This design comes from an exercise in tuning for small area on the open sky130 flow, not from production work.
Where RTL was checked, it was by simulation tests only, not by an equivalence proof against the original.
Some runs may be left out. An edit can pass the tests and still lose a function that they never use.
Only the layout flow was run in runs 3 and 4; the RTL was not checked for function there.

## design/flow/run.sh

```bash
#!/bin/bash
# synth_recipe.tcl (not shown) runs the flow's synth.tcl, then flattens the netlist and writes it again
# the make line also repeats each setting of config.mk as NAME=value (left out here)
make -C /OpenROAD-flow-scripts/flow DESIGN_CONFIG=/design/flow/config.mk WORK_HOME=/design/flow/orfs CLKGATE_MAP_FILE= SYNTH_SCRIPT=/design/flow/synth_recipe.tcl finish
```

## design/flow/design.v

```verilog
module FrequencyDetector(MAX10_CLK1_50, KEY, HEX0, HEX1, HEX2, HEX3, HEX4, HEX5, LEDR, SW, GPIO);
	input MAX10_CLK1_50;
	input [1:0] KEY;  
	output reg [6:0] HEX0, HEX1, HEX2, HEX3, HEX4, HEX5;  
	output reg [9:0] LEDR;
	input [9:0] SW;
	input [34:0] GPIO;
	reg [26:0] output_frequency;
	reg [26:0] output_pulse_width;
	reg [26:0] full_width_count;
	reg [26:0] num_pulse_width;
	reg [26:0] num_period_width;
	reg [26:0] count_pos_pos;
	reg [26:0] count_pos_neg;	
	reg[3:0] digit0, digit1, digit2, digit3, digit4, digit5;
	reg edgeFront, edgeBack, edgePos, edgeNeg;
	always @ (posedge MAX10_CLK1_50)
	begin
		if (SW[1] == 1) begin
			count_pos_pos <= 0;
			count_pos_neg <= 0;
			output_frequency <= 0;
			output_pulse_width <= 0;
			num_period_width <= 0;
			full_width_count <= 0;
			num_pulse_width <= 0;
			num_period_width <= 0;
			digit0 <= 0;
			digit1 <= 0;
			digit2 <= 0;
			digit3 <= 0;
			digit4 <= 0;
			digit5 <= 0;
			LEDR <= 8'b000000000;
		end
		else begin
			count_pos_pos <= count_pos_pos + 1;
			full_width_count <= count_pos_pos;
			count_pos_neg <= count_pos_neg + 1;
			if (count_pos_pos > 50000000) begin
				count_pos_pos <= 0; end
			if (count_pos_neg > 50000000) begin
				count_pos_neg <= 0; end
			if (SW[0] > 0) begin
				edgeFront <= KEY[1]; end
			else begin
				edgeFront <= ~GPIO[0]; end
			edgeBack <= edgeFront;
			edgePos <= (~edgeFront) & edgeBack;
			edgeNeg <= edgeFront & (~edgeBack);
			if (edgeNeg) begin
				num_pulse_width <= count_pos_neg;
			end
			if (edgePos) begin
				count_pos_neg <= 0;
				count_pos_pos <= 0;
				num_period_width <= full_width_count;
			end
			output_pulse_width <= (num_period_width == 0) ? 0 : (100 * num_pulse_width) / num_period_width;
			digit0 <= output_pulse_width / 100;
			digit1 <= (output_pulse_width / 10) % 10;
			digit2 <= output_pulse_width % 10;
			output_frequency <= (num_period_width == 0) ? 0 : 50000000 / num_period_width;
			if (output_frequency >= 1000000) begin
				digit3 <= output_frequency / 100000000;
				digit4 <= (output_frequency / 10000000) % 10;
				digit5 <= (output_frequency % 10000000)/1000000;
				LEDR[2] <= 0;
				LEDR[1] <= 0;
				LEDR[0] <= 1;end
			else if (output_frequency >= 1000) begin
				digit3 <= output_frequency / 100000;
				digit4 <= (output_frequency / 10000) % 10;
				digit5 <= (output_frequency % 10000)/1000;
				LEDR[2] <= 0;
				LEDR[1] <= 1;
				LEDR[0] <= 0;end
			else begin
				digit3 <= output_frequency / 100;
				digit4 <= (output_frequency / 10) % 10;
				digit5 <= output_frequency % 10;
				LEDR[2] <= 1;
				LEDR[1] <= 0;
				LEDR[0] <= 0;
			end
		end
	end
	always @ (posedge MAX10_CLK1_50)
	begin
		case(digit2)
		0:	HEX0[6:0] = 7'b1000000;
		1: HEX0[6:0] = 7'b1111001;
		2:	HEX0[6:0] = 7'b0100100;
		3:	HEX0[6:0] = 7'b0110000;
		4:	HEX0[6:0] = 7'b0011001;
		5:	HEX0[6:0] = 7'b0010010;
		6:	HEX0[6:0] = 7'b0000010;
		7:	HEX0[6:0] = 7'b1111000;
		8:	HEX0[6:0] = 7'b0000000;
		9:	HEX0[6:0] = 7'b0011000;
		default:	HEX0[6:0] = 7'b1111110;
	endcase
	case(digit1)
		0:	HEX1[6:0] = 7'b1000000;
		1: HEX1[6:0] = 7'b1111001;
		2:	HEX1[6:0] = 7'b0100100;
		3:	HEX1[6:0] = 7'b0110000;
		4:	HEX1[6:0] = 7'b0011001;
		5:	HEX1[6:0] = 7'b0010010;
		6:	HEX1[6:0] = 7'b0000010;
		7:	HEX1[6:0] = 7'b1111000;
		8:	HEX1[6:0] = 7'b0000000;
		9:	HEX1[6:0] = 7'b0011000;
		default:	HEX1[6:0] = 7'b1111110;
	endcase
	case(digit0)
		0:	HEX2[6:0] = 7'b1000000;
		1: HEX2[6:0] = 7'b1111001;
		2:	HEX2[6:0] = 7'b0100100;
		3:	HEX2[6:0] = 7'b0110000;
		4:	HEX2[6:0] = 7'b0011001;
		5:	HEX2[6:0] = 7'b0010010;
		6:	HEX2[6:0] = 7'b0000010;
		7:	HEX2[6:0] = 7'b1111000;
		8:	HEX2[6:0] = 7'b0000000;
		9:	HEX2[6:0] = 7'b0011000;
		default:	HEX2[6:0] = 7'b1111110;
	endcase
	case(digit5)
		0:	HEX3[6:0] = 7'b1000000;
		1: HEX3[6:0] = 7'b1111001;
		2:	HEX3[6:0] = 7'b0100100;
		3:	HEX3[6:0] = 7'b0110000;
		4:	HEX3[6:0] = 7'b0011001;
		5:	HEX3[6:0] = 7'b0010010;
		6:	HEX3[6:0] = 7'b0000010;
		7:	HEX3[6:0] = 7'b1111000;
		8:	HEX3[6:0] = 7'b0000000;
		9:	HEX3[6:0] = 7'b0011000;
		default:	HEX3[6:0] = 7'b1111110;
	endcase
	case(digit4)
		0:	HEX4[6:0] = 7'b1000000;
		1: HEX4[6:0] = 7'b1111001;
		2:	HEX4[6:0] = 7'b0100100;
		3:	HEX4[6:0] = 7'b0110000;
		4:	HEX4[6:0] = 7'b0011001;
		5:	HEX4[6:0] = 7'b0010010;
		6:	HEX4[6:0] = 7'b0000010;
		7:	HEX4[6:0] = 7'b1111000;
		8:	HEX4[6:0] = 7'b0000000;
		9:	HEX4[6:0] = 7'b0011000;
		default:	HEX4[6:0] = 7'b1111110;
	endcase
	case(digit3)
		0:	HEX5[6:0] = 7'b1000000;
		1: HEX5[6:0] = 7'b1111001;
		2:	HEX5[6:0] = 7'b0100100;
		3:	HEX5[6:0] = 7'b0110000;
		4:	HEX5[6:0] = 7'b0011001;
		5:	HEX5[6:0] = 7'b0010010;
		6:	HEX5[6:0] = 7'b0000010;
		7:	HEX5[6:0] = 7'b1111000;
		8:	HEX5[6:0] = 7'b0000000;
		9:	HEX5[6:0] = 7'b0011000;
		default:	HEX4[6:0] = 7'b1111110;
	endcase
	end
endmodule
```

## design/flow/constraint.sdc

```tcl
create_clock -name core_clock -period 115.0 [get_ports {MAX10_CLK1_50}]
set_input_delay 23.0000 -clock core_clock [delete_from_list [all_inputs] [get_ports {MAX10_CLK1_50}]]
set_output_delay 23.0000 -clock core_clock [all_outputs]
set_load 0.01 [all_outputs]
```

## design/flow/config.mk

```make
export PLATFORM = sky130hd
export DESIGN_NAME = FrequencyDetector
export DESIGN_NICKNAME = FrequencyDetector
export VERILOG_FILES = /design/flow/design.v
export SDC_FILE = /design/flow/constraint.sdc
export NUM_CORES = 4
export LEC_CHECK = 0
export CAP_MARGIN = 20
export CORE_MARGIN = 2
export CORE_UTILIZATION = 40
export SLEW_MARGIN = 20
```

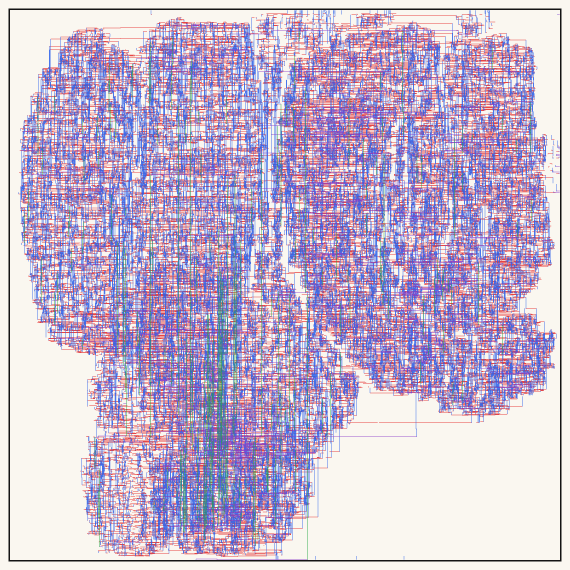
Figure 1: run 1, routed metal, one color a layer.
Scale: 1 px per micron.
[blue] metal 2 | wire length: 172 mm
[green] metal 4 | wire length: 10700 microns
[red] metal 1 | wire length: 176 mm
[purple] metal 3 | wire length: 18000 microns
post-detailed-route wirelength per cell: 17.5 microns
gr usage total: 23.9%

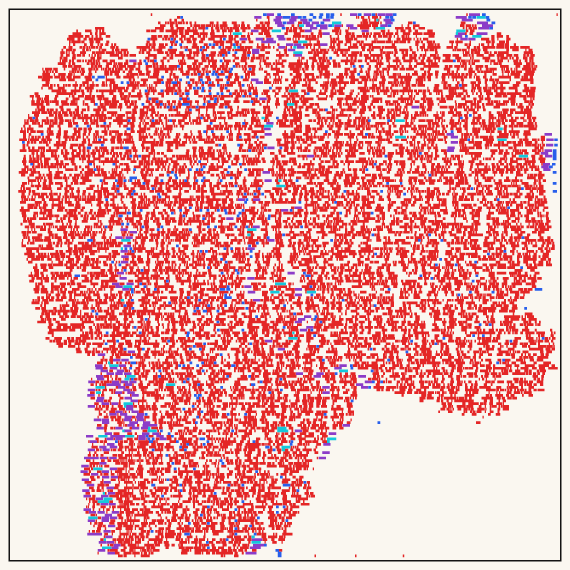
Figure 2: run 1, cell classes on the final placement.
Scale: 1 px per micron.
[cyan] clock drivers and dummy loads | cells: 67
[purple] sequential cells | cells: 262
[blue] remaining buffers and delay cells | cells: 530
[red] combinational and other logic | cells: 16713

==> notes.md, run 1 <==
Final Cycle Share 92.6%; worst setup path category reg2reg; antenna violations before repair 5; hold-critical path depth 2; wirelength, routed 377000 microns; Worst setup EP type register; total gr overflow 0; post-synthesis async set-or-reset flop share 0%; latest clock arrival within the worst-skew pair 680 ps; count of vias placed by the detailed router 126k; Final Hold Vio Count 0; Least-Margin Pin Slew 1340 ps; met1 usage in global routing 32.2%; maximum cell stage delay along the critical path 580 ps; Worst path most repeated cell o21a_1; data required time of the critical path 115490 ps; Worst EP arrival 107000 ps; result of the run no timing/DRC/antenna violations; flop and latch count out of synthesis 262; top cell types by occurrence after synthesis nor2_1 (2087), ha_1 (1608), nand2_1 (1554), a21oi_1 (1548), o21ai_0 (1067); clock root cell clkbuf_16; Final Max Tran Viols 0; aggregate negative setup slack 0 ps; critical path capture point output_frequency[0]$_SDFF_PP0_; first-pass detailed-route iteration total 6; Yosys cell types 153; highest clock frequency the design can meet 9.39 MHz; yosys synthesis warning count 1; Top-Level Pins 100; global routing's busiest layer met2; DR DRC count 0; met2 layer usage reported by global route 40.7%; proportion of layout cells with a drive suffix above 1 7.61%; number of buffer cells added on primary ports 49; number of cell rows 200; MaxCap Viol Count 0; via count of the first global-routing pass 117k; worst hold path class reg2reg; Critical path buffers and inverters 22; wire length of the first global-routing pass 609000 microns; slowest stage cell, crit path or3b_2; reg-to-reg startpoint num_period_width[24]$_SDFFE_PP0P_; number of buffers created by CTS 37; total of fill cells in the finished design 31.3k; Worst Min Path Start full_width_count[1]$_SDFF_PP0_; post-route core utilization 43.2%; top cell type by total area after synthesis ha_1; number of failing setup endpoints in the final timing report 0; DIE AREA 0.303 sq mm; smallest setup slack after layout 8490 ps; final period demand of the worst path 106510 ps; detail-routed via count per cell 5.87; Critical Path Fanout Max 23; minimum setup slack among reg-to-reg paths 8490 ps; number of buffers on the longest clock path 3; quantity of hold-fixing buffers added after cts 0; dpl ws 3180 ps; register area share after synthesis 4.49%; most instantiated library cell after synthesis nor2_1; count of antenna-violating nets left after detailed routing 0; Worst Clk Skew 70.8 ps; timing startpoint of the critical path num_period_width[24]$_SDFFE_PP0P_; die height 550 microns; TritonCTS clock tree yes; synthesized cell area 0.119 sq mm; Worst Hold Path EP num_period_width[1]$_SDFFE_PP0P_; deepest level of the CTS H-tree 2; global-route track usage on met3 1.58%; Critical Path Start Type register; Post-synth EDFFs 11; Detail Placement HPWL 295000 microns; gate count after technology mapping 17.6k; Die W 550 microns; count of cell instances traversed by the critical path 612; worst r2r dst output_frequency[0]$_SDFF_PP0_; Clock transition at path regs 70 ps; setup repair after global routing missed its margin true; Placer Congestion 0.958; pin count of the biggest net entering global routing 124; number of design-rule violations left by the first detailed-router iteration 8771; number of nets in the finished design 19.2k; synth top area cells ha_1 (17%), xnor2_1 (6.9%), nor2_1 (6.6%); leading register cell type out of synthesis dfxtp_1; worst reg-to-reg path cell count 612; worst slew margin relative to its limit 9.82%; area growth from synthesis to layout 7.60%; syn_area_per_cell 6.77 sq um; family of cells with the greatest summed delay on the critical path compound AO/OA/AOI/OAI gates; effective utilization at floorplan 40.2%; area share of the largest cell type after synthesis 16.9%; total clock sinks 262; area of the core 0.297 sq mm
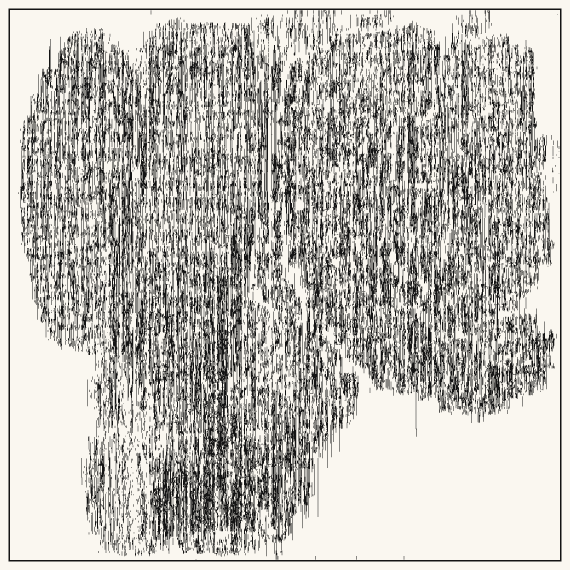
Figure 3: run 1, met2 routing.
Scale: 1 px per micron.
longest straight run: 133 microns
share of all routed wire: 46%
nets with wire on the layer: 15626

==> run 1: placed cells by master (no fill, tap or decap), types with 144 or more instances in the layout <==
cell type | Yosys | final
a211oi_1 | 165 | 155
a21o_1 | 606 | 606
a21oi_1 | 1548 | 1519
a31oi_1 | 160 | 155
and2_1 | 256 | 253
and3_1 | 146 | 144
buf_4 | 11 | 460
dfxtp_1 | 251 | 249
ha_1 | 1608 | 1608
inv_1 | 801 | 779
mux2_2 | 279 | 279
mux2i_1 | 239 | 236
nand2_1 | 1554 | 1543
nand2b_1 | 390 | 389
nand3_1 | 404 | 400
nand4_1 | 195 | 195
nor2_1 | 2087 | 2073
nor2b_1 | 268 | 267
nor3_1 | 588 | 572
o21a_1 | 398 | 393
o21ai_0 | 1067 | 1022
o31ai_1 | 311 | 304
or3_1 | 154 | 150
xnor2_1 | 939 | 936
xor2_1 | 578 | 575
==> run 1: per-layer routing <==
layer  vias up  wire [microns]  share of wire (%)
met5         -               0                  0
met4         0           10700                2.8
met3       459           18000                4.8
met2      2835          172000                 46
met1     58500          176000                 47
li1      64500               -                  -
==> run 1: cell type report <==
type	count	area, sq um	area share, %
sequential	262	5360	4.18
tap	3939	4930	3.84
clock buffer	47	1020	0.799
timing repair buffer	530	4230	3.30
multi-input combinational	15900	109000	85.3
inverter	818	3100	2.41
clock inverter	20	246	0.192
antenna	6	15.0	0.0117
==> run 1: stage by stage <==
step                      cell area [sq um]  cells  hold slack [ps]
after floorplan                      119000  17600              414
after global placement               126000  21400              432
after detailed placement             126000  21400              439
after CTS                            127000  21500              458
after global routing                 128000  21500              468
final                                128000  21500              449
==> run 1: flip-flops by register name (all words and copies together) (netlist names) <==
signal and cells:
HEX0 7, HEX1 7, HEX2 7, HEX3 7, HEX4 7, HEX5 7, LEDR 3, count_pos_neg 27
count_pos_pos 27, digit0 4, digit1 4, digit2 4, digit3 4, digit4 4, digit5 4, edgeBack 1
edgeFront 1, edgeNeg 1, edgePos 1, full_width_count 27, num_period_width 27, num_pulse_width 27, output_frequency 27, output_pulse_width 27
==> run 1: cell families after synthesis <==
| group | share of synthesized area [%] |
|---|---|
| simple gates | 26.7 |
| compound gates | 30.5 |
| fa+ha+maj | 17.6 |
| xor+xnor | 11.2 |
| buf+inv | 4.76 |
| mux | 4.79 |
| flops | 4.49 |
| other cells | 0.00314 |
==> run 1: repair_timing <==
action                     4_1_cts  5_1_grt
setup buffers                    0       37
setup endpoints to repair        0        5
gates resized for setup          0      240
Figure 4. Routing view (run 1).
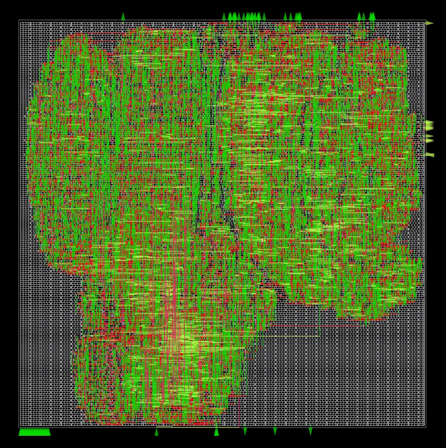

==> inputs of run 2 (changes only) <==
==> design/flow/design.v (replaced) <==
module FrequencyDetector(MAX10_CLK1_50, KEY, HEX0, HEX1, HEX2, HEX3, HEX4, HEX5, LEDR, SW, GPIO);
	input MAX10_CLK1_50;
	input [1:0] KEY;
	output [6:0] HEX0, HEX1, HEX2, HEX3, HEX4, HEX5;
	output [9:0] LEDR;
	input [9:0] SW;
	input [34:0] GPIO;
	wire clk = MAX10_CLK1_50;
	wire rst = SW[1];
	wire sig = SW[0] ? KEY[1] : ~GPIO[0];
	reg ef, eb, ep;
	reg [25:0] cnt, P, W;
	wire [25:0] cnt_inc = (cnt > 26'd50000000) ? 26'd0 : cnt + 26'd1;
	wire [25:0] cnt_nx = ep ? 26'd0 : cnt_inc;
	always @(posedge clk) begin
		if (rst) begin
			cnt <= 26'd0;
			P <= 26'd0;
			W <= 26'd0;
		end else begin
			ef <= sig;
			eb <= ef;
			ep <= ~ef & eb;
			cnt <= cnt_nx;
			if (~ef & eb) P <= cnt;
			if (ef & ~eb) W <= cnt_nx;
		end
	end
	reg [5:0] st;			 
	always @(posedge clk) st <= st + 6'd1;
	wire ph = st[5];
	wire [4:0] t = st[4:0];
	wire first = (t == 5'd0);
	wire pnz = |P;
	wire mhz = pnz & (P <= 26'd50);
	wire khz = (P > 26'd50) & (P <= 26'd50000);
	wire hz = ~mhz & ~khz;
	wire [31:0] N = mhz ? 32'd50 : khz ? 32'd50000 : 32'd50000000;
	wire nbit = N[~t];
	wire wb = (t >= 5'd2 && t <= 5'd27) ? W[t - 5'd2] : 1'b0;
	reg [3:0] dl;
	reg [1:0] cy;
	wire [2:0] xs = wb + dl[2] + dl[3] + (first ? 2'd0 : cy);
	always @(posedge clk) begin
		dl <= {dl[2:0], wb};
		cy <= xs[2:1];
	end
	reg [31:0] ring;
	always @(posedge clk) ring <= {ph ? ring[0] : xs[0], ring[31:1]};
	wire [15:0] odd = {ring[31], ring[29], ring[27], ring[25], ring[23], ring[21], ring[19], ring[17],
	                   ring[15], ring[13], ring[11], ring[9], ring[7], ring[5], ring[3], ring[1]};
	wire rbit = odd[~t[3:0]];
	wire x = ph ? rbit : nbit;
	reg [25:0] R;
	wire [26:0] T = {(first ? 26'd0 : R), x};
	wire [27:0] D = {1'b0, T} - {2'b0, P};
	wire ge = ~D[27] & pnz;
	always @(posedge clk) R <= ge ? D[25:0] : T[25:0];
	wire q = ge & ~(ph & (t < 5'd5));	 
	reg [3:0] r1, r2, h;
	wire [4:0] a1 = {(first ? 4'd0 : r1), q};
	wire g1 = (a1 >= 5'd10);
	wire [4:0] b1 = g1 ? a1 - 5'd10 : a1;
	wire [4:0] a2 = {(first ? 4'd0 : r2), g1};
	wire g2 = (a2 >= 5'd10);
	wire [4:0] b2 = g2 ? a2 - 5'd10 : a2;
	always @(posedge clk) begin
		r1 <= b1[3:0];
		r2 <= b2[3:0];
		h <= {h[2:0], g2};
	end
	reg [3:0] d0, d1, d2, d3, d4, d5;
	reg [2:0] led;
	always @(posedge clk) begin
		if (first) begin
			if (ph) begin
				d5 <= r1;
				d4 <= r2;
				d3 <= h;
				led <= rst ? 3'b000 : {hz, khz, mhz};
			end else begin
				d2 <= r1;
				d1 <= r2;
				d0 <= h;
			end
		end
	end
	function [6:0] seg;
		input [3:0] d;
		seg = (d == 4'd0) ? 7'b1000000 :
		      (d == 4'd1) ? 7'b1111001 :
		      (d == 4'd2) ? 7'b0100100 :
		      (d == 4'd3) ? 7'b0110000 :
		      (d == 4'd4) ? 7'b0011001 :
		      (d == 4'd5) ? 7'b0010010 :
		      (d == 4'd6) ? 7'b0000010 :
		      (d == 4'd7) ? 7'b1111000 :
		      (d == 4'd8) ? 7'b0000000 :
		      (d == 4'd9) ? 7'b0011000 : 7'b1111110;
	endfunction
	assign HEX0 = seg(d2);
	assign HEX1 = seg(d1);
	assign HEX2 = seg(d0);
	assign HEX3 = seg(d5);
	assign HEX4 = seg(d4);
	assign HEX5 = seg(d3);
	assign LEDR = {7'b0000000, led};
endmodule
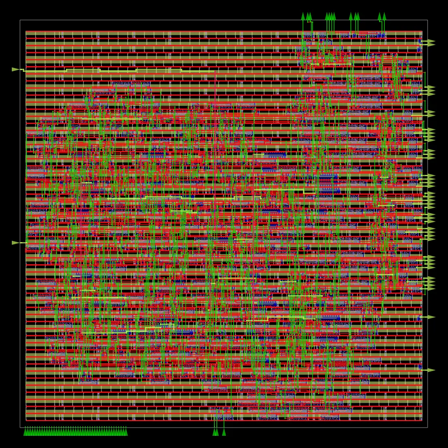
Figure 5: run 2, routing view.
met2 WL post-DR: 8100 microns
total met3 wirelength after detailed routing: 471 microns
gr usage total: 15.6%
wirelength, routed: 18300 microns

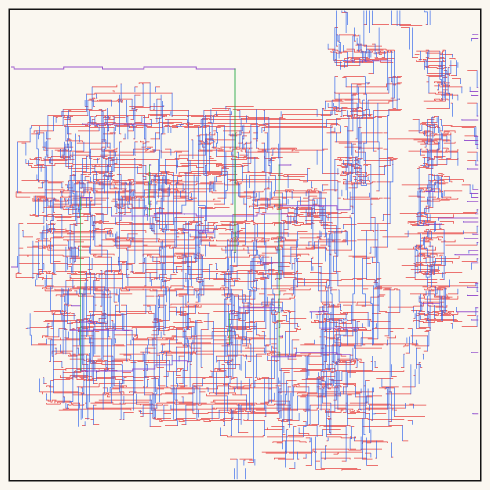
Figure 6: run 2, routed metal, one color a layer.
Scale: 3 px per micron.
[blue] metal 2 | wire length: 8100 microns
[red] metal 1 | wire length: 9510 microns
[purple] metal 3 | wire length: 472 microns
[green] metal 4 | wire length: 210 microns
count of vias placed by the detailed router: 6950
post-detailed-route wirelength per cell: 13.2 microns

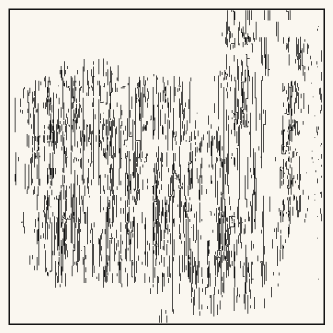
Figure 7: run 2, met2 routing.
Scale: 2 px per micron.
wire length on this layer: 8100 microns
longest straight run: 57.6 microns
main direction: vertical
nets with wire on the layer: 887
met2 layer usage reported by global route: 24.9%

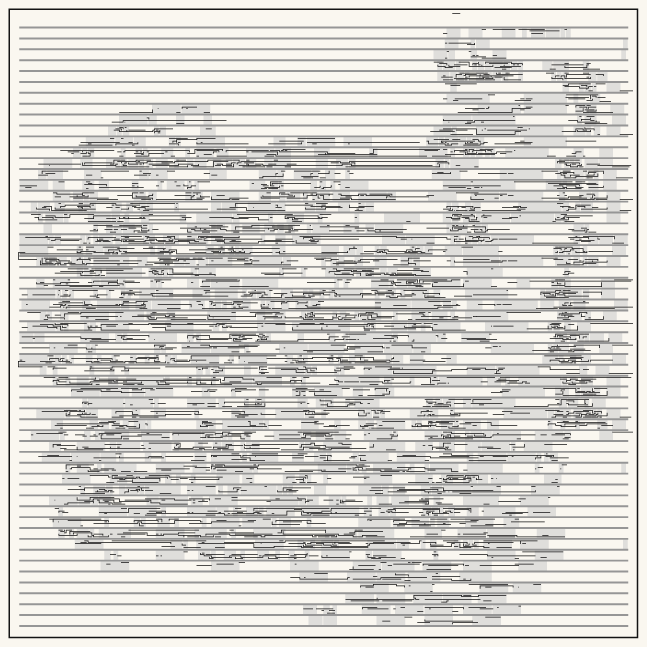
Figure 8: run 2, met1 routing.
Scale: 4 px per micron. Supply wires on this layer in gray. Cells faint in the background.
nets with wire on the layer: 1017
share of all routed wire: 52%
main direction: horizontal
wire length on this layer: 9510 microns

==> run 2 against run 1 <==
Cell count is 94% lower; via count is 94% lower; maximum frequency grew to 4.2 times the previous value; synthesized area is 92% lower; worst setup slack better by 81000 ps; register-to-register slack better by 100000 ps; worst hold slack worse by 120 ps; design area is 92% lower; sequential share of layout area is 34 points higher; wire length is 95% lower; die area is 92% lower; critical path depth is 608 lower; critical path type is now reg2out; critical endpoint is now HEX2[3]; largest cell class unchanged.
==> notes.md, run 2 <==
TritonCTS clock tree yes (unchanged); dpl ws 90210 ps (was 3180 ps); Critical Path Start Type register (unchanged); yosys synthesis warning count 1 (unchanged); syn_area_per_cell 8.94 sq um (was 6.77 sq um); count of antenna-violating nets left after detailed routing 0 (unchanged); post-synthesis async set-or-reset flop share 0% (unchanged); number of buffers created by CTS 17 (was 37); worst slew margin relative to its limit 36.5% (was 9.82%); top cell type by total area after synthesis dfxtp_1 (was ha_1); Top-Level Pins 100 (unchanged); total of fill cells in the finished design 2169 (was 31.3k); antenna violations before repair 0 (was 5); Final Cycle Share 21.8% (was 92.6%); design area 0.0106 sq mm (was 0.128 sq mm); result of the run no timing/DRC/antenna violations (unchanged); detail-routed via count per cell 5.01 (was 5.87); setup repair after global routing missed its margin false (was true); Final Hold Vio Count 0 (unchanged); highest clock frequency the design can meet 39.9 MHz (was 9.39 MHz); latest clock arrival within the worst-skew pair 440 ps (was 680 ps); quantity of hold-fixing buffers added after cts 0 (unchanged); Worst setup EP type primary output (was register); gate count after technology mapping 1043 (was 17.6k); number of cell rows 55 (was 200); DIE AREA 0.0246 sq mm (was 0.303 sq mm); CTS-repair resized insts 0 (unchanged); Least-Margin Pin Slew 952 ps (was 1340 ps); effective utilization at floorplan 41.0% (was 40.2%); synth top area cells dfxtp_1 (34%), edfxtp_1 (9.7%), nand2_1 (5.8%) (was ha_1 (17%), xnor2_1 (6.9%), nor2_1 (6.6%)); count of buffers added by post-CTS timing repair for setup 0 (unchanged); number of flip-flops in the largest register 32; pin count of the biggest net entering global routing 34 (was 124); Critical Path Fanout Max 7 (was 23); total gr overflow 0 (unchanged); clock root cell clkbuf_16 (unchanged); number of design-rule violations left by the first detailed-router iteration 368 (was 8771); deepest level of the CTS H-tree 4 (was 2); Placer Congestion 0.795 (was 0.958); leading register cell type out of synthesis dfxtp_1 (unchanged); number of buffers on the longest clock path 2 (was 3); register area share after synthesis 44.0% (was 4.49%); number of nets in the finished design 1149 (was 19.2k); aggregate negative setup slack 0 ps (unchanged); top cell types by occurrence after synthesis dfxtp_1 (160), nand2_1 (143), a21oi_1 (104), nor2_1 (81), inv_1 (56) (was nor2_1 (2087), ha_1 (1608), nand2_1 (1554), a21oi_1 (1548), o21ai_0 (1067)); final period demand of the worst path 25090 ps (was 106510 ps); area of the core 0.0228 sq mm (was 0.297 sq mm); Post-synth EDFFs 30 (was 11); highest-count cells in the layout ignoring fill and taps dfxtp_1 (160), nand2_1 (143), a21oi_1 (104), nor2_1 (80), inv_1 (56) (was nor2_1 (2073), ha_1 (1608), nand2_1 (1543), a21oi_1 (1519), o21ai_0 (1022)); placed standard-cell area 0.00997 sq mm (was 0.126 sq mm); Yosys cell types 71 (was 153); worst setup path category reg2out (was reg2reg); Die W 157 microns (was 550 microns); total clock sinks 190 (was 262); die height 157 microns (was 550 microns); first-pass detailed-route iteration total 5 (was 6); most instantiated library cell after synthesis dfxtp_1 (was nor2_1); number of buffer cells added on primary ports 49 (unchanged); MaxCap Viol Count 0 (unchanged); area share of the largest cell type after synthesis 34.3% (was 16.9%); proportion of layout cells with a drive suffix above 1 8.95% (was 7.61%); Clock transition at path regs 80 ps (was 70 ps); minimum hold slack 327 ps (was 449 ps); synthesized cell area 0.00933 sq mm (was 0.119 sq mm); area growth from synthesis to layout 13.9% (was 7.60%); smallest setup slack after layout 89910 ps (was 8490 ps); Worst EP arrival 2090 ps (was 107000 ps); Final Max Tran Viols 0 (unchanged); flop and latch count out of synthesis 190 (was 262); number of antenna repair diodes 0 (was 6); wire length of the first global-routing pass 31100 microns (was 609000 microns); DR DRC count 0 (unchanged); worst hold path class reg2reg (unchanged); Detail Placement HPWL 13200 microns (was 295000 microns); Worst Clk Skew 10.8 ps (was 70.8 ps); most common library cell in the layout ignoring fill and taps dfxtp_1 (was nor2_1); number of failing setup endpoints in the final timing report 0 (unchanged); data required time of the critical path 92000 ps (was 115490 ps); via count of the first global-routing pass 6375 (was 117k); Largest Register ring
## run 2: cell types whose count changed in the layout (fill, tap and decap cells not counted), sizes merged, moves of 597 or more
cell | previous run | this run
nor2 | 2091 | 81
a21oi | 1557 | 105
nand2 | 1557 | 144
inv | 800 | 64
xnor2 | 939 | 36
o21ai | 1167 | 64
ha | 1608 | 38
a21o | 607 | 10
## run 2: logic make-up after synthesis
kind of cell | synth area share [%]
simple gates | 18.1
compound gates | 16.6
flops | 44.0
buf+inv | 5.49
xor+xnor | 5.07
fa+ha+maj | 5.74
mux | 5.02
other cells | 0.0402
## run 2: layout make-up
| type | count | area (sq um) | share of cell area, % |
|---|---|---|---|
| Multi-Input combinational cell | 740 | 4740 | 44.6 |
| Sequential cell | 190 | 4100 | 38.6 |
| Timing Repair Buffer | 54 | 528 | 4.97 |
| Clock buffer | 18 | 450 | 4.24 |
| Tap cell | 313 | 392 | 3.69 |
| Inverter | 57 | 214 | 2.01 |
| Clock inverter | 14 | 200 | 1.88 |
## run 2: metal layers
| metal | part of all wire [%] | track usage (%) |
|---|---|---|
| met3 | 2.6 | 2.94 |
| met5 | 0 | 0 |
| met1 | 52 | 21.5 |
| met2 | 44 | 24.9 |
| met4 | 1.1 | 4.72 |
## run 2: worst max-delay path, stage by stage, from the launching register on
cell	delay, ps
edfxtp_1	480
inv_1	180
mux2_2	360
o21a_1	170
clkdlybuf4s50_1	470
## run 2: worst paths after layout
path	from	end	slack (ps)	cells after the start
min	ring[12]$_DFF_P_	ring[11]$_DFF_P_	330	0
max reg2reg	st[1]$_DFF_P_	R[5]$_DFF_P_	110030	14
max	d0[1]$_DFFE_PP_	HEX2[3]	89910	4
min reg2reg	ring[12]$_DFF_P_	ring[11]$_DFF_P_	330	0
## run 2: through the flow
stage,std cells,util [%]
floorplan,1049,-
global placement,1354,43.8
detailed placement,1354,43.8
CTS,1386,46.6
global route,1386,46.6
finish,1386,46.6
Figure 9. Cell classes on the final placement (run 2).
Scale: 3 px per micron.
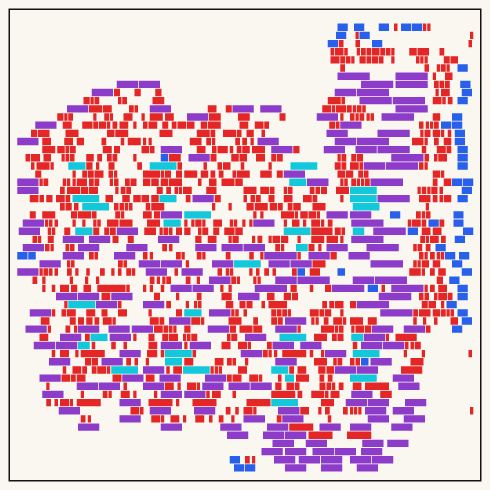

==> inputs of run 3 (changes only) <==
--- a/design/flow/design.v
+++ b/design/flow/design.v
@@ -53,8 +53,18 @@
 	wire x = ph ? rbit : nbit;
 	reg [25:0] R;
 	wire [26:0] T = {(first ? 26'd0 : R), x};
-	wire [27:0] D = {1'b0, T} - {2'b0, P};
-	wire ge = ~D[27] & pnz;
+	wire [27:0] b;			 
+	wire [26:0] D;
+	assign b[0] = 1'b0;
+	genvar i;
+	generate
+		for (i = 0; i < 27; i = i + 1) begin : sub
+			wire p = (i < 26) ? P[i] : 1'b0;
+			assign D[i] = T[i] ^ p ^ b[i];
+			assign b[i + 1] = (~T[i] & p) | (~(T[i] ^ p) & b[i]);
+		end
+	endgenerate
+	wire ge = ~b[27] & pnz;
 	always @(posedge clk) R <= ge ? D[25:0] : T[25:0];
 	wire q = ge & ~(ph & (t < 5'd5));	 
 	reg [3:0] r1, r2, h;
==> design/flow/flow/run.sh (new file) <==
#!/bin/bash
# Standard ORFS layout, with two changes: port buffers use the smallest
# buffer cell, and clock tree synthesis inserts no dummy loads.
set -euo pipefail
export BUFFER_PORTS_ARGS="-buffer_cell sky130_fd_sc_hd__buf_1"
export CTS_ARGS="-sink_clustering_enable -repair_clock_nets -dont_use_dummy_load -buf_list {sky130_fd_sc_hd__clkbuf_8}"
bash standard.sh > make_flow.log 2>&1
==> design/flow/standard.sh (new file) <==
#!/bin/bash
# synth_recipe.tcl (not shown) runs the flow's synth.tcl, then flattens the netlist and writes it again
# the make line also repeats each setting of config.mk as NAME=value (left out here)
make -C /OpenROAD-flow-scripts/flow DESIGN_CONFIG=/design/flow/config.mk WORK_HOME=/design/flow/orfs CLKGATE_MAP_FILE= SYNTH_SCRIPT=/design/flow/synth_recipe.tcl "${@:-finish}"
removed: design/flow/run.sh
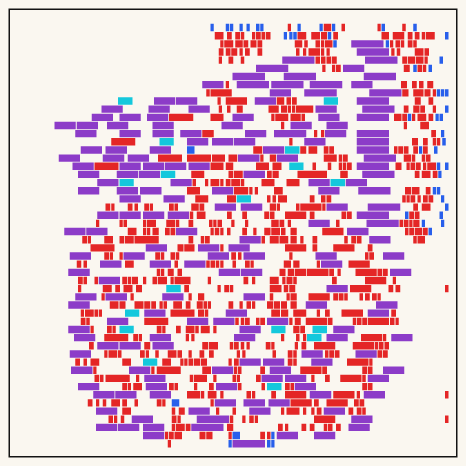
Figure 10: run 3, cell classes on the final placement.
Scale: 3 px per micron.
[red] combinational and other logic | cells: 631
[purple] sequential cells | cells: 190
[cyan] clock drivers | cells: 17
[blue] remaining buffers and delay cells | cells: 52

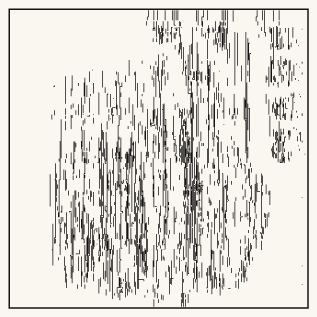
Figure 11: run 3, met2 routing.
Scale: 2 px per micron.
share of all routed wire: 43%
wire length on this layer: 6730 microns

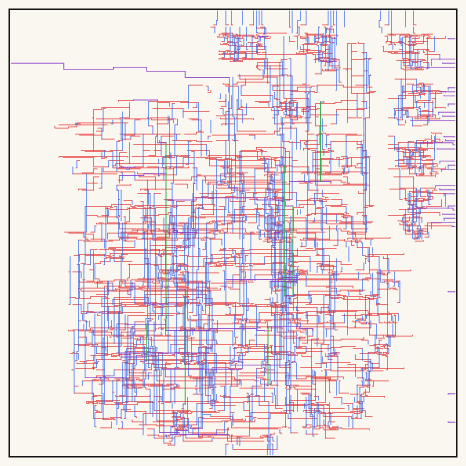
Figure 12: run 3, routed metal, one color a layer.
Scale: 3 px per micron.
[blue] metal 2 | wire length: 6730 microns
[purple] metal 3 | wire length: 619 microns
[green] metal 4 | wire length: 299 microns
[red] metal 1 | wire length: 7900 microns
post-detailed-route wirelength per cell: 13.4 microns
count of vias placed by the detailed router: 5870
wirelength, routed: 15500 microns

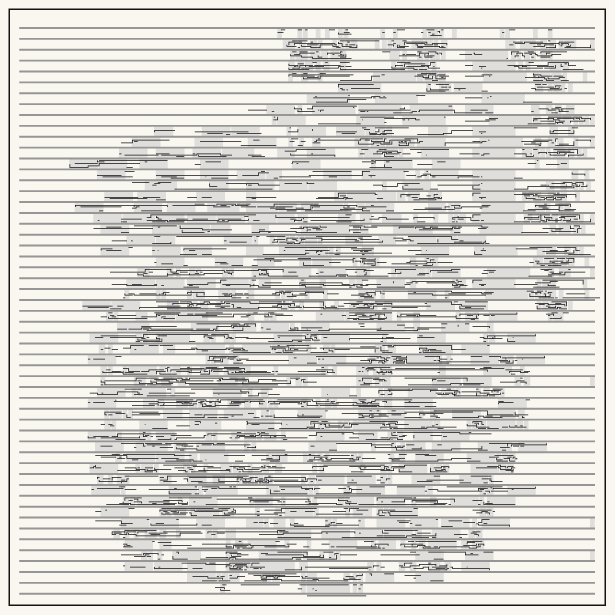
Figure 13: run 3, met1 routing.
Scale: 4 px per micron. Supply wires on this layer in gray. Cells faint in the background.
longest straight run: 28.1 microns
main direction: horizontal

==> run 3 against run 2 <==
Global-route usage fell by 0.78 points; first-iteration DRC count down 13%; wire length decreased by 15%; clock skew increased by 22 ps.
==> notes.md, run 3 <==
timing startpoint of the critical path d1[1]$_DFFE_PP_ (was d0[1]$_DFFE_PP_); minimum hold slack 328 ps (was 327 ps); most common library cell in the layout ignoring fill and taps dfxtp_1 (unchanged); number of buffer cells added on primary ports 49 (unchanged); DIE AREA 0.0221 sq mm (was 0.0246 sq mm); Final Max Tran Viols 0 (unchanged); Worst EP arrival 1760 ps (was 2090 ps); Critical Path Start Type register (unchanged); Placer Congestion 0.816 (was 0.795); flop and latch count out of synthesis 190 (unchanged); Die W 149 microns (was 157 microns); maximum cell stage delay along the critical path 490 ps (was 480 ps); worst setup path category reg2out (unchanged); count of buffers added by post-CTS timing repair for setup 0 (unchanged); yosys synthesis warning count 1 (unchanged); minimum setup slack among reg-to-reg paths 101010 ps (was 110030 ps); post-synthesis share of cell area spent on and, or, nand and nor gates 17.6% (was 18.1%); Largest Register ring (unchanged); setup repair after global routing missed its margin false (unchanged); worst slew margin relative to its limit 36.3% (was 36.5%); Clock transition at path regs 100 ps (was 80 ps); xor and xnor area share after synthesis 3.77% (was 5.07%); Worst Clk Skew 32.8 ps (was 10.8 ps); proportion of layout cells with a drive suffix above 1 4.83% (was 8.95%); leading register cell type out of synthesis dfxtp_1 (unchanged); critical path capture point HEX1[3] (was HEX2[3]); effective utilization at floorplan 41.1% (was 41.0%); reg-to-reg startpoint P[10]$_SDFFE_PP0P_ (was st[1]$_DFF_P_); combinational family with the most area after synthesis simple AND/OR/NAND/NOR gates (unchanged); total of fill cells in the finished design 1994 (was 2169); number of cell rows 52 (was 55); number of antenna repair diodes 0 (unchanged); Critical Path Fanout Max 7 (unchanged); data required time of the critical path 92000 ps (about the same); via count of the first global-routing pass 5359 (was 6375); latest clock arrival within the worst-skew pair 460 ps (was 440 ps); aggregate negative setup slack 0 ps (unchanged); highest-count cells in the layout ignoring fill and taps dfxtp_1 (160), nand2_1 (152), o21ai_0 (72), a21oi_1 (62), nor2_1 (58) (was dfxtp_1 (160), nand2_1 (143), a21oi_1 (104), nor2_1 (80), inv_1 (56)); number of design-rule violations left by the first detailed-router iteration 322 (was 368); number of buffers created by CTS 17 (unchanged); syn_area_per_cell 9.53 sq um (was 8.94 sq um); final period demand of the worst path 24760 ps (was 25090 ps); area of the core 0.0204 sq mm (was 0.0228 sq mm); total gr overflow 0 (unchanged); dpl ws 90340 ps (was 90210 ps); number of buffers on the longest clock path 2 (unchanged); gr usage total 14.8% (was 15.6%); Least-Margin Pin Slew 952 ps (about the same); post-synthesis async set-or-reset flop share 0% (unchanged); number of flip-flops in the largest register 32 (unchanged); DR DRC count 0 (unchanged); first-pass detailed-route iteration total 5 (unchanged); top cell types by occurrence after synthesis dfxtp_1 (160), nand2_1 (152), o21ai_0 (72), a21oi_1 (62), nor2_1 (58) (was dfxtp_1 (160), nand2_1 (143), a21oi_1 (104), nor2_1 (81), inv_1 (56)); total clock sinks 190 (unchanged); area share of the largest cell type after synthesis 38.3% (was 34.3%); result of the run no timing/DRC/antenna violations (unchanged); Detail Placement HPWL 10900 microns (was 13200 microns); die height 149 microns (was 157 microns); register area share after synthesis 49.0% (was 44.0%); MaxCap Viol Count 0 (unchanged); highest clock frequency the design can meet 40.4 MHz (was 39.9 MHz); Post-synth EDFFs 30 (unchanged); Top-Level Pins 100 (unchanged); number of nets in the finished design 980 (was 1149); TritonCTS clock tree yes (unchanged); detail-routed via count per cell 5.06 (was 5.01); quantity of hold-fixing buffers added after cts 0 (unchanged); Final Hold Vio Count 0 (unchanged); worst reg-to-reg path cell count 38 (was 14); gate count after technology mapping 878 (was 1043); fraction of the mapped netlist area in adder cells 8.40% (was 5.74%); count of antenna-violating nets left after detailed routing 0 (unchanged); flip-flop and latch area 0.00410 sq mm (unchanged)
## run 3: how the worst min path moves through the flow
stage,start,cells after the start,to
6_report,ring[6]$_DFF_P_,0,ring[5]$_DFF_P_
5_1_grt,ring[6]$_DFF_P_,0,ring[5]$_DFF_P_
4_1_cts,ring[6]$_DFF_P_,0,ring[5]$_DFF_P_
3_5_place_dp,dl[0]$_DFF_P_,0,dl[1]$_DFF_P_
3_3_place_gp,ring[22]$_DFF_P_,0,ring[21]$_DFF_P_
2_1_floorplan,dl[0]$_DFF_P_,0,dl[1]$_DFF_P_
## run 3: area by class of cell
type	instances	area share, %
well taps	270	3.80
flip-flops and latches	190	46.2
clock buffers	17	2.63
repair buffers	52	2.32
multi-input cells	604	43.9
inverters	27	1.14
## run 3: through the flow
stage | cell area, sq um | util [%] | std cells
3_3_place_gp | 8650 | 42.5 | 1143
2_1_floorplan | 8390 | - | 884
3_5_place_dp | 8650 | 42.5 | 1143
5_1_grt | 8890 | 43.6 | 1160
6_report | 8890 | 43.6 | 1160
4_1_cts | 8890 | 43.6 | 1160
## run 3: metal layers
metal / global-route usage (%) / routed length, microns / vias up
met5: 0 / 0 / -
met4: 5.48 / 298 / 0
li1: - / - / 3016
met3: 3.01 / 618 / 24
met1: 21.5 / 7900 / 2721
met2: 22.0 / 6730 / 109
## run 3: logic make-up (layout without fill, tap and decap cells)
group                    count (synthesis)  in the layout
buffers and inverters                   90             96
AO/OA/AOI/OAI                          177            177
XOR/XNOR                                36             36
AND/OR/NAND/NOR                        327            327
adder cells (fa/ha/maj)                 40             40
flip-flops                             190            190
multiplexers                            17             17
other                                    1              7
## run 3: critical path: cells and delay by family, from the launching register on
family,cells,cell delay [ps]
compound gates,1,160
flops,1,490
buf+inv,2,300
mux,1,350
==> inputs of run 4 (changes only) <==
==> design/flow/flow/run.sh (replaced) <==
#!/bin/bash
# Standard ORFS layout, with two changes: port buffers use the smallest
# buffer cell, and clock tree synthesis inserts no dummy loads.
set -euo pipefail
export BUFFER_PORTS_ARGS="-buffer_cell sky130_fd_sc_hd__buf_1"
export CTS_ARGS="-sink_clustering_enable -repair_clock_nets -dont_use_dummy_load -buf_list {sky130_fd_sc_hd__clkbuf_4 sky130_fd_sc_hd__clkbuf_8}"
bash standard.sh > make_flow.log 2>&1
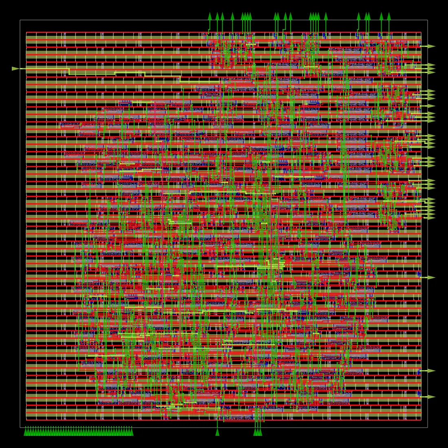
Figure 14: run 4, routing view.
uppermost routed layer: met4
detailed-routing wirelength on met1: 7900 microns

==> run 4 against run 3 <==
Still clean on timing, DRC and antenna; critical path depth stayed put; worst hold slack did not move; die area stayed put; non-clock buffer count is the same; critical path type unchanged; largest cell class unchanged.
==> notes.md, run 4 <==
result of the run no timing/DRC/antenna violations (unchanged); Least-Margin Pin Slew 952 ps (unchanged); count of cell instances traversed by the critical path 4 (unchanged); worst reg-to-reg path cell count 38 (unchanged); worst slew margin relative to its limit 36.3% (unchanged); yosys synthesis warning count 1 (unchanged); Post-synth EDFFs 30 (unchanged); top cell type by total area after synthesis dfxtp_1 (unchanged); syn_area_per_cell 9.53 sq um (unchanged); met2 WL post-DR 6730 microns (unchanged); TritonCTS clock tree yes (unchanged); slowest stage cell, crit path edfxtp_1 (unchanged); maximum cell stage delay along the critical path 490 ps (about the same); number of buffer cells added on primary ports 49 (unchanged); number of failing setup endpoints in the final timing report 0 (unchanged); Critical path buffers and inverters 2 (unchanged); count of buffers added by post-CTS timing repair for setup 0 (unchanged); Clock transition at path regs 100 ps (about the same); highest clock frequency the design can meet 40.4 MHz (unchanged); post-synthesis async set-or-reset flop share 0% (unchanged); Largest Register ring (unchanged); Detail Placement HPWL 10900 microns (unchanged); number of design-rule violations left by the first detailed-router iteration 322 (unchanged); via count of the first global-routing pass 5359 (unchanged); highest-count cells in the layout ignoring fill and taps dfxtp_1 (160), nand2_1 (152), o21ai_0 (72), a21oi_1 (62), nor2_1 (58) (unchanged); wirelength, routed 15500 microns (unchanged); proportion of layout cells with a drive suffix above 1 4.83% (unchanged); Worst Clk Skew 32.8 ps (unchanged); gr usage total 14.8% (unchanged); DR DRC count 0 (unchanged); data required time of the critical path 92000 ps (about the same); detail-routed via count per cell 5.06 (unchanged); antenna violations before repair 0 (unchanged); post-detailed-route wirelength per cell 13.4 microns (unchanged); register area share after synthesis 49.0% (unchanged); number of buffers created by CTS 17 (unchanged); Final Max Tran Viols 0 (unchanged); total gr overflow 0 (unchanged); dpl ws 90340 ps (unchanged); minimum hold slack 328 ps (unchanged); total of fill cells in the finished design 1994 (unchanged); number of flip-flops in the largest register 32 (unchanged); total met3 wirelength after detailed routing 618 microns (unchanged); gate count after technology mapping 878 (unchanged); number of buffers on the longest clock path 2 (unchanged); Worst EP arrival 1760 ps (about the same); final period demand of the worst path 24760 ps (unchanged); area share of the largest cell type after synthesis 38.3% (unchanged); number of cell rows 52 (unchanged); Top-Level Pins 100 (unchanged); leading register cell type out of synthesis dfxtp_1 (unchanged); count of antenna-violating nets left after detailed routing 0 (unchanged); die height 149 microns (unchanged); Critical Path Fanout Max 7 (unchanged); minimum setup slack among reg-to-reg paths 101010 ps (about the same); first-pass detailed-route iteration total 5 (unchanged); Placer Congestion 0.816 (unchanged); Worst Hold Path EP ring[5]$_DFF_P_ (unchanged); Yosys cell types 60 (unchanged); area growth from synthesis to layout 6.17% (unchanged); Critical Path Start Type register (unchanged); MaxCap Viol Count 0 (unchanged); deepest level of the CTS H-tree 4 (unchanged); Final Hold Vio Count 0 (unchanged); combined area of the multi-input logic cells 0.00390 sq mm (unchanged); worst setup path category reg2out (unchanged); Die W 149 microns (unchanged); quantity of hold-fixing buffers added after cts 0 (unchanged); wire length of the first global-routing pass 26500 microns (unchanged); effective utilization at floorplan 41.1% (unchanged); top cell types by occurrence after synthesis dfxtp_1 (160), nand2_1 (152), o21ai_0 (72), a21oi_1 (62), nor2_1 (58) (unchanged); aggregate negative setup slack 0 ps (unchanged); most common library cell in the layout ignoring fill and taps dfxtp_1 (unchanged); Worst Min Path Start ring[6]$_DFF_P_ (unchanged); total clock sinks 190 (unchanged); flip-flop and latch area 0.00410 sq mm (unchanged); synthesized cell area 0.00837 sq mm (unchanged); critical path cell sequence inv_1 -> mux2_2 -> o21a_1 -> buf_1 (unchanged); area of the core 0.0204 sq mm (unchanged); family of cells with the greatest summed delay on the critical path flip-flops (unchanged); number of antenna repair diodes 0 (unchanged); hold-critical path depth 0 (unchanged); setup repair after global routing missed its margin false (unchanged); flop and latch count out of synthesis 190 (unchanged); DIE AREA 0.0221 sq mm (unchanged); Worst setup EP type primary output (unchanged); count of vias placed by the detailed router 5870 (unchanged); smallest setup slack after layout 90240 ps (unchanged); Final Cycle Share 21.5% (unchanged)
-- run 4: final cells by class --
| type | instances | share of cell area [%] |
|---|---|---|
| Tap cell | 270 | 3.80 |
| Multi-Input combinational cell | 604 | 43.9 |
| Sequential cell | 190 | 46.2 |
| Clock buffer | 17 | 2.63 |
| Timing Repair Buffer | 52 | 2.32 |
| Inverter | 27 | 1.14 |
-- run 4: how the worst max path moves through the flow --
stage	to	startpoint
3_5_place_dp	W[25]$_SDFFE_PP0P_	SW[1]
2_1_floorplan	HEX3[3]	d5[2]$_DFFE_PP_
4_1_cts	HEX1[3]	d1[1]$_DFFE_PP_
5_1_grt	HEX2[3]	d0[1]$_DFFE_PP_
6_report	HEX1[3]	d1[1]$_DFFE_PP_
3_3_place_gp	W[13]$_SDFFE_PP0P_	SW[1]
-- run 4: logic make-up (layout without fill, tap and decap cells) --
| kind of cell | Yosys count | in the layout | share of synthesized area [%] |
|---|---|---|---|
| AOI/OAI and AO/OA | 177 | 177 | 12.6 |
| xor gates and xnor gates | 36 | 36 | 3.77 |
| adders and majority gates | 40 | 40 | 8.40 |
| buffers and inverters | 90 | 96 | 4.60 |
| DFF | 190 | 190 | 49.0 |
| muxes | 17 | 17 | 3.87 |
| other | 1 | 7 | 0.0448 |
| and+or+nand+nor | 327 | 327 | 17.6 |
-- run 4: metrics by stage --
stage	utilization [%]	instance area [sq um]	instances
6_report	43.6	8890	1160
5_1_grt	43.6	8890	1160
4_1_cts	43.6	8890	1160
3_5_place_dp	42.5	8650	1143
3_3_place_gp	42.5	8650	1143
2_1_floorplan	-	8390	884
-- run 4: layer usage --
layer / up-vias / track usage (%)
li1: 3016 / -
met5: - / 0
met2: 109 / 22.0
met1: 2721 / 21.5
met4: 0 / 5.48
met3: 24 / 3.01
## Run 5: files that changed since run 4, shown whole
removed: design/flow/flow/run.sh
removed: design/flow/standard.sh
==> design/flow/design.v <==
module FrequencyDetector(MAX10_CLK1_50, KEY, HEX0, HEX1, HEX2, HEX3, HEX4, HEX5, LEDR, SW, GPIO);
	input MAX10_CLK1_50;
	input [1:0] KEY;
	output [6:0] HEX0, HEX1, HEX2, HEX3, HEX4, HEX5;
	output [9:0] LEDR;
	input [9:0] SW;
	input [34:0] GPIO;
	wire clk = MAX10_CLK1_50;
	wire rst = SW[1];
	wire sig = SW[0] ? KEY[1] : ~GPIO[0];
	reg ef, eb, ep;
	reg [25:0] cnt, P, W;
	reg pz, wz;
	wire wrap = ((cnt & 26'd50000001) == 26'd50000001);
	wire clr = rst | ep | wrap;
	wire [26:0] ci;			 
	wire [25:0] cnt_nx;		 
	assign ci[0] = 1'b1;
	genvar i;
	generate
		for (i = 0; i < 26; i = i + 1) begin : inc
			assign cnt_nx[i] = ~clr & (cnt[i] ^ ci[i]);
			assign ci[i + 1] = cnt[i] & ci[i];
		end
	endgenerate
	wire ldp = ~rst & ~ef & eb;
	wire ldw = ~rst & ef & ~eb;
	always @(posedge clk) begin
		cnt <= cnt_nx;
		if (~rst) begin
			ef <= sig;
			eb <= ef;
			ep <= ~ef & eb;
		end
		if (ldp) P <= cnt;
		if (ldw) W <= cnt_nx;
		if (rst | ldp) pz <= rst;
		if (rst | ldw) wz <= rst;
	end
	reg [5:0] st;			 
	always @(posedge clk) st <= st + 6'd1;
	wire ph = st[5];
	wire [4:0] t = st[4:0];
	wire first = (t == 5'd0);
	wire pnz = ~pz & (|P);
	wire mhz = pnz & (P <= 26'd50);
	wire khz = ~pz & (P > 26'd50) & (P <= 26'd50000);
	wire hz = ~mhz & ~khz;
	wire [31:0] N = mhz ? 32'd50 : khz ? 32'd50000 : 32'd50000000;
	wire nbit = N[~t];
	wire wb = (t >= 5'd2 && t <= 5'd27) ? (W[t - 5'd2] & ~wz) : 1'b0;
	reg [3:0] dl;
	reg [1:0] cy;
	wire [2:0] xs = wb + dl[2] + dl[3] + (first ? 2'd0 : cy);
	always @(posedge clk) begin
		dl <= {dl[2:0], wb};
		cy <= xs[2:1];
	end
	reg [31:0] ring;
	always @(posedge clk) ring <= {ph ? ring[0] : xs[0], ring[31:1]};
	wire [15:0] odd = {ring[31], ring[29], ring[27], ring[25], ring[23], ring[21], ring[19], ring[17],
	                   ring[15], ring[13], ring[11], ring[9], ring[7], ring[5], ring[3], ring[1]};
	wire rbit = odd[~t[3:0]];
	wire x = ph ? rbit : nbit;
	reg [25:0] R;
	wire [26:0] T = {(first ? 26'd0 : R), x};
	wire [27:0] b;			 
	wire [26:0] D;
	assign b[0] = 1'b0;
	generate
		for (i = 0; i < 27; i = i + 1) begin : sub
			wire p = (i < 26) ? P[i] : 1'b0;
			assign D[i] = T[i] ^ p ^ b[i];
			assign b[i + 1] = (~T[i] & p) | (~(T[i] ^ p) & b[i]);
		end
	endgenerate
	wire ge = ~b[27] & pnz;
	always @(posedge clk) R <= ge ? D[25:0] : T[25:0];
	wire q = ge & ~(ph & (t < 5'd5));	 
	reg [3:0] r1, r2, h;
	wire g1, g2;
	wire [2:0] m1, m2;
	stage10 s1(.r(r1), .clr(first), .g(g1), .m(m1));
	stage10 s2(.r(r2), .clr(first), .g(g2), .m(m2));
	always @(posedge clk) begin
		r1 <= {m1, q};
		r2 <= {m2, g1};
		h <= {h[2:0], g2};
	end
	reg [3:0] d0, d1, d2, d3, d4, d5;
	reg [2:0] led;
	always @(posedge clk) begin
		if (first) begin
			if (ph) begin
				d5 <= r1;
				d4 <= r2;
				d3 <= h;
				led <= rst ? 3'b000 : {hz, khz, mhz};
			end else begin
				d2 <= r1;
				d1 <= r2;
				d0 <= h;
			end
		end
	end
	function [6:0] seg;
		input [3:0] d;
		seg = (d == 4'd0) ? 7'b1000000 :
		      (d == 4'd1) ? 7'b1111001 :
		      (d == 4'd2) ? 7'b0100100 :
		      (d == 4'd3) ? 7'b0110000 :
		      (d == 4'd4) ? 7'b0011001 :
		      (d == 4'd5) ? 7'b0010010 :
		      (d == 4'd6) ? 7'b0000010 :
		      (d == 4'd7) ? 7'b1111000 :
		      (d == 4'd8) ? 7'b0000000 :
		      (d == 4'd9) ? 7'b0011000 : 7'b1111110;
	endfunction
	function [6:0] segd;
		input [3:0] d;
		reg A, B, C, D;
		begin
			{A, B, C, D} = d;
			segd[0] = (~A & ~B & ~C & D) | (B & ~C & ~D);
			segd[1] = B & (C ^ D);
			segd[2] = ~B & C & ~D;
			segd[3] = (~B & ~C & D) | (B & ~C & ~D) | (B & C & D);
			segd[4] = D | (B & ~C);
			segd[5] = (~A & ~B & D) | (~B & C) | (C & D);
			segd[6] = (~A & ~B & ~C) | (B & C & D);
		end
	endfunction
	assign HEX0 = segd(d2);
	assign HEX1 = segd(d1);
	assign HEX2 = seg(d0);
	assign HEX3 = segd(d5);
	assign HEX4 = segd(d4);
	assign HEX5 = segd(d3);
	assign LEDR = {7'b0000000, led};
endmodule
module stage10(r, clr, g, m);
	input [3:0] r;
	input clr;
	output g;
	output [2:0] m;
	wire A = r[3], B = r[2], C = r[1], D = r[0];
	assign g = ~clr & (A | (B & D) | (B & C));
	assign m[2] = ~clr & ((B & ~C & ~D) | (A & D));
	assign m[1] = ~clr & ((~B & C) | (B & C & D) | (A & ~D));
	assign m[0] = ~clr & ((~A & ~B & D) | (B & C & ~D) | (A & ~D));
endmodule
==> design/flow/run.sh <==
#!/bin/bash
# synth_recipe.tcl (not shown) runs the flow's synth.tcl, then flattens the netlist and writes it again
# the make line also repeats each setting of config.mk as NAME=value (left out here)
make -C /OpenROAD-flow-scripts/flow DESIGN_CONFIG=/design/flow/config.mk WORK_HOME=/design/flow/orfs CLKGATE_MAP_FILE= SYNTH_SCRIPT=/design/flow/synth_recipe.tcl finish
==> design/flow/config.mk <==
export PLATFORM = sky130hd
export DESIGN_NAME = FrequencyDetector
export DESIGN_NICKNAME = FrequencyDetector
export VERILOG_FILES = /design/flow/design.v
export SDC_FILE = /design/flow/constraint.sdc
export NUM_CORES = 4
export LEC_CHECK = 0
export CAP_MARGIN = 20
export CORE_MARGIN = 2
export CORE_UTILIZATION = 40
export CTS_BUF_LIST = sky130_fd_sc_hd__clkbuf_8
export SLEW_MARGIN = 20
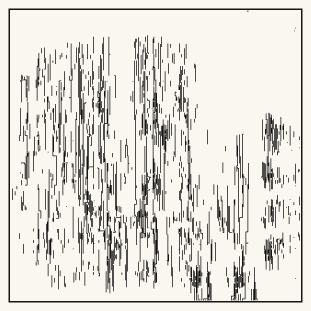
Figure 15: run 5, met2 routing.
Scale: 2 px per micron.
share of all routed wire: 47%
main direction: vertical
wire length on this layer: 6320 microns
longest straight run: 56.1 microns
count of vias placed by the detailed router: 4611
met2 layer usage reported by global route: 21.5%

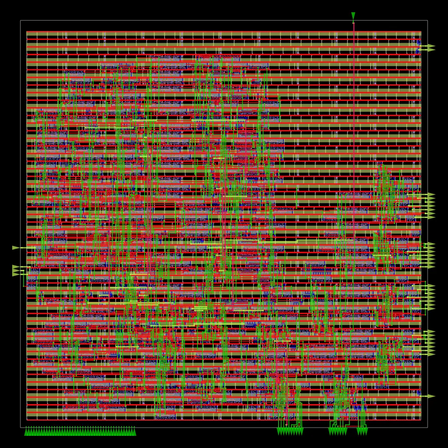
Figure 16: run 5, routing view.
total met3 wirelength after detailed routing: 403 microns
detailed-routing wirelength on met1: 6220 microns

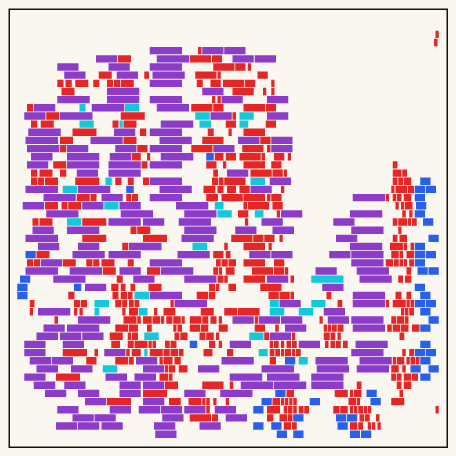
Figure 17: run 5, cell classes on the final placement.
Scale: 3 px per micron.
[cyan] clock drivers and dummy loads | cells: 32
[blue] remaining buffers and delay cells | cells: 53
[purple] sequential cells | cells: 192
[red] combinational and other logic | cells: 409

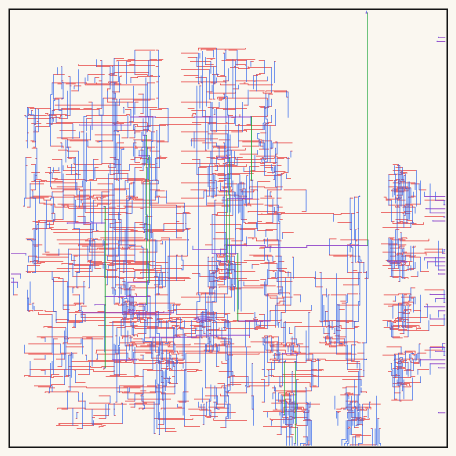
Figure 18: run 5, routed metal, one color a layer.
Scale: 3 px per micron.
[green] metal 4 | wire length: 382 microns
[blue] metal 2 | wire length: 6320 microns
[red] metal 1 | wire length: 6220 microns
[purple] metal 3 | wire length: 404 microns
post-detailed-route wirelength per cell: 14.0 microns
wirelength, routed: 13300 microns
gr usage total: 13.2%

==> run 5 against run 4 <==
Design area is 2.5% higher; wire length is 14% lower; critical path depth stayed put; sequential share of layout area is 5.3 points higher; synthesized cell count is 28% lower; worst hold slack better by 7.0 ps; sequential cell count is 2 higher; global-route usage is 1.6 points lower; register-to-register slack better by 830 ps; worst setup slack worse by 350 ps.
==> notes.md, run 5 <==
result of the run no timing/DRC/antenna violations (unchanged); worst hold path class reg2reg (unchanged); deepest level of the CTS H-tree 4 (unchanged); reg-to-reg startpoint P[16]$_DFFE_PP_ (was P[10]$_SDFFE_PP0P_); CTS-repair resized insts 0 (unchanged); Final Cycle Share 21.8% (was 21.5%); Top-Level Pins 100 (unchanged); wire length of the first global-routing pass 22400 microns (was 26500 microns); highest clock frequency the design can meet 39.8 MHz (was 40.4 MHz); count of buffers added by post-CTS timing repair for setup 0 (unchanged); Worst EP arrival 2110 ps (was 1760 ps); Clock transition at path regs 90 ps (was 100 ps); number of nets in the finished design 786 (was 980); Detail Placement HPWL 9900 microns (was 10900 microns); met2 WL post-DR 6320 microns (was 6730 microns); detail-routed via count per cell 4.85 (was 5.06); number of cell rows 51 (was 52); synthesized cell area 0.00801 sq mm (was 0.00837 sq mm); number of buffer cells added on primary ports 49 (unchanged); worst setup path category reg2out (unchanged); DIE AREA 0.0212 sq mm (was 0.0221 sq mm); Least-Margin Pin Slew 992 ps (was 952 ps); top cell types by occurrence after synthesis dfxtp_1 (108), edfxtp_1 (84), nand2_1 (55), ha_1 (38), and2_1 (34) (was dfxtp_1 (160), nand2_1 (152), o21ai_0 (72), a21oi_1 (62), nor2_1 (58)); worst reg-to-reg path cell count 36 (was 38); worst r2r dst R[0]$_DFF_P_ (was r2[1]$_DFF_P_); highest-count cells in the layout ignoring fill and taps dfxtp_1 (108), edfxtp_1 (84), nand2_1 (55), clkdlybuf4s50_1 (49), ha_1 (38) (was dfxtp_1 (160), nand2_1 (152), o21ai_0 (72), a21oi_1 (62), nor2_1 (58)); synth top area cells edfxtp_1 (32%), dfxtp_1 (27%), fa_1 (6.8%) (was dfxtp_1 (38%), edfxtp_1 (11%), nand2_1 (6.8%)); count of antenna-violating nets left after detailed routing 0 (unchanged); most common library cell in the layout ignoring fill and taps dfxtp_1 (unchanged); Worst setup EP type primary output (unchanged); number of flip-flops in the largest register 32 (unchanged); slowest stage cell, crit path edfxtp_1 (unchanged); number of antenna repair diodes 0 (unchanged); antenna violations before repair 0 (unchanged); area share of the largest cell type after synthesis 31.5% (was 38.3%); most instantiated library cell after synthesis dfxtp_1 (unchanged); yosys synthesis warning count 1 (unchanged); minimum setup slack among reg-to-reg paths 101840 ps (was 101010 ps); data required time of the critical path 92000 ps (about the same); Die W 145 microns (was 149 microns); number of buffers created by CTS 17 (unchanged); Largest Register ring (unchanged); leading register cell type out of synthesis dfxtp_1 (unchanged); Critical Path Start Type register (unchanged); number of buffers on the longest clock path 2 (unchanged); die height 145 microns (was 149 microns); area of the core 0.0195 sq mm (was 0.0204 sq mm); Worst Hold Path EP ring[15]$_DFF_P_ (was ring[5]$_DFF_P_); maximum cell stage delay along the critical path 490 ps (about the same); Post-synth EDFFs 84 (was 30); gate count after technology mapping 628 (was 878); latest clock arrival within the worst-skew pair 460 ps (about the same); TritonCTS clock tree yes (unchanged); clock root cell clkbuf_8 (unchanged); pin count of the biggest net entering global routing 30 (was 67); critical path cell sequence inv_1 -> mux2_2 -> o21a_1 -> clkdlybuf4s50_1 (was inv_1 -> mux2_2 -> o21a_1 -> buf_1); top cell type by total area after synthesis edfxtp_1 (was dfxtp_1); via count of the first global-routing pass 4588 (was 5359); DR DRC count 0 (unchanged); Critical Path Fanout Max 7 (unchanged); Final Hold Vio Count 0 (unchanged); uppermost routed layer met4 (unchanged); total clock sinks 192 (was 190); area growth from synthesis to layout 13.7% (was 6.17%); post-synthesis async set-or-reset flop share 0% (unchanged); register area share after synthesis 58.5% (was 49.0%); MaxCap Viol Count 0 (unchanged); quantity of hold-fixing buffers added after cts 0 (unchanged); Worst Clk Skew 15.5 ps (was 32.8 ps)
## run 5: cell families after synthesis
group,Yosys count,share of synthesized area (%)
DFF,192,58.5
and+or+nand+nor,178,11.1
AOI/OAI and AO/OA,86,7.11
adders and majority gates,65,12.7
buffers and inverters,59,3.22
muxes,39,6.47
xor gates and xnor gates,8,0.875
other,1,0.0468
## run 5: worst max-delay path by stage
stage,startpoint,slack (ps),endpoint
floorplan,SW[1],90290,P[0]$_DFFE_PP_
global placement,SW[1],89940,P[18]$_DFFE_PP_
detailed placement,SW[1],89890,P[18]$_DFFE_PP_
CTS,d0[1]$_DFFE_PP_,89840,HEX2[3]
global route,d0[1]$_DFFE_PP_,89760,HEX2[3]
finish,d0[1]$_DFFE_PP_,89890,HEX2[3]
## run 5: critical path, delay by kind of cell (launching register included)
family	cells	cell delay [ps]
compound gates	1	170
buf+inv	2	650
flops	1	490
mux	1	350
## run 5: area by class of cell
cell class | instances | area (sq um)
clock buffers | 18 | 248
clock inverters | 14 | 128
fillers | 1778 | 10400
inverters | 26 | 97.6
multi-input cells | 383 | 3100
flip-flops and latches | 192 | 4680
well taps | 265 | 332
repair buffers | 53 | 520
## run 5: per-stage QoR
stage	setup slack (ps)	util, %	instances	cell area (sq um)
after floorplan	90290	-	634	8030
after global placement	89940	44.7	919	8730
after detailed placement	89890	44.7	919	8730
after CTS	89840	46.6	951	9100
after global routing	89760	46.6	951	9110
final	89890	46.6	951	9110
## run 5: per-layer routing
layer,up-vias,GRT usage [%]
met2,89,21.5
met3,23,3.29
met1,2184,16.8
met5,-,0
li1,2315,-
met4,0,6.03
Figure 19. Met1 routing (run 5).
Scale: 4 px per micron. Supply wires on this layer in gray. Cells faint in the background.
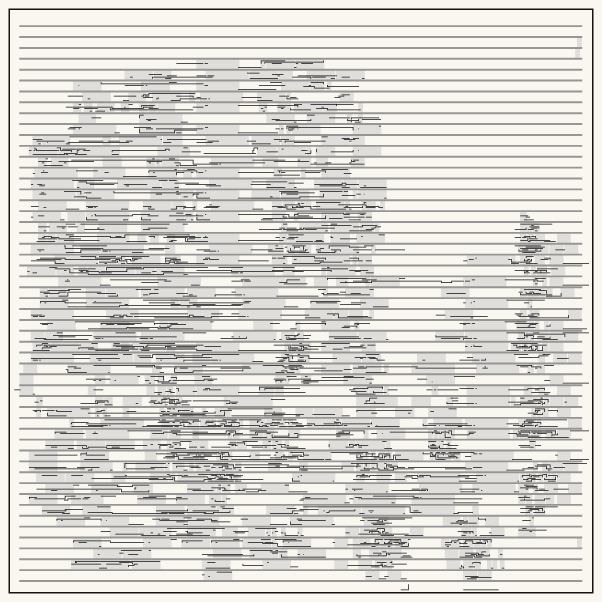

==> inputs of run 6 (changes only) <==
==> design/flow/flow/run.sh (new file) <==
#!/bin/bash
# The standard ORFS layout (standard.sh), with two changes made through
# ORFS's own variables: the port buffers use the smallest buffer cell, and
# clock tree synthesis uses clkbuf_8 and inserts no dummy loads.
# make's full output goes to make_flow.log; ORFS keeps each step's log
# under orfs/logs/.
set -euo pipefail
export BUFFER_PORTS_ARGS="-buffer_cell sky130_fd_sc_hd__buf_1"
export CTS_ARGS="-sink_clustering_enable -repair_clock_nets -dont_use_dummy_load -buf_list {sky130_fd_sc_hd__clkbuf_8}"
bash standard.sh > make_flow.log 2>&1
==> design/flow/standard.sh (new file) <==
#!/bin/bash
# synth_recipe.tcl (not shown) runs the flow's synth.tcl, then flattens the netlist and writes it again
# the make line also repeats each setting of config.mk as NAME=value (left out here)
make -C /OpenROAD-flow-scripts/flow DESIGN_CONFIG=/design/flow/config.mk WORK_HOME=/design/flow/orfs CLKGATE_MAP_FILE= SYNTH_SCRIPT=/design/flow/synth_recipe.tcl "${@:-finish}"
--- a/design/flow/config.mk
+++ b/design/flow/config.mk
@@ -8,5 +8,4 @@
 export CAP_MARGIN = 20
 export CORE_MARGIN = 2
 export CORE_UTILIZATION = 40
-export CTS_BUF_LIST = sky130_fd_sc_hd__clkbuf_8
 export SLEW_MARGIN = 20
removed: design/flow/run.sh
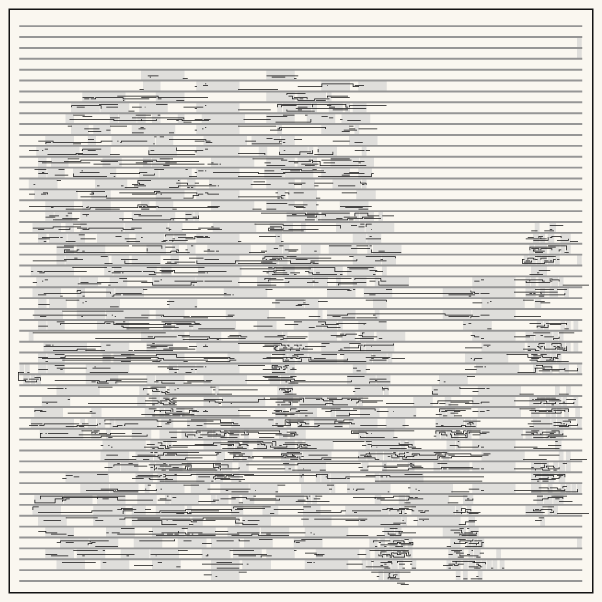
Figure 20: run 6, met1 routing.
Scale: 4 px per micron. Supply wires on this layer in gray. Cells faint in the background.
wire length on this layer: 6180 microns
longest straight run: 33.1 microns

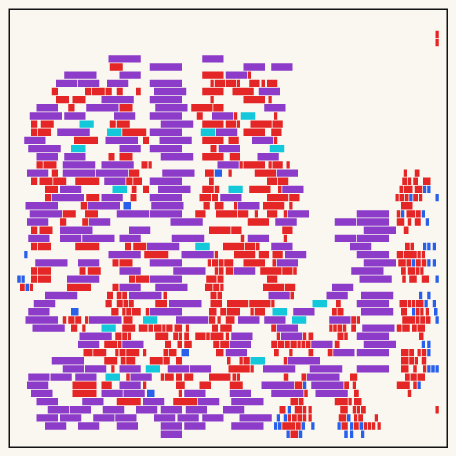
Figure 21: run 6, cell classes on the final placement.
Scale: 3 px per micron.
[red] combinational and other logic | cells: 409
[purple] sequential cells | cells: 192
[cyan] clock drivers | cells: 17
[blue] remaining buffers and delay cells | cells: 54
number of cell rows: 51
area of the core: 0.0195 sq mm

==> run 6 against run 5 <==
Still clean; maximum frequency is 1.6% higher; sequential share of layout area up 2.6 points; design area decreased by 4.8%; non-clock buffer count grew 1; global-route usage fell by 0.28 points; worst setup slack gained 380 ps; largest cell class unchanged.
==> notes.md, run 6 <==
flop and latch count out of synthesis 192 (unchanged); wirelength, routed 13100 microns (was 13300 microns); final period demand of the worst path 24730 ps (was 25110 ps); Final Cycle Share 21.5% (was 21.8%); worst hold path class reg2reg (unchanged); placed standard-cell area 0.00843 sq mm (was 0.00873 sq mm); Final Max Tran Viols 0 (unchanged); total clock sinks 192 (unchanged); leading register cell type out of synthesis dfxtp_1 (unchanged); Worst EP arrival 1730 ps (was 2110 ps); DIE AREA 0.0212 sq mm (unchanged); number of nets in the finished design 787 (was 786); area share of the largest cell type after synthesis 31.5% (unchanged); first-pass detailed-route iteration total 6 (was 4); highest clock frequency the design can meet 40.4 MHz (was 39.8 MHz); post-detailed-route wirelength per cell 13.9 microns (was 14.0 microns); number of antenna repair diodes 0 (unchanged); aggregate negative setup slack 0 ps (unchanged); Worst Hold Path EP ring[17]$_DFF_P_ (was ring[15]$_DFF_P_); setup repair after global routing missed its margin false (unchanged); result of the run no timing/DRC/antenna violations (unchanged); number of buffer cells added on primary ports 49 (unchanged); area growth from synthesis to layout 8.24% (was 13.7%); detail-routed via count per cell 4.86 (was 4.85); yosys synthesis warning count 1 (unchanged); Placer Congestion 0.803 (was 0.829); dpl ws 90310 ps (was 89890 ps); clock root cell clkbuf_8 (unchanged); number of failing setup endpoints in the final timing report 0 (unchanged); gate count after technology mapping 628 (unchanged); most common library cell in the layout ignoring fill and taps dfxtp_1 (unchanged); design area 0.00867 sq mm (was 0.00911 sq mm); Worst Clk Skew 42.9 ps (was 15.5 ps); most instantiated library cell after synthesis dfxtp_1 (unchanged); synthesized cell area 0.00801 sq mm (unchanged); Least-Margin Pin Slew 969 ps (was 992 ps); pin count of the biggest net entering global routing 30 (unchanged); critical path cell sequence inv_1 -> mux2_2 -> o21a_1 -> buf_1 (was inv_1 -> mux2_2 -> o21a_1 -> clkdlybuf4s50_1); number of flip-flops in the largest register 32 (unchanged); latest clock arrival within the worst-skew pair 450 ps (was 460 ps); slowest stage cell, crit path edfxtp_1 (unchanged); number of design-rule violations left by the first detailed-router iteration 260 (was 255); number of buffers created by CTS 17 (unchanged); Clock transition at path regs 100 ps (was 90 ps); total gr overflow 0 (unchanged); post-synthesis async set-or-reset flop share 0% (unchanged); Critical Path Fanout Max 7 (unchanged); Critical Path Start Type register (unchanged); Worst Min Path Start ring[18]$_DFF_P_ (was ring[16]$_DFF_P_); worst setup path category reg2out (unchanged); MaxCap Viol Count 0 (unchanged); smallest setup slack after layout 90270 ps (was 89890 ps); Top-Level Pins 100 (unchanged); maximum cell stage delay along the critical path 480 ps (was 490 ps)
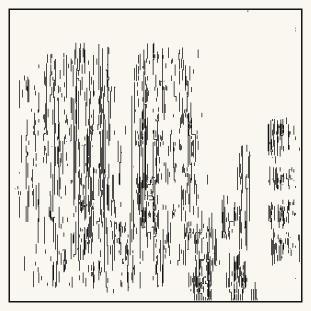
Figure 22: run 6, met2 routing.
Scale: 2 px per micron.
share of all routed wire: 48%
wire length on this layer: 6210 microns
main direction: vertical

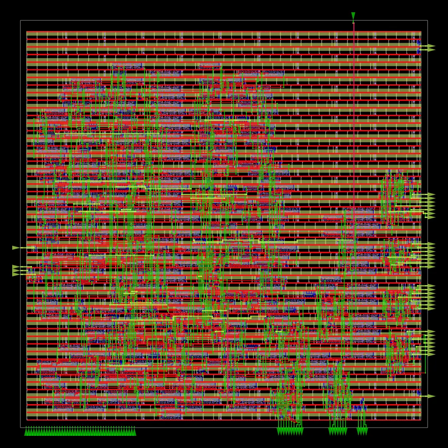
Figure 23: run 6, routing view.
total met3 wirelength after detailed routing: 544 microns
count of vias placed by the detailed router: 4556
met2 WL post-DR: 6210 microns

## run 6: cell counts after synthesis
No cell type changed its count.
## run 6: worst max path at each step
| stage | to | cells after the start | startpoint |
|---|---|---|---|
| 6_report | HEX2[3] | 4 | d0[1]$_DFFE_PP_ |
| 2_1_floorplan | P[0]$_DFFE_PP_ | 2 | SW[1] |
| 5_1_grt | HEX2[3] | 4 | d0[1]$_DFFE_PP_ |
| 3_3_place_gp | P[18]$_DFFE_PP_ | 2 | SW[1] |
| 3_5_place_dp | P[18]$_DFFE_PP_ | 2 | SW[1] |
| 4_1_cts | HEX2[3] | 4 | d0[1]$_DFFE_PP_ |
## run 6: worst max-delay path: cells and delay by family, from the launching register on
| family | cells | cell delay, ps |
|---|---|---|
| mux | 1 | 350 |
| flops | 1 | 480 |
| compound gates | 1 | 170 |
| buf+inv | 2 | 290 |
## run 6: area by class of cell
class	count	area (sq um)	area share, %
clock buffer	17	234	2.70
inverter	26	97.6	1.13
multi-input combinational	383	3100	35.7
sequential	192	4680	54.1
tap	265	332	3.83
timing repair buffer	54	221	2.56
## run 6: layer usage
layer	vias to the layer above	part of all wire (%)	GRT usage [%]
met3	6	4.2	3.23
met1	2159	47	17.4
met4	0	0.99	4.71
li1	2299	-	-
met5	-	0	0
met2	92	48	20.5
## run 6: cells by family after synthesis
group,synth area share (%)
other cells,0.0468
flops,58.5
fa+ha+maj,12.7
xor+xnor,0.875
compound gates,7.11
mux,6.47
buf+inv,3.22
simple gates,11.1
## run 6: stage by stage
step | util [%] | std cells
3_5_place_dp | 43.2 | 920
2_1_floorplan | - | 634
4_1_cts | 44.4 | 937
6_report | 44.4 | 937
3_3_place_gp | 43.2 | 920
5_1_grt | 44.4 | 937
Figure 24. Routed metal, one color a layer (run 6).
Scale: 3 px per micron.
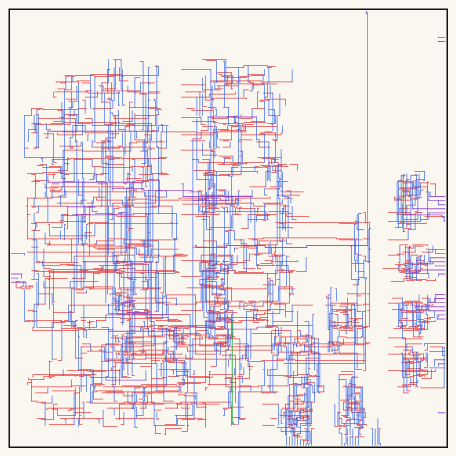

==> inputs of run 7 (changes only) <==
--- a/design/flow/design.v
+++ b/design/flow/design.v
@@ -130,11 +130,25 @@
 			segd[6] = (~A & ~B & ~C) | (B & C & D);
 		end
 	endfunction
-	assign HEX0 = segd(d2);
-	assign HEX1 = segd(d1);
+	function [6:0] segm;
+		input [3:0] r;
+		reg c2, c1, c0, b;
+		begin
+			{c2, c1, c0, b} = r;
+			segm[0] = (~c1 & b) | (c2 & c0 & ~b);
+			segm[1] = (~c2 & ~c0 & ~b) | (c2 & c0 & b);
+			segm[2] = ~c2 & c1 & c0 & ~b;
+			segm[3] = (~c0 & b) | (~c1 & b) | (c2 & c0 & ~b);
+			segm[4] = b | (c2 & c0);
+			segm[5] = (~c2 & b) | (~c2 & c1 & c0);
+			segm[6] = ~c1 | (~c2 & ~c0 & b);
+		end
+	endfunction
+	assign HEX0 = segm(d2);
+	assign HEX1 = segm(d1);
 	assign HEX2 = seg(d0);
-	assign HEX3 = segd(d5);
-	assign HEX4 = segd(d4);
+	assign HEX3 = segm(d5);
+	assign HEX4 = segm(d4);
 	assign HEX5 = segd(d3);
 	assign LEDR = {7'b0000000, led};
 endmodule
@@ -143,9 +157,9 @@
 	input clr;
 	output g;
 	output [2:0] m;
-	wire A = r[3], B = r[2], C = r[1], D = r[0];
-	assign g = ~clr & (A | (B & D) | (B & C));
-	assign m[2] = ~clr & ((B & ~C & ~D) | (A & D));
-	assign m[1] = ~clr & ((~B & C) | (B & C & D) | (A & ~D));
-	assign m[0] = ~clr & ((~A & ~B & D) | (B & C & ~D) | (A & ~D));
+	wire c2 = r[3], c1 = r[2], c0 = r[1], b = r[0];
+	assign g = ~clr & (~c0 | (c2 & b));
+	assign m[2] = ~clr & ((~c0 & b) | (c1 & c0 & ~b));
+	assign m[1] = ~clr & (~c0 | (c1 & ~b) | (~c2 & b));
+	assign m[0] = clr | ~c1 | (~c2 & ~b) | (~c2 & ~c0) | (c2 & c0 & b);
 endmodule
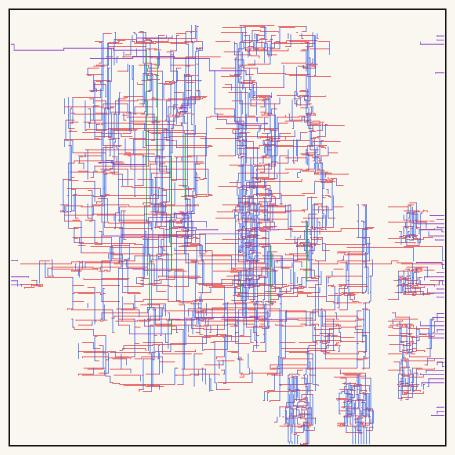
Figure 25: run 7, routed metal, one color a layer.
Scale: 3 px per micron.
[purple] metal 3 | wire length: 573 microns
[green] metal 4 | wire length: 216 microns
[blue] metal 2 | wire length: 6320 microns
[red] metal 1 | wire length: 6480 microns

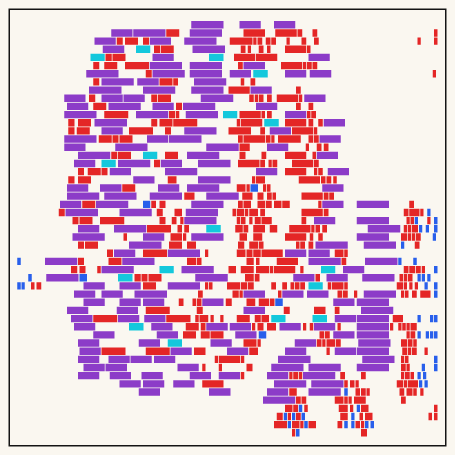
Figure 26: run 7, cell classes on the final placement.
Scale: 3 px per micron.
[red] combinational and other logic | cells: 414
[purple] sequential cells | cells: 192
[blue] remaining buffers and delay cells | cells: 54
[cyan] clock drivers | cells: 17
flip-flop and latch share of the layout cell area: 54.5%
post-route core utilization: 44.1%
area of the core: 0.0195 sq mm
design area: 0.00859 sq mm

==> run 7 against run 6 <==
Still clean; core utilization down 0.25 points; worst setup slack worse by 25 ps.
==> notes.md, run 7 <==
gr usage total 13.6% (was 13.0%); syn_area_per_cell 12.4 sq um (was 12.7 sq um); total clock sinks 192 (unchanged); post-detailed-route wirelength per cell 14.4 microns (was 13.9 microns); first-pass detailed-route iteration total 4 (was 6); number of flip-flops in the largest register 32 (unchanged); CTS-repair resized insts 0 (unchanged); Worst EP arrival 1750 ps (was 1730 ps); Die W 145 microns (about the same); Worst setup EP type primary output (unchanged); result of the run no timing/DRC/antenna violations (unchanged); antenna violations before repair 0 (unchanged); Worst Clk Skew 22.1 ps (was 42.9 ps); number of cell rows 51 (unchanged); data required time of the critical path 92000 ps (about the same); total of fill cells in the finished design 1770 (was 1794); Placer Congestion 0.776 (was 0.803); Final Cycle Share 21.5% (about the same); Critical path buffers and inverters 1 (was 2); register area share after synthesis 58.9% (was 58.5%); deepest level of the CTS H-tree 4 (unchanged); gate count after technology mapping 641 (was 628); slowest stage cell, crit path edfxtp_1 (unchanged); Critical Path Start Type register (unchanged); aggregate negative setup slack 0 ps (unchanged); quantity of hold-fixing buffers added after cts 0 (unchanged); family of cells with the greatest summed delay on the critical path flip-flops (unchanged); smallest setup slack after layout 90250 ps (was 90270 ps); maximum cell stage delay along the critical path 580 ps (was 480 ps); clock root cell clkbuf_8 (unchanged); latest clock arrival within the worst-skew pair 460 ps (was 450 ps); number of failing setup endpoints in the final timing report 0 (unchanged); worst hold path class reg2reg (unchanged); pin count of the biggest net entering global routing 57 (was 30); worst setup path category reg2out (unchanged); wire length of the first global-routing pass 23000 microns (was 22000 microns); highest-count cells in the layout ignoring fill and taps dfxtp_1 (108), edfxtp_1 (84), nand2_1 (71), buf_1 (49), nand3_1 (37) (was dfxtp_1 (108), edfxtp_1 (84), nand2_1 (55), buf_1 (49), ha_1 (38)); Final Hold Vio Count 0 (unchanged); total gr overflow 0 (unchanged); synth top area cells edfxtp_1 (32%), dfxtp_1 (27%), fa_1 (6.8%) (unchanged); DIE AREA 0.0210 sq mm (was 0.0212 sq mm); count of antenna-violating nets left after detailed routing 0 (unchanged); proportion of layout cells with a drive suffix above 1 6.79% (was 6.25%); yosys synthesis warning count 1 (unchanged); Largest Register ring (unchanged); top cell types by occurrence after synthesis dfxtp_1 (108), edfxtp_1 (84), nand2_1 (71), nand3_1 (38), ha_1 (34) (was dfxtp_1 (108), edfxtp_1 (84), nand2_1 (55), ha_1 (38), and2_1 (34)); flip-flop and latch area 0.00468 sq mm (unchanged); dpl ws 90360 ps (was 90310 ps); top cell type by total area after synthesis edfxtp_1 (unchanged); number of buffers on the longest clock path 2 (unchanged); via count of the first global-routing pass 4748 (was 4430); most instantiated library cell after synthesis dfxtp_1 (unchanged); MaxCap Viol Count 0 (unchanged); leading register cell type out of synthesis dfxtp_1 (unchanged); DR DRC count 0 (unchanged); Least-Margin Pin Slew 959 ps (was 969 ps); number of design-rule violations left by the first detailed-router iteration 300 (was 260); detail-routed via count per cell 5.01 (was 4.86); Detail Placement HPWL 9770 microns (was 9560 microns); number of buffers created by CTS 17 (unchanged); critical path cell sequence nand2_1 -> mux2_1 -> o21a_1 -> buf_1 (was inv_1 -> mux2_2 -> o21a_1 -> buf_1); area share of the largest cell type after synthesis 31.7% (was 31.5%); effective utilization at floorplan 40.9% (was 41.0%); Top-Level Pins 100 (unchanged); final period demand of the worst path 24750 ps (was 24730 ps); setup repair after global routing missed its margin false (unchanged); Clock transition at path regs 100 ps (about the same); combined area of the multi-input logic cells 0.00305 sq mm (was 0.00310 sq mm); highest clock frequency the design can meet 40.4 MHz (about the same); Critical Path Fanout Max 13 (was 7); number of nets in the finished design 788 (was 787); number of antenna repair diodes 0 (unchanged); synthesized cell area 0.00795 sq mm (was 0.00801 sq mm); area growth from synthesis to layout 7.99% (was 8.24%); number of buffer cells added on primary ports 49 (unchanged); Yosys cell types 56 (was 53); flop and latch count out of synthesis 192 (unchanged); die height 145 microns (about the same); most common library cell in the layout ignoring fill and taps dfxtp_1 (unchanged); Post-synth EDFFs 84 (unchanged); worst slew margin relative to its limit 36.0% (was 35.2%); count of buffers added by post-CTS timing repair for setup 0 (unchanged); TritonCTS clock tree yes (unchanged); Final Max Tran Viols 0 (unchanged); post-synthesis async set-or-reset flop share 0% (unchanged)
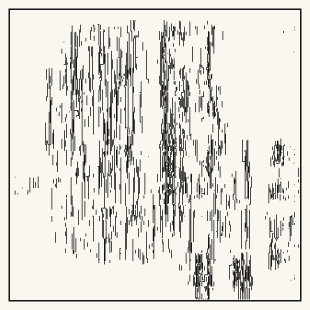
Figure 27: run 7, met2 routing.
Scale: 2 px per micron.
longest straight run: 50.0 microns
nets with wire on the layer: 618
main direction: vertical

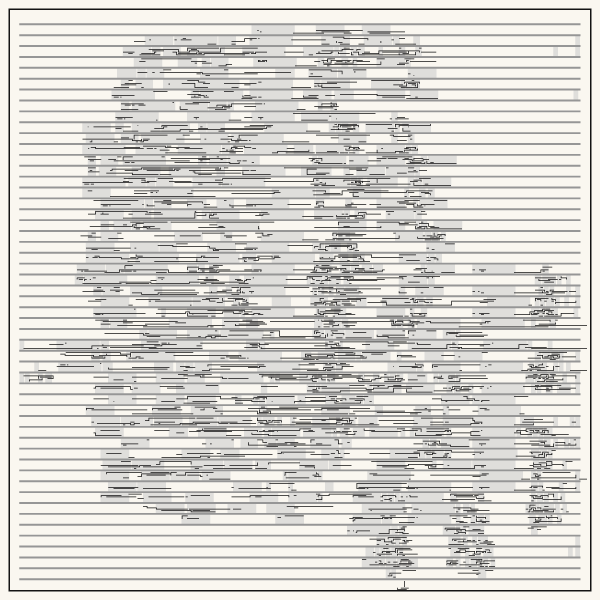
Figure 28: run 7, met1 routing.
Scale: 4 px per micron. Supply wires on this layer in gray. Cells faint in the background.
main direction: horizontal
nets with wire on the layer: 674
share of all routed wire: 48%
count of vias placed by the detailed router: 4717
met1 usage in global routing: 17.2%
wirelength, routed: 13600 microns

run 7: cell types whose count changed after synthesis, moves of 5 or more:
cell,before,now
nand3_1,17,38
and2_1,34,28
mux2i_1,27,5
o21ai_0,16,8
o21ai_1,0,27
nor4_1,10,4
o21bai_1,7,2
inv_1,26,17
clkbuf_1,18,30
nand2_1,55,71
run 7: worst paths after layout:
check	start	end	slack (ps)	cells after the start
worst max register to register	P[2]$_DFFE_PP_	R[3]$_DFF_P_	101540	37
worst max-delay path	d0[2]$_DFFE_PP_	HEX2[3]	90250	4
worst min-delay path	ring[6]$_DFF_P_	ring[5]$_DFF_P_	320	0
worst min register to register	ring[6]$_DFF_P_	ring[5]$_DFF_P_	320	0
run 7: cell type report:
cell class / instances / area share (%)
Sequential cell: 192 / 54.5
Multi-Input combinational cell: 396 / 35.5
Tap cell: 265 / 3.86
Clock buffer: 17 / 2.72
Timing Repair Buffer: 54 / 2.58
Inverter: 18 / 0.787
run 7: per-stage QoR:
stage	std cells	hold slack, ps	instance area (sq um)
after floorplan	647	310	7980
after global placement	925	311	8350
after detailed placement	925	313	8350
after CTS	942	322	8580
after global routing	942	326	8590
final	942	324	8590
run 7: metal layers:
layer,GRT usage (%),vias to the layer above,routed length [microns]
li1,-,2323,-
met4,5.74,0,216
met5,0,-,0
met3,4.06,19,573
met1,17.2,2270,6480
met2,22.0,105,6320
run 7: logic make-up after synthesis:
logic type      share of synthesized area [%]
other cells                            0.0471
compound gates                           6.34
fa+ha+maj                                12.1
flops                                    58.9
mux                                      4.59
simple gates                             13.7
buf+inv                                  3.22
xor+xnor                                 1.10
Figure 29. Routing view (run 7).
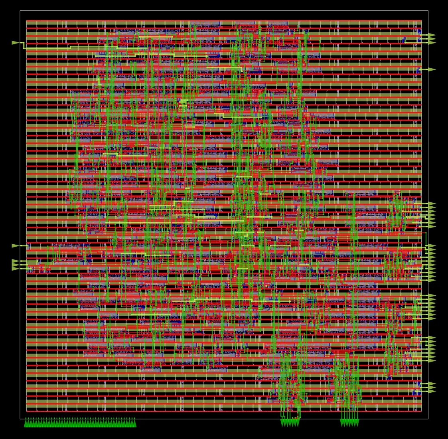

==> inputs of run 8 (changes only) <==
--- a/design/flow/design.v
+++ b/design/flow/design.v
@@ -89,13 +89,13 @@
 	end
 	reg [3:0] d0, d1, d2, d3, d4, d5;
 	reg [2:0] led;
+	always @(posedge clk) led <= {hz & ~rst, khz, mhz};
 	always @(posedge clk) begin
 		if (first) begin
 			if (ph) begin
 				d5 <= r1;
 				d4 <= r2;
 				d3 <= h;
-				led <= rst ? 3'b000 : {hz, khz, mhz};
 			end else begin
 				d2 <= r1;
 				d1 <= r2;
--- a/design/flow/config.mk
+++ b/design/flow/config.mk
@@ -8,4 +8,5 @@
 export CAP_MARGIN = 20
 export CORE_MARGIN = 2
 export CORE_UTILIZATION = 40
+export GPL_TIMING_DRIVEN = 0
 export SLEW_MARGIN = 20
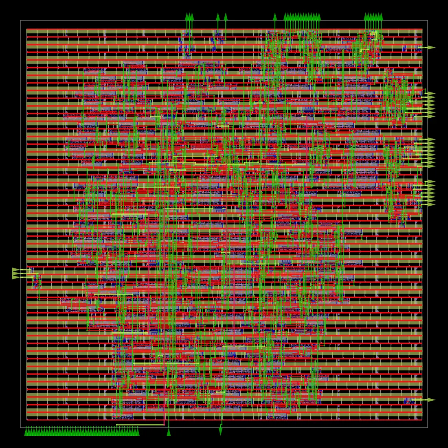
Figure 30: run 8, routing view.
detailed-routing wirelength on met1: 6280 microns
count of vias placed by the detailed router: 4520
total met3 wirelength after detailed routing: 345 microns
met2 WL post-DR: 6680 microns

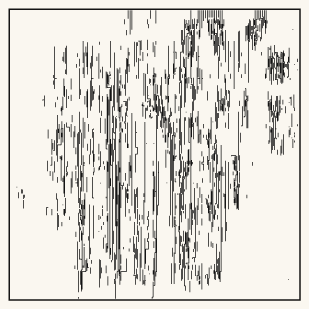
Figure 31: run 8, met2 routing.
Scale: 2 px per micron.
wire length on this layer: 6680 microns
share of all routed wire: 49%
longest straight run: 84.7 microns
main direction: vertical
wirelength, routed: 13500 microns
met2 layer usage reported by global route: 23.2%

==> run 8 against run 7 <==
Clock-buffer cell count is the same; first-iteration DRC count shrank 23%; clock skew grew 6.2 ps; cell count grew 0.32%; sequential cell count is the same; largest cell class unchanged; die area shrank 0.57%; register-to-register slack lost 180 ps; global-route usage grew 0.13 points; non-clock buffer count grew 32.
==> notes.md, run 8 <==
result of the run no timing/DRC/antenna violations (unchanged); quantity of hold-fixing buffers added after cts 0 (unchanged); flop and latch count out of synthesis 192 (unchanged); Least-Margin Pin Slew 986 ps (was 959 ps); placed standard-cell area 0.00847 sq mm (was 0.00835 sq mm); Yosys cell types 58 (was 56); number of buffers on the longest clock path 2 (unchanged); Final Max Tran Viols 0 (unchanged); Critical Path Fanout Max 10 (was 13); wire length of the first global-routing pass 22000 microns (was 23000 microns); worst setup path category reg2out (unchanged); Worst Clk Skew 28.3 ps (was 22.1 ps); critical path cell sequence clkbuf_1 -> or3_1 -> o211ai_1 -> buf_1 (was nand2_1 -> mux2_1 -> o21a_1 -> buf_1); yosys synthesis warning count 1 (unchanged); synthesized cell area 0.00791 sq mm (was 0.00795 sq mm); maximum cell stage delay along the critical path 390 ps (was 580 ps); register area share after synthesis 58.9% (about the same); effective utilization at floorplan 40.6% (was 40.9%); number of buffer cells added on primary ports 49 (unchanged); highest clock frequency the design can meet 40.5 MHz (was 40.4 MHz); Critical path buffers and inverters 2 (was 1); synth top area cells edfxtp_1 (31%), dfxtp_1 (28%), fa_1 (6.8%) (was edfxtp_1 (32%), dfxtp_1 (27%), fa_1 (6.8%)); total gr overflow 0 (unchanged); antenna violations before repair 0 (unchanged); DIE AREA 0.0209 sq mm (was 0.0210 sq mm); Clock transition at path regs 90 ps (was 100 ps); total clock sinks 192 (unchanged); number of cell rows 51 (unchanged); final period demand of the worst path 24710 ps (was 24750 ps); dpl ws 90460 ps (was 90360 ps); post-synthesis async set-or-reset flop share 0% (unchanged); minimum hold slack 327 ps (was 324 ps); count of buffers added by post-CTS timing repair for setup 0 (unchanged); Detail Placement HPWL 10100 microns (was 9770 microns); most common library cell in the layout ignoring fill and taps dfxtp_1 (unchanged); Final Hold Vio Count 0 (unchanged); leading register cell type out of synthesis dfxtp_1 (unchanged); top cell type by total area after synthesis edfxtp_1 (unchanged); DR DRC count 0 (unchanged); Die W 145 microns (about the same); number of nets in the finished design 791 (was 788); setup repair after global routing missed its margin false (unchanged); TritonCTS clock tree yes (unchanged); worst hold path class reg2reg (unchanged); Post-synth EDFFs 81 (was 84); Worst setup EP type primary output (unchanged); area share of the largest cell type after synthesis 30.8% (was 31.7%); detail-routed via count per cell 4.78 (was 5.01); via count of the first global-routing pass 4378 (was 4748); Placer Congestion 0.754 (was 0.776); clock root cell clkbuf_8 (unchanged); area growth from synthesis to layout 10.1% (was 7.99%); number of buffers created by CTS 17 (unchanged); proportion of layout cells with a drive suffix above 1 8.97% (was 6.79%); top cell types by occurrence after synthesis dfxtp_1 (111), edfxtp_1 (81), nand2_1 (71), ha_1 (34), mux2i_1 (34) (was dfxtp_1 (108), edfxtp_1 (84), nand2_1 (71), nand3_1 (38), ha_1 (34)); MaxCap Viol Count 0 (unchanged); family of cells with the greatest summed delay on the critical path simple AND/OR/NAND/NOR gates (was flip-flops); minimum setup slack among reg-to-reg paths 101360 ps (was 101540 ps); gate count after technology mapping 607 (was 641); Worst EP arrival 1710 ps (was 1750 ps); Largest Register ring (unchanged); CTS-repair resized insts 0 (unchanged); number of flip-flops in the largest register 32 (unchanged); syn_area_per_cell 13.0 sq um (was 12.4 sq um); number of design-rule violations left by the first detailed-router iteration 230 (was 300); most instantiated library cell after synthesis dfxtp_1 (unchanged); design area 0.00870 sq mm (was 0.00859 sq mm); deepest level of the CTS H-tree 4 (unchanged); aggregate negative setup slack 0 ps (unchanged); Final Cycle Share 21.5% (about the same); data required time of the critical path 92000 ps (about the same); Critical Path Start Type register (unchanged); number of antenna repair diodes 0 (unchanged); latest clock arrival within the worst-skew pair 450 ps (was 460 ps); Top-Level Pins 100 (unchanged); area of the core 0.0195 sq mm (unchanged)
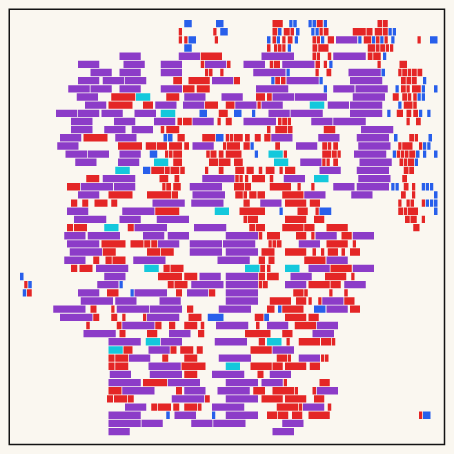
Figure 32: run 8, cell classes on the final placement.
Scale: 3 px per micron.
[red] combinational and other logic | cells: 385
[blue] remaining buffers and delay cells | cells: 86
[cyan] clock drivers | cells: 17
[purple] sequential cells | cells: 192

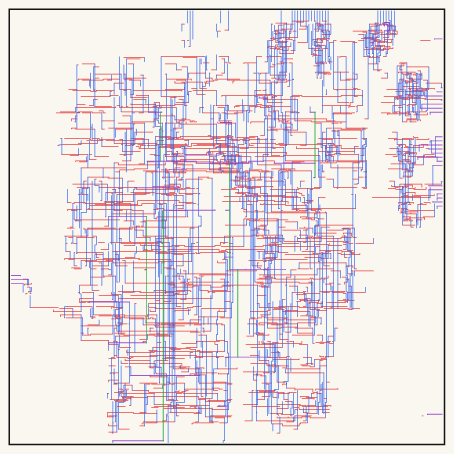
Figure 33: run 8, routed metal, one color a layer.
Scale: 3 px per micron.
[red] metal 1 | wire length: 6280 microns
[blue] metal 2 | wire length: 6680 microns
[green] metal 4 | wire length: 222 microns
[purple] metal 3 | wire length: 346 microns
post-detailed-route wirelength per cell: 14.3 microns
gr usage total: 13.8%

==> run 8: changes by cell type in the layout (fill, tap and decap cells not counted), moves of 5 or more <==
cell	change
o21ai_1	-27
nor3_1	-5
clkbuf_1	+20
mux2i_1	+29
buf_4	+7
nand3_1	-23
==> run 8: stage by stage <==
step	std cells
after global routing	945
after detailed placement	928
after CTS	945
after floorplan	613
final	945
after global placement	927
==> run 8: final timing paths <==
kind,depth (start not counted),start,to
setup / recovery,4,d0[3]$_DFFE_PP_,HEX2[6]
hold / removal,0,ring[6]$_DFF_P_,ring[5]$_DFF_P_
setup reg to reg,37,P[25]$_DFFE_PP_,R[22]$_DFF_P_
hold reg to reg,0,ring[6]$_DFF_P_,ring[5]$_DFF_P_
==> run 8: logic make-up (layout without fill, tap and decap cells) <==
logic type	after synthesis	after routing	synth area share [%]
xor+xnor	10	10	1.11
compound gates	55	55	4.53
flops	192	192	58.9
buf+inv	55	122	3.40
mux	48	48	7.86
other cells	1	7	0.0474
simple gates	185	185	12.0
fa+ha+maj	61	61	12.2
==> run 8: final cells by class <==
class	instances	area (sq um)
fill	1780	10800
buffer	36	198
clock buffer	17	234
inverter	19	71.3
timing repair buffer	50	199
sequential	192	4650
tap	265	332
multi-input combinational	366	3020
==> run 8: routing by layer <==
layer | GRT usage [%] | wire, microns
met2 | 23.2 | 6680
met5 | 0 | 0
met1 | 17.7 | 6280
met4 | 5.67 | 221
met3 | 2.38 | 345
==> run 8: worst register-to-register path: cells and delay by family (launching register included) <==
kind                       cells  cell delay, ps
DFF                            1             450
buffers and inverters          2             560
and+or+nand+nor                4            1400
muxes                          1             210
adders and majority gates     26           10120
AOI/OAI and AO/OA              4             840
Figure 34. Met1 routing (run 8).
Scale: 4 px per micron. Supply wires on this layer in gray. Cells faint in the background.
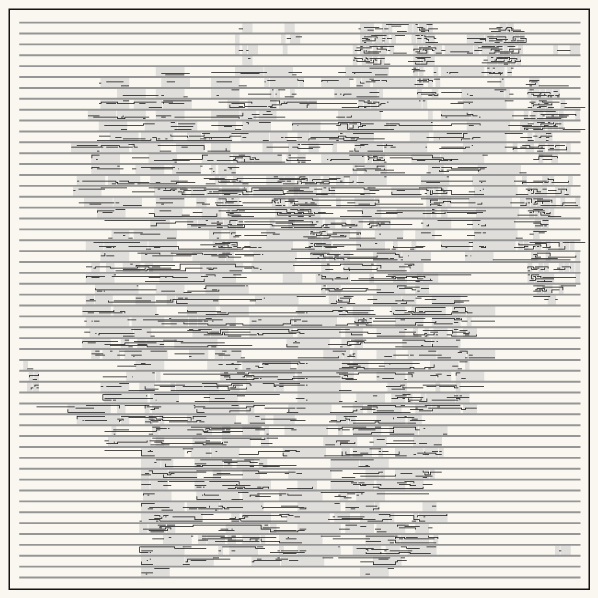

==> inputs of run 9 (changes only) <==
--- a/design/flow/config.mk
+++ b/design/flow/config.mk
@@ -8,5 +8,4 @@
 export CAP_MARGIN = 20
 export CORE_MARGIN = 2
 export CORE_UTILIZATION = 40
-export GPL_TIMING_DRIVEN = 0
 export SLEW_MARGIN = 20
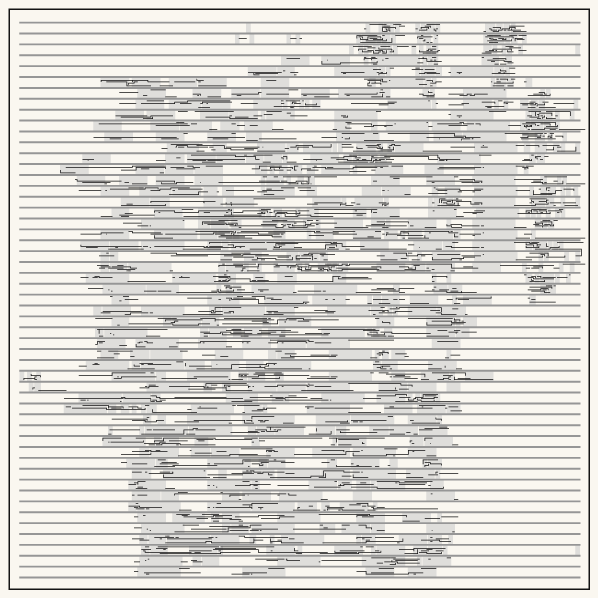
Figure 35: run 9, met1 routing.
Scale: 4 px per micron. Supply wires on this layer in gray. Cells faint in the background.
longest straight run: 27.8 microns
wire length on this layer: 6010 microns
count of vias placed by the detailed router: 4415
wirelength, routed: 13200 microns
met1 usage in global routing: 16.7%

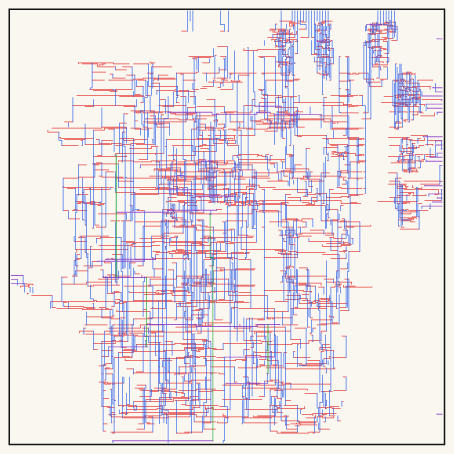
Figure 36: run 9, routed metal, one color a layer.
Scale: 3 px per micron.
[purple] metal 3 | wire length: 378 microns
[blue] metal 2 | wire length: 6630 microns
[red] metal 1 | wire length: 6010 microns
[green] metal 4 | wire length: 157 microns
post-detailed-route wirelength per cell: 14.4 microns
gr usage total: 13.4%

==> run 9 against run 8 <==
Still clean on timing, DRC and antenna; sequential cell count unchanged; clock skew decreased by 4.6 ps; synthesized area did not move; register-to-register slack worse by 150 ps; maximum frequency up 0.24%; first-iteration DRC count decreased by 23%; clock-buffer cell count did not move; via count down 2.3%; design area down 1.9%; largest cell class unchanged.
==> notes.md, run 9 <==
Clock transition at path regs 90 ps (about the same); clock root cell clkbuf_8 (unchanged); uppermost routed layer met4 (unchanged); DIE AREA 0.0209 sq mm (unchanged); yosys synthesis warning count 1 (unchanged); number of nets in the finished design 759 (was 791); Least-Margin Pin Slew 964 ps (was 986 ps); Worst EP arrival 1650 ps (was 1710 ps); met2 WL post-DR 6630 microns (was 6680 microns); synthesized cell area 0.00791 sq mm (unchanged); Worst Clk Skew 23.7 ps (was 28.3 ps); top cell types by occurrence after synthesis dfxtp_1 (111), edfxtp_1 (81), nand2_1 (71), ha_1 (34), mux2i_1 (34) (unchanged); detailed-routing wirelength on met1 6010 microns (was 6280 microns); proportion of layout cells with a drive suffix above 1 7.72% (was 8.97%); Worst setup EP type primary output (unchanged); deepest level of the CTS H-tree 4 (unchanged); via count of the first global-routing pass 4359 (was 4378); count of buffers added by post-CTS timing repair for setup 0 (unchanged); worst slew margin relative to its limit 35.7% (was 32.6%); die height 145 microns (unchanged); number of buffers on the longest clock path 2 (unchanged); gate count after technology mapping 607 (unchanged); Placer Congestion 0.780 (was 0.754); post-synthesis async set-or-reset flop share 0% (unchanged); Die W 145 microns (unchanged); combinational family with the most area after synthesis adder cells (unchanged); TritonCTS clock tree yes (unchanged); DR DRC count 0 (unchanged); data required time of the critical path 92000 ps (about the same); area growth from synthesis to layout 8.04% (was 10.1%); worst hold path class reg2reg (unchanged); CTS-repair resized insts 0 (unchanged); flop and latch count out of synthesis 192 (unchanged); final period demand of the worst path 24650 ps (was 24710 ps); pin count of the biggest net entering global routing 31 (was 27); Final Cycle Share 21.4% (was 21.5%); antenna violations before repair 0 (unchanged); number of buffer cells added on primary ports 49 (unchanged); worst setup path category reg2out (unchanged); highest-count cells in the layout ignoring fill and taps dfxtp_1 (111), edfxtp_1 (81), nand2_1 (71), buf_1 (49) (unchanged); quantity of hold-fixing buffers added after cts 0 (unchanged); number of flip-flops in the largest register 32 (unchanged); total met3 wirelength after detailed routing 378 microns (was 345 microns); wire length of the first global-routing pass 21500 microns (was 22000 microns); setup repair after global routing missed its margin false (unchanged); register area share after synthesis 58.9% (unchanged); area of the core 0.0195 sq mm (unchanged); Final Max Tran Viols 0 (unchanged); Critical Path Fanout Max 10 (unchanged); MaxCap Viol Count 0 (unchanged); Top-Level Pins 100 (unchanged); number of buffers created by CTS 17 (unchanged); xor and xnor area share after synthesis 1.11% (unchanged); total gr overflow 0 (unchanged); fraction of the mapped netlist area in compound gates 4.53% (unchanged); result of the run no timing/DRC/antenna violations (unchanged); most common library cell in the layout ignoring fill and taps dfxtp_1 (unchanged); area share of the largest cell type after synthesis 30.8% (unchanged); number of cell rows 51 (unchanged); highest clock frequency the design can meet 40.6 MHz (was 40.5 MHz); number of design-rule violations left by the first detailed-router iteration 176 (was 230)
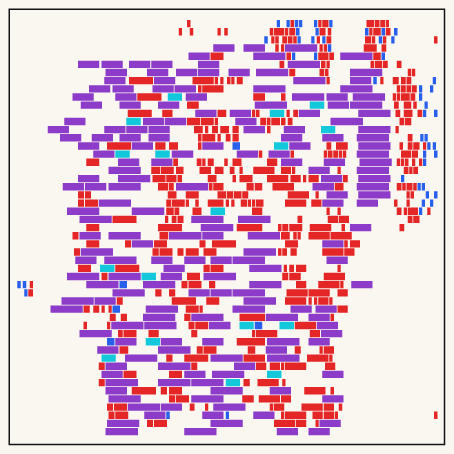
Figure 37: run 9, cell classes on the final placement.
Scale: 3 px per micron.
[red] combinational and other logic | cells: 385
[purple] sequential cells | cells: 192
[cyan] clock drivers | cells: 17
[blue] remaining buffers and delay cells | cells: 54

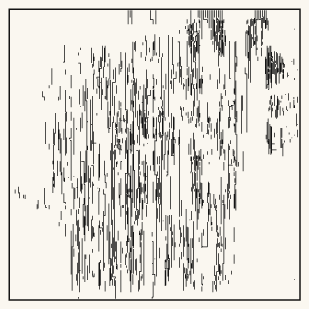
Figure 38: run 9, met2 routing.
Scale: 2 px per micron.
wire length on this layer: 6630 microns
nets with wire on the layer: 622
main direction: vertical
share of all routed wire: 50%
longest straight run: 56.1 microns

==> run 9: cell counts after synthesis <==
No cell type changed its count.
==> run 9: metal layers <==
layer	global-route usage (%)	vias to the layer above
li1	-	2189
met1	16.7	2148
met2	23.0	68
met3	2.98	10
met4	4.75	0
met5	0	-
==> run 9: critical path, cell delays in order, from the launching register on <==
cell	delay, ps
edfxtp_1	520
or3_1	400
o211ai_1	110
buf_1	170
==> run 9: per-stage QoR <==
stage / worst slack, ps / instances / util, % / hold WS, ps / area [sq um]
after floorplan: 90470 / 613 / - / 310 / 7930
after global placement: 90420 / 896 / 42.7 / 311 / 8310
after detailed placement: 90340 / 896 / 42.7 / 313 / 8310
after CTS: 90320 / 913 / 43.9 / 328 / 8540
after global routing: 90250 / 913 / 43.9 / 331 / 8540
final: 90350 / 913 / 43.9 / 323 / 8540
==> run 9: path summary, 6_finish.rpt <==
check,from,to,slack (ps),cells after the start
setup / recovery,d0[3]$_DFFE_PP_,HEX2[6],90350,3
hold / removal,ring[6]$_DFF_P_,ring[5]$_DFF_P_,320,0
setup reg to reg,P[24]$_DFFE_PP_,R[14]$_DFF_P_,101210,36
hold reg to reg,ring[6]$_DFF_P_,ring[5]$_DFF_P_,320,0
==> run 9: cell type report <==
type                       count  area, sq um
clock buffer                  17          234
timing repair buffer          54          221
tap                          265          332
sequential                   192         4650
inverter                      19         71.3
multi-input combinational    366         3030
fill                        1779        10900
==> run 9: logic make-up after synthesis <==
kind of cell,Yosys count
adders and majority gates,61
other,1
buffers and inverters,55
DFF,192
muxes,48
and+or+nand+nor,185
AOI/OAI and AO/OA,55
xor gates and xnor gates,10
Figure 39. Routing view (run 9).
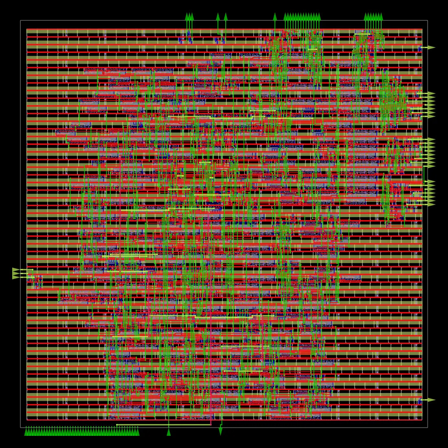

==> inputs of run 10 (changes only) <==
--- a/design/flow/config.mk
+++ b/design/flow/config.mk
@@ -5,7 +5,7 @@
 export SDC_FILE = /design/flow/constraint.sdc
 export NUM_CORES = 4
 export LEC_CHECK = 0
-export CAP_MARGIN = 20
+export CAP_MARGIN = 0
 export CORE_MARGIN = 2
 export CORE_UTILIZATION = 40
-export SLEW_MARGIN = 20
+export SLEW_MARGIN = 0
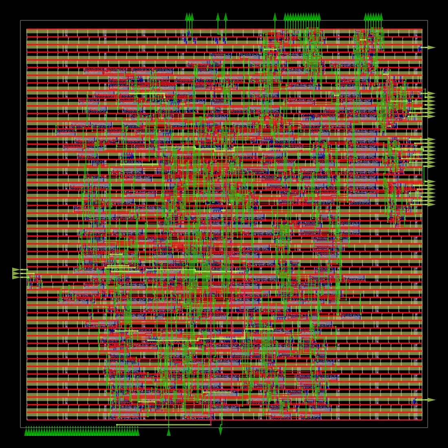
Figure 40: run 10, routing view.
wirelength, routed: 13300 microns
gr usage total: 13.5%
count of vias placed by the detailed router: 4460
total met3 wirelength after detailed routing: 383 microns

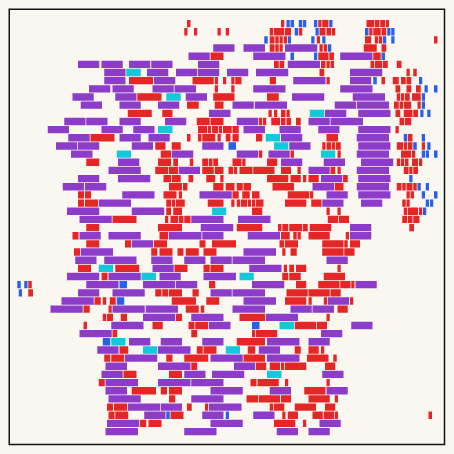
Figure 41: run 10, cell classes on the final placement.
Scale: 3 px per micron.
[blue] remaining buffers and delay cells | cells: 54
[cyan] clock drivers | cells: 17
[red] combinational and other logic | cells: 385
[purple] sequential cells | cells: 192

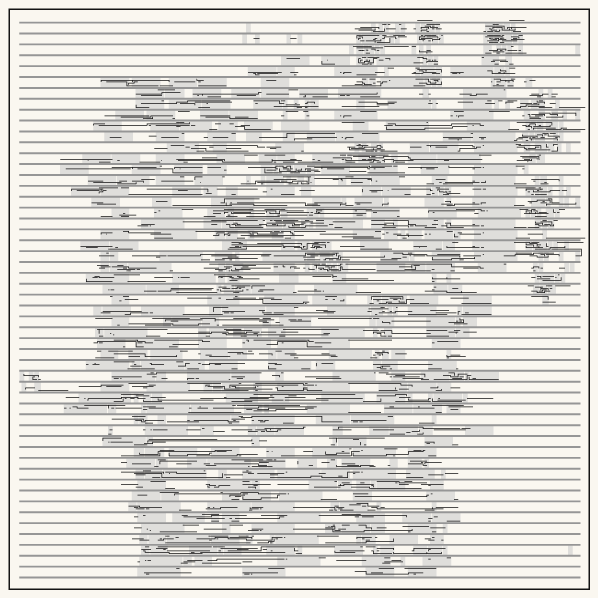
Figure 42: run 10, met1 routing.
Scale: 4 px per micron. Supply wires on this layer in gray. Cells faint in the background.
longest straight run: 29.7 microns
nets with wire on the layer: 649
main direction: horizontal
wire length on this layer: 6150 microns
share of all routed wire: 46%
met1 usage in global routing: 16.7%

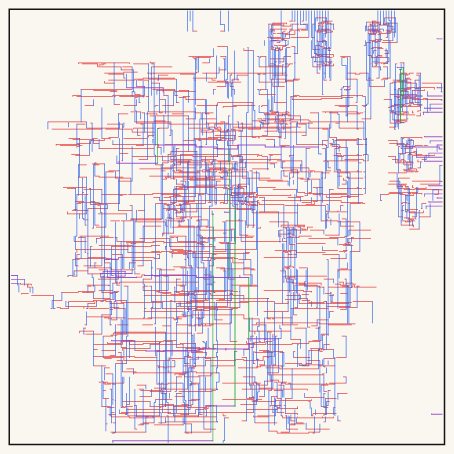
Figure 43: run 10, routed metal, one color a layer.
Scale: 3 px per micron.
[blue] metal 2 | wire length: 6520 microns
[red] metal 1 | wire length: 6150 microns
[purple] metal 3 | wire length: 383 microns
[green] metal 4 | wire length: 244 microns
post-detailed-route wirelength per cell: 14.6 microns

==> run 10 against run 9 <==
Critical path depth stayed put; wire length is 0.93% higher; via count is 1.0% higher; synthesized cell count stayed put; register-to-register slack hardly changed; largest cell class unchanged.
==> notes.md, run 10 <==
total gr overflow 0 (unchanged); post-synthesis async set-or-reset flop share 0% (unchanged); gate count after technology mapping 607 (unchanged); critical path cell sequence or3_1 -> o211ai_1 -> buf_1 (unchanged); Worst Clk Skew 28.1 ps (was 23.7 ps); worst setup path category reg2out (unchanged); Final Hold Vio Count 0 (unchanged); worst slew margin relative to its limit 21.4% (was 35.7%); Final Cycle Share 21.4% (about the same); Top-Level Pins 100 (unchanged); reg-to-reg startpoint P[24]$_DFFE_PP_ (unchanged); synth top area cells edfxtp_1 (31%), dfxtp_1 (28%), fa_1 (6.8%) (unchanged); number of buffers on the longest clock path 2 (unchanged); maximum cell stage delay along the critical path 520 ps (about the same); highest clock frequency the design can meet 40.6 MHz (about the same); die height 145 microns (unchanged); latest clock arrival within the worst-skew pair 450 ps (about the same); number of nets in the finished design 759 (unchanged); global routing's busiest layer met2 (unchanged); aggregate negative setup slack 0 ps (unchanged); number of buffer cells added on primary ports 49 (unchanged); global-route track usage on met3 3.48% (was 2.98%); slowest stage cell, crit path edfxtp_1 (unchanged); Worst Min Path Start ring[2]$_DFF_P_ (was ring[6]$_DFF_P_); register area share after synthesis 58.9% (unchanged); Worst EP arrival 1640 ps (was 1650 ps); synthesized cell area 0.00791 sq mm (unchanged); minimum hold slack 309 ps (was 323 ps); timing startpoint of the critical path d0[3]$_DFFE_PP_ (unchanged); Largest Register ring (unchanged); Worst setup EP type primary output (unchanged); number of antenna repair diodes 0 (unchanged); most instantiated library cell after synthesis dfxtp_1 (unchanged); Post-synth EDFFs 81 (unchanged); final period demand of the worst path 24640 ps (was 24650 ps); number of flip-flops in the largest register 32 (unchanged); leading register cell type out of synthesis dfxtp_1 (unchanged); first-pass detailed-route iteration total 4 (unchanged); Placer Congestion 0.780 (unchanged); flop and latch count out of synthesis 192 (unchanged); post-route core utilization 43.9% (about the same); Critical Path Start Type register (unchanged); antenna violations before repair 0 (unchanged); total of fill cells in the finished design 1777 (was 1779); number of buffers created by CTS 17 (unchanged); area share of the largest cell type after synthesis 30.8% (unchanged); pin count of the biggest net entering global routing 31 (unchanged); Least-Margin Pin Slew 1150 ps (was 964 ps); family of cells with the greatest summed delay on the critical path flip-flops (unchanged); TritonCTS clock tree yes (unchanged); wire length of the first global-routing pass 21500 microns (about the same); highest-count cells in the layout ignoring fill and taps dfxtp_1 (111), edfxtp_1 (81), nand2_1 (71), buf_1 (49) (unchanged); number of cell rows 51 (unchanged); smallest setup slack after layout 90360 ps (was 90350 ps); most common library cell in the layout ignoring fill and taps dfxtp_1 (unchanged); Detail Placement HPWL 9830 microns (was 9690 microns); CTS-repair resized insts 0 (unchanged); yosys synthesis warning count 1 (unchanged); Final Max Tran Viols 0 (unchanged); minimum setup slack among reg-to-reg paths 101200 ps (was 101210 ps); dpl ws 90350 ps (was 90340 ps); data required time of the critical path 92000 ps (about the same); via count of the first global-routing pass 4365 (was 4359); Die W 145 microns (unchanged); syn_area_per_cell 13.0 sq um (unchanged); worst hold path class reg2reg (unchanged); area growth from synthesis to layout 8.02% (was 8.04%); count of buffers added by post-CTS timing repair for setup 0 (unchanged); quantity of hold-fixing buffers added after cts 0 (unchanged); result of the run no timing/DRC/antenna violations (unchanged); proportion of layout cells with a drive suffix above 1 7.72% (unchanged); count of antenna-violating nets left after detailed routing 0 (unchanged); detail-routed via count per cell 4.88 (was 4.84); Clock transition at path regs 90 ps (about the same); area of the core 0.0195 sq mm (unchanged); setup repair after global routing missed its margin false (unchanged); MaxCap Viol Count 0 (unchanged); met2 layer usage reported by global route 22.7% (was 23.0%)
-- run 10: logic make-up after synthesis --
| kind of cell | after synthesis | synth area share (%) |
|---|---|---|
| AOI/OAI and AO/OA | 55 | 4.53 |
| xor gates and xnor gates | 10 | 1.11 |
| adders and majority gates | 61 | 12.2 |
| buffers and inverters | 55 | 3.40 |
| DFF | 192 | 58.9 |
| muxes | 48 | 7.86 |
| other | 1 | 0.0474 |
| and+or+nand+nor | 185 | 12.0 |
-- run 10: path summary, 6_finish.rpt --
check,end,cells past startpoint
worst max-delay path,HEX2[6],3
worst min-delay path,ring[1]$_DFF_P_,0
worst max register to register,R[11]$_DFF_P_,36
worst min register to register,ring[1]$_DFF_P_,0
-- run 10: metrics by stage --
stage	cell area [sq um]	cells
after floorplan	7930	613
after global placement	8310	896
after detailed placement	8310	896
after CTS	8540	913
after global routing	8540	913
final	8540	913
-- run 10: cell type report --
class	count	area, sq um	area share, %
flip-flops and latches	192	4650	54.5
multi-input cells	366	3030	35.5
well taps	265	332	3.88
clock buffers	17	234	2.74
repair buffers	54	221	2.59
inverters	19	71.3	0.835
-- run 10: routing by layer --
layer	routed length [microns]	vias to the layer above
met3	383	16
met4	244	0
li1	-	2195
met2	6520	67
met1	6150	2182
met5	0	-
-- run 10: worst reg2reg max path: cells and delay by family (launching register included) --
kind	cells	cell delay [ps]
mux	1	270
buf+inv	1	440
compound gates	4	1000
simple gates	4	1550
flops	1	480
fa+ha+maj	26	10020

-- re-timing with driven ports --
How much do the figures lean on ideal ports? The routed layouts below were timed once more, with nothing changed but the port constraints.
Step 1 (the two cells are an assumption about what drives the block):
set clk [get_ports {MAX10_CLK1_50}]
set_driving_cell -lib_cell sky130_fd_sc_hd__clkbuf_16 $clk
set_driving_cell -lib_cell sky130_fd_sc_hd__buf_2 [delete_from_list [all_inputs] $clk]
Step 2 times the ports against the registers' clock, not the clock port: input delays grow and output delays shrink by t, the midpoint of the rising clock arrivals with the driver on.
Three values: ideal ports, drivers, drivers and shift; two values: the first two.
| run | t, ns | setup slack, ns | worst slew at a driven data input, ns | pins driven straight from the clock port |
|---|---|---|---|---|
| run 1 | 0.732 | 8.490 / 8.490 / 8.490 | 0.04 | 1 |
| run 2 | 0.481 | 89.909 / 89.866 / 90.231 | 0.03 | 1 |
| run 3 | 0.481 | 90.241 / 90.205 / 90.379 | 0.03 | 1 |
| run 4 | 0.481 | 90.241 / 90.205 / 90.379 | 0.03 | 1 |
| run 5 | 0.485 | 89.888 / 89.850 / 90.255 | 0.03 | 1 |
| run 6 | 0.464 | 90.271 / 90.233 / 90.629 | 0.03 | 1 |
| run 7 | 0.485 | 90.246 / 90.207 / 90.685 | 0.03 | 1 |
| run 8 | 0.475 | 90.295 / 90.259 / 90.469 | 0.03 | 1 |
| run 9 | 0.472 | 90.354 / 90.320 / 90.394 | 0.03 | 1 |
| run 10 | 0.471 | 90.355 / 90.321 / 90.346 | 0.03 | 1 |
After both steps setup and hold are still met in every run listed. The setup slack of run 10, which loses most, moves by -0.034 ns with the drivers and by -0.009 ns with both steps.
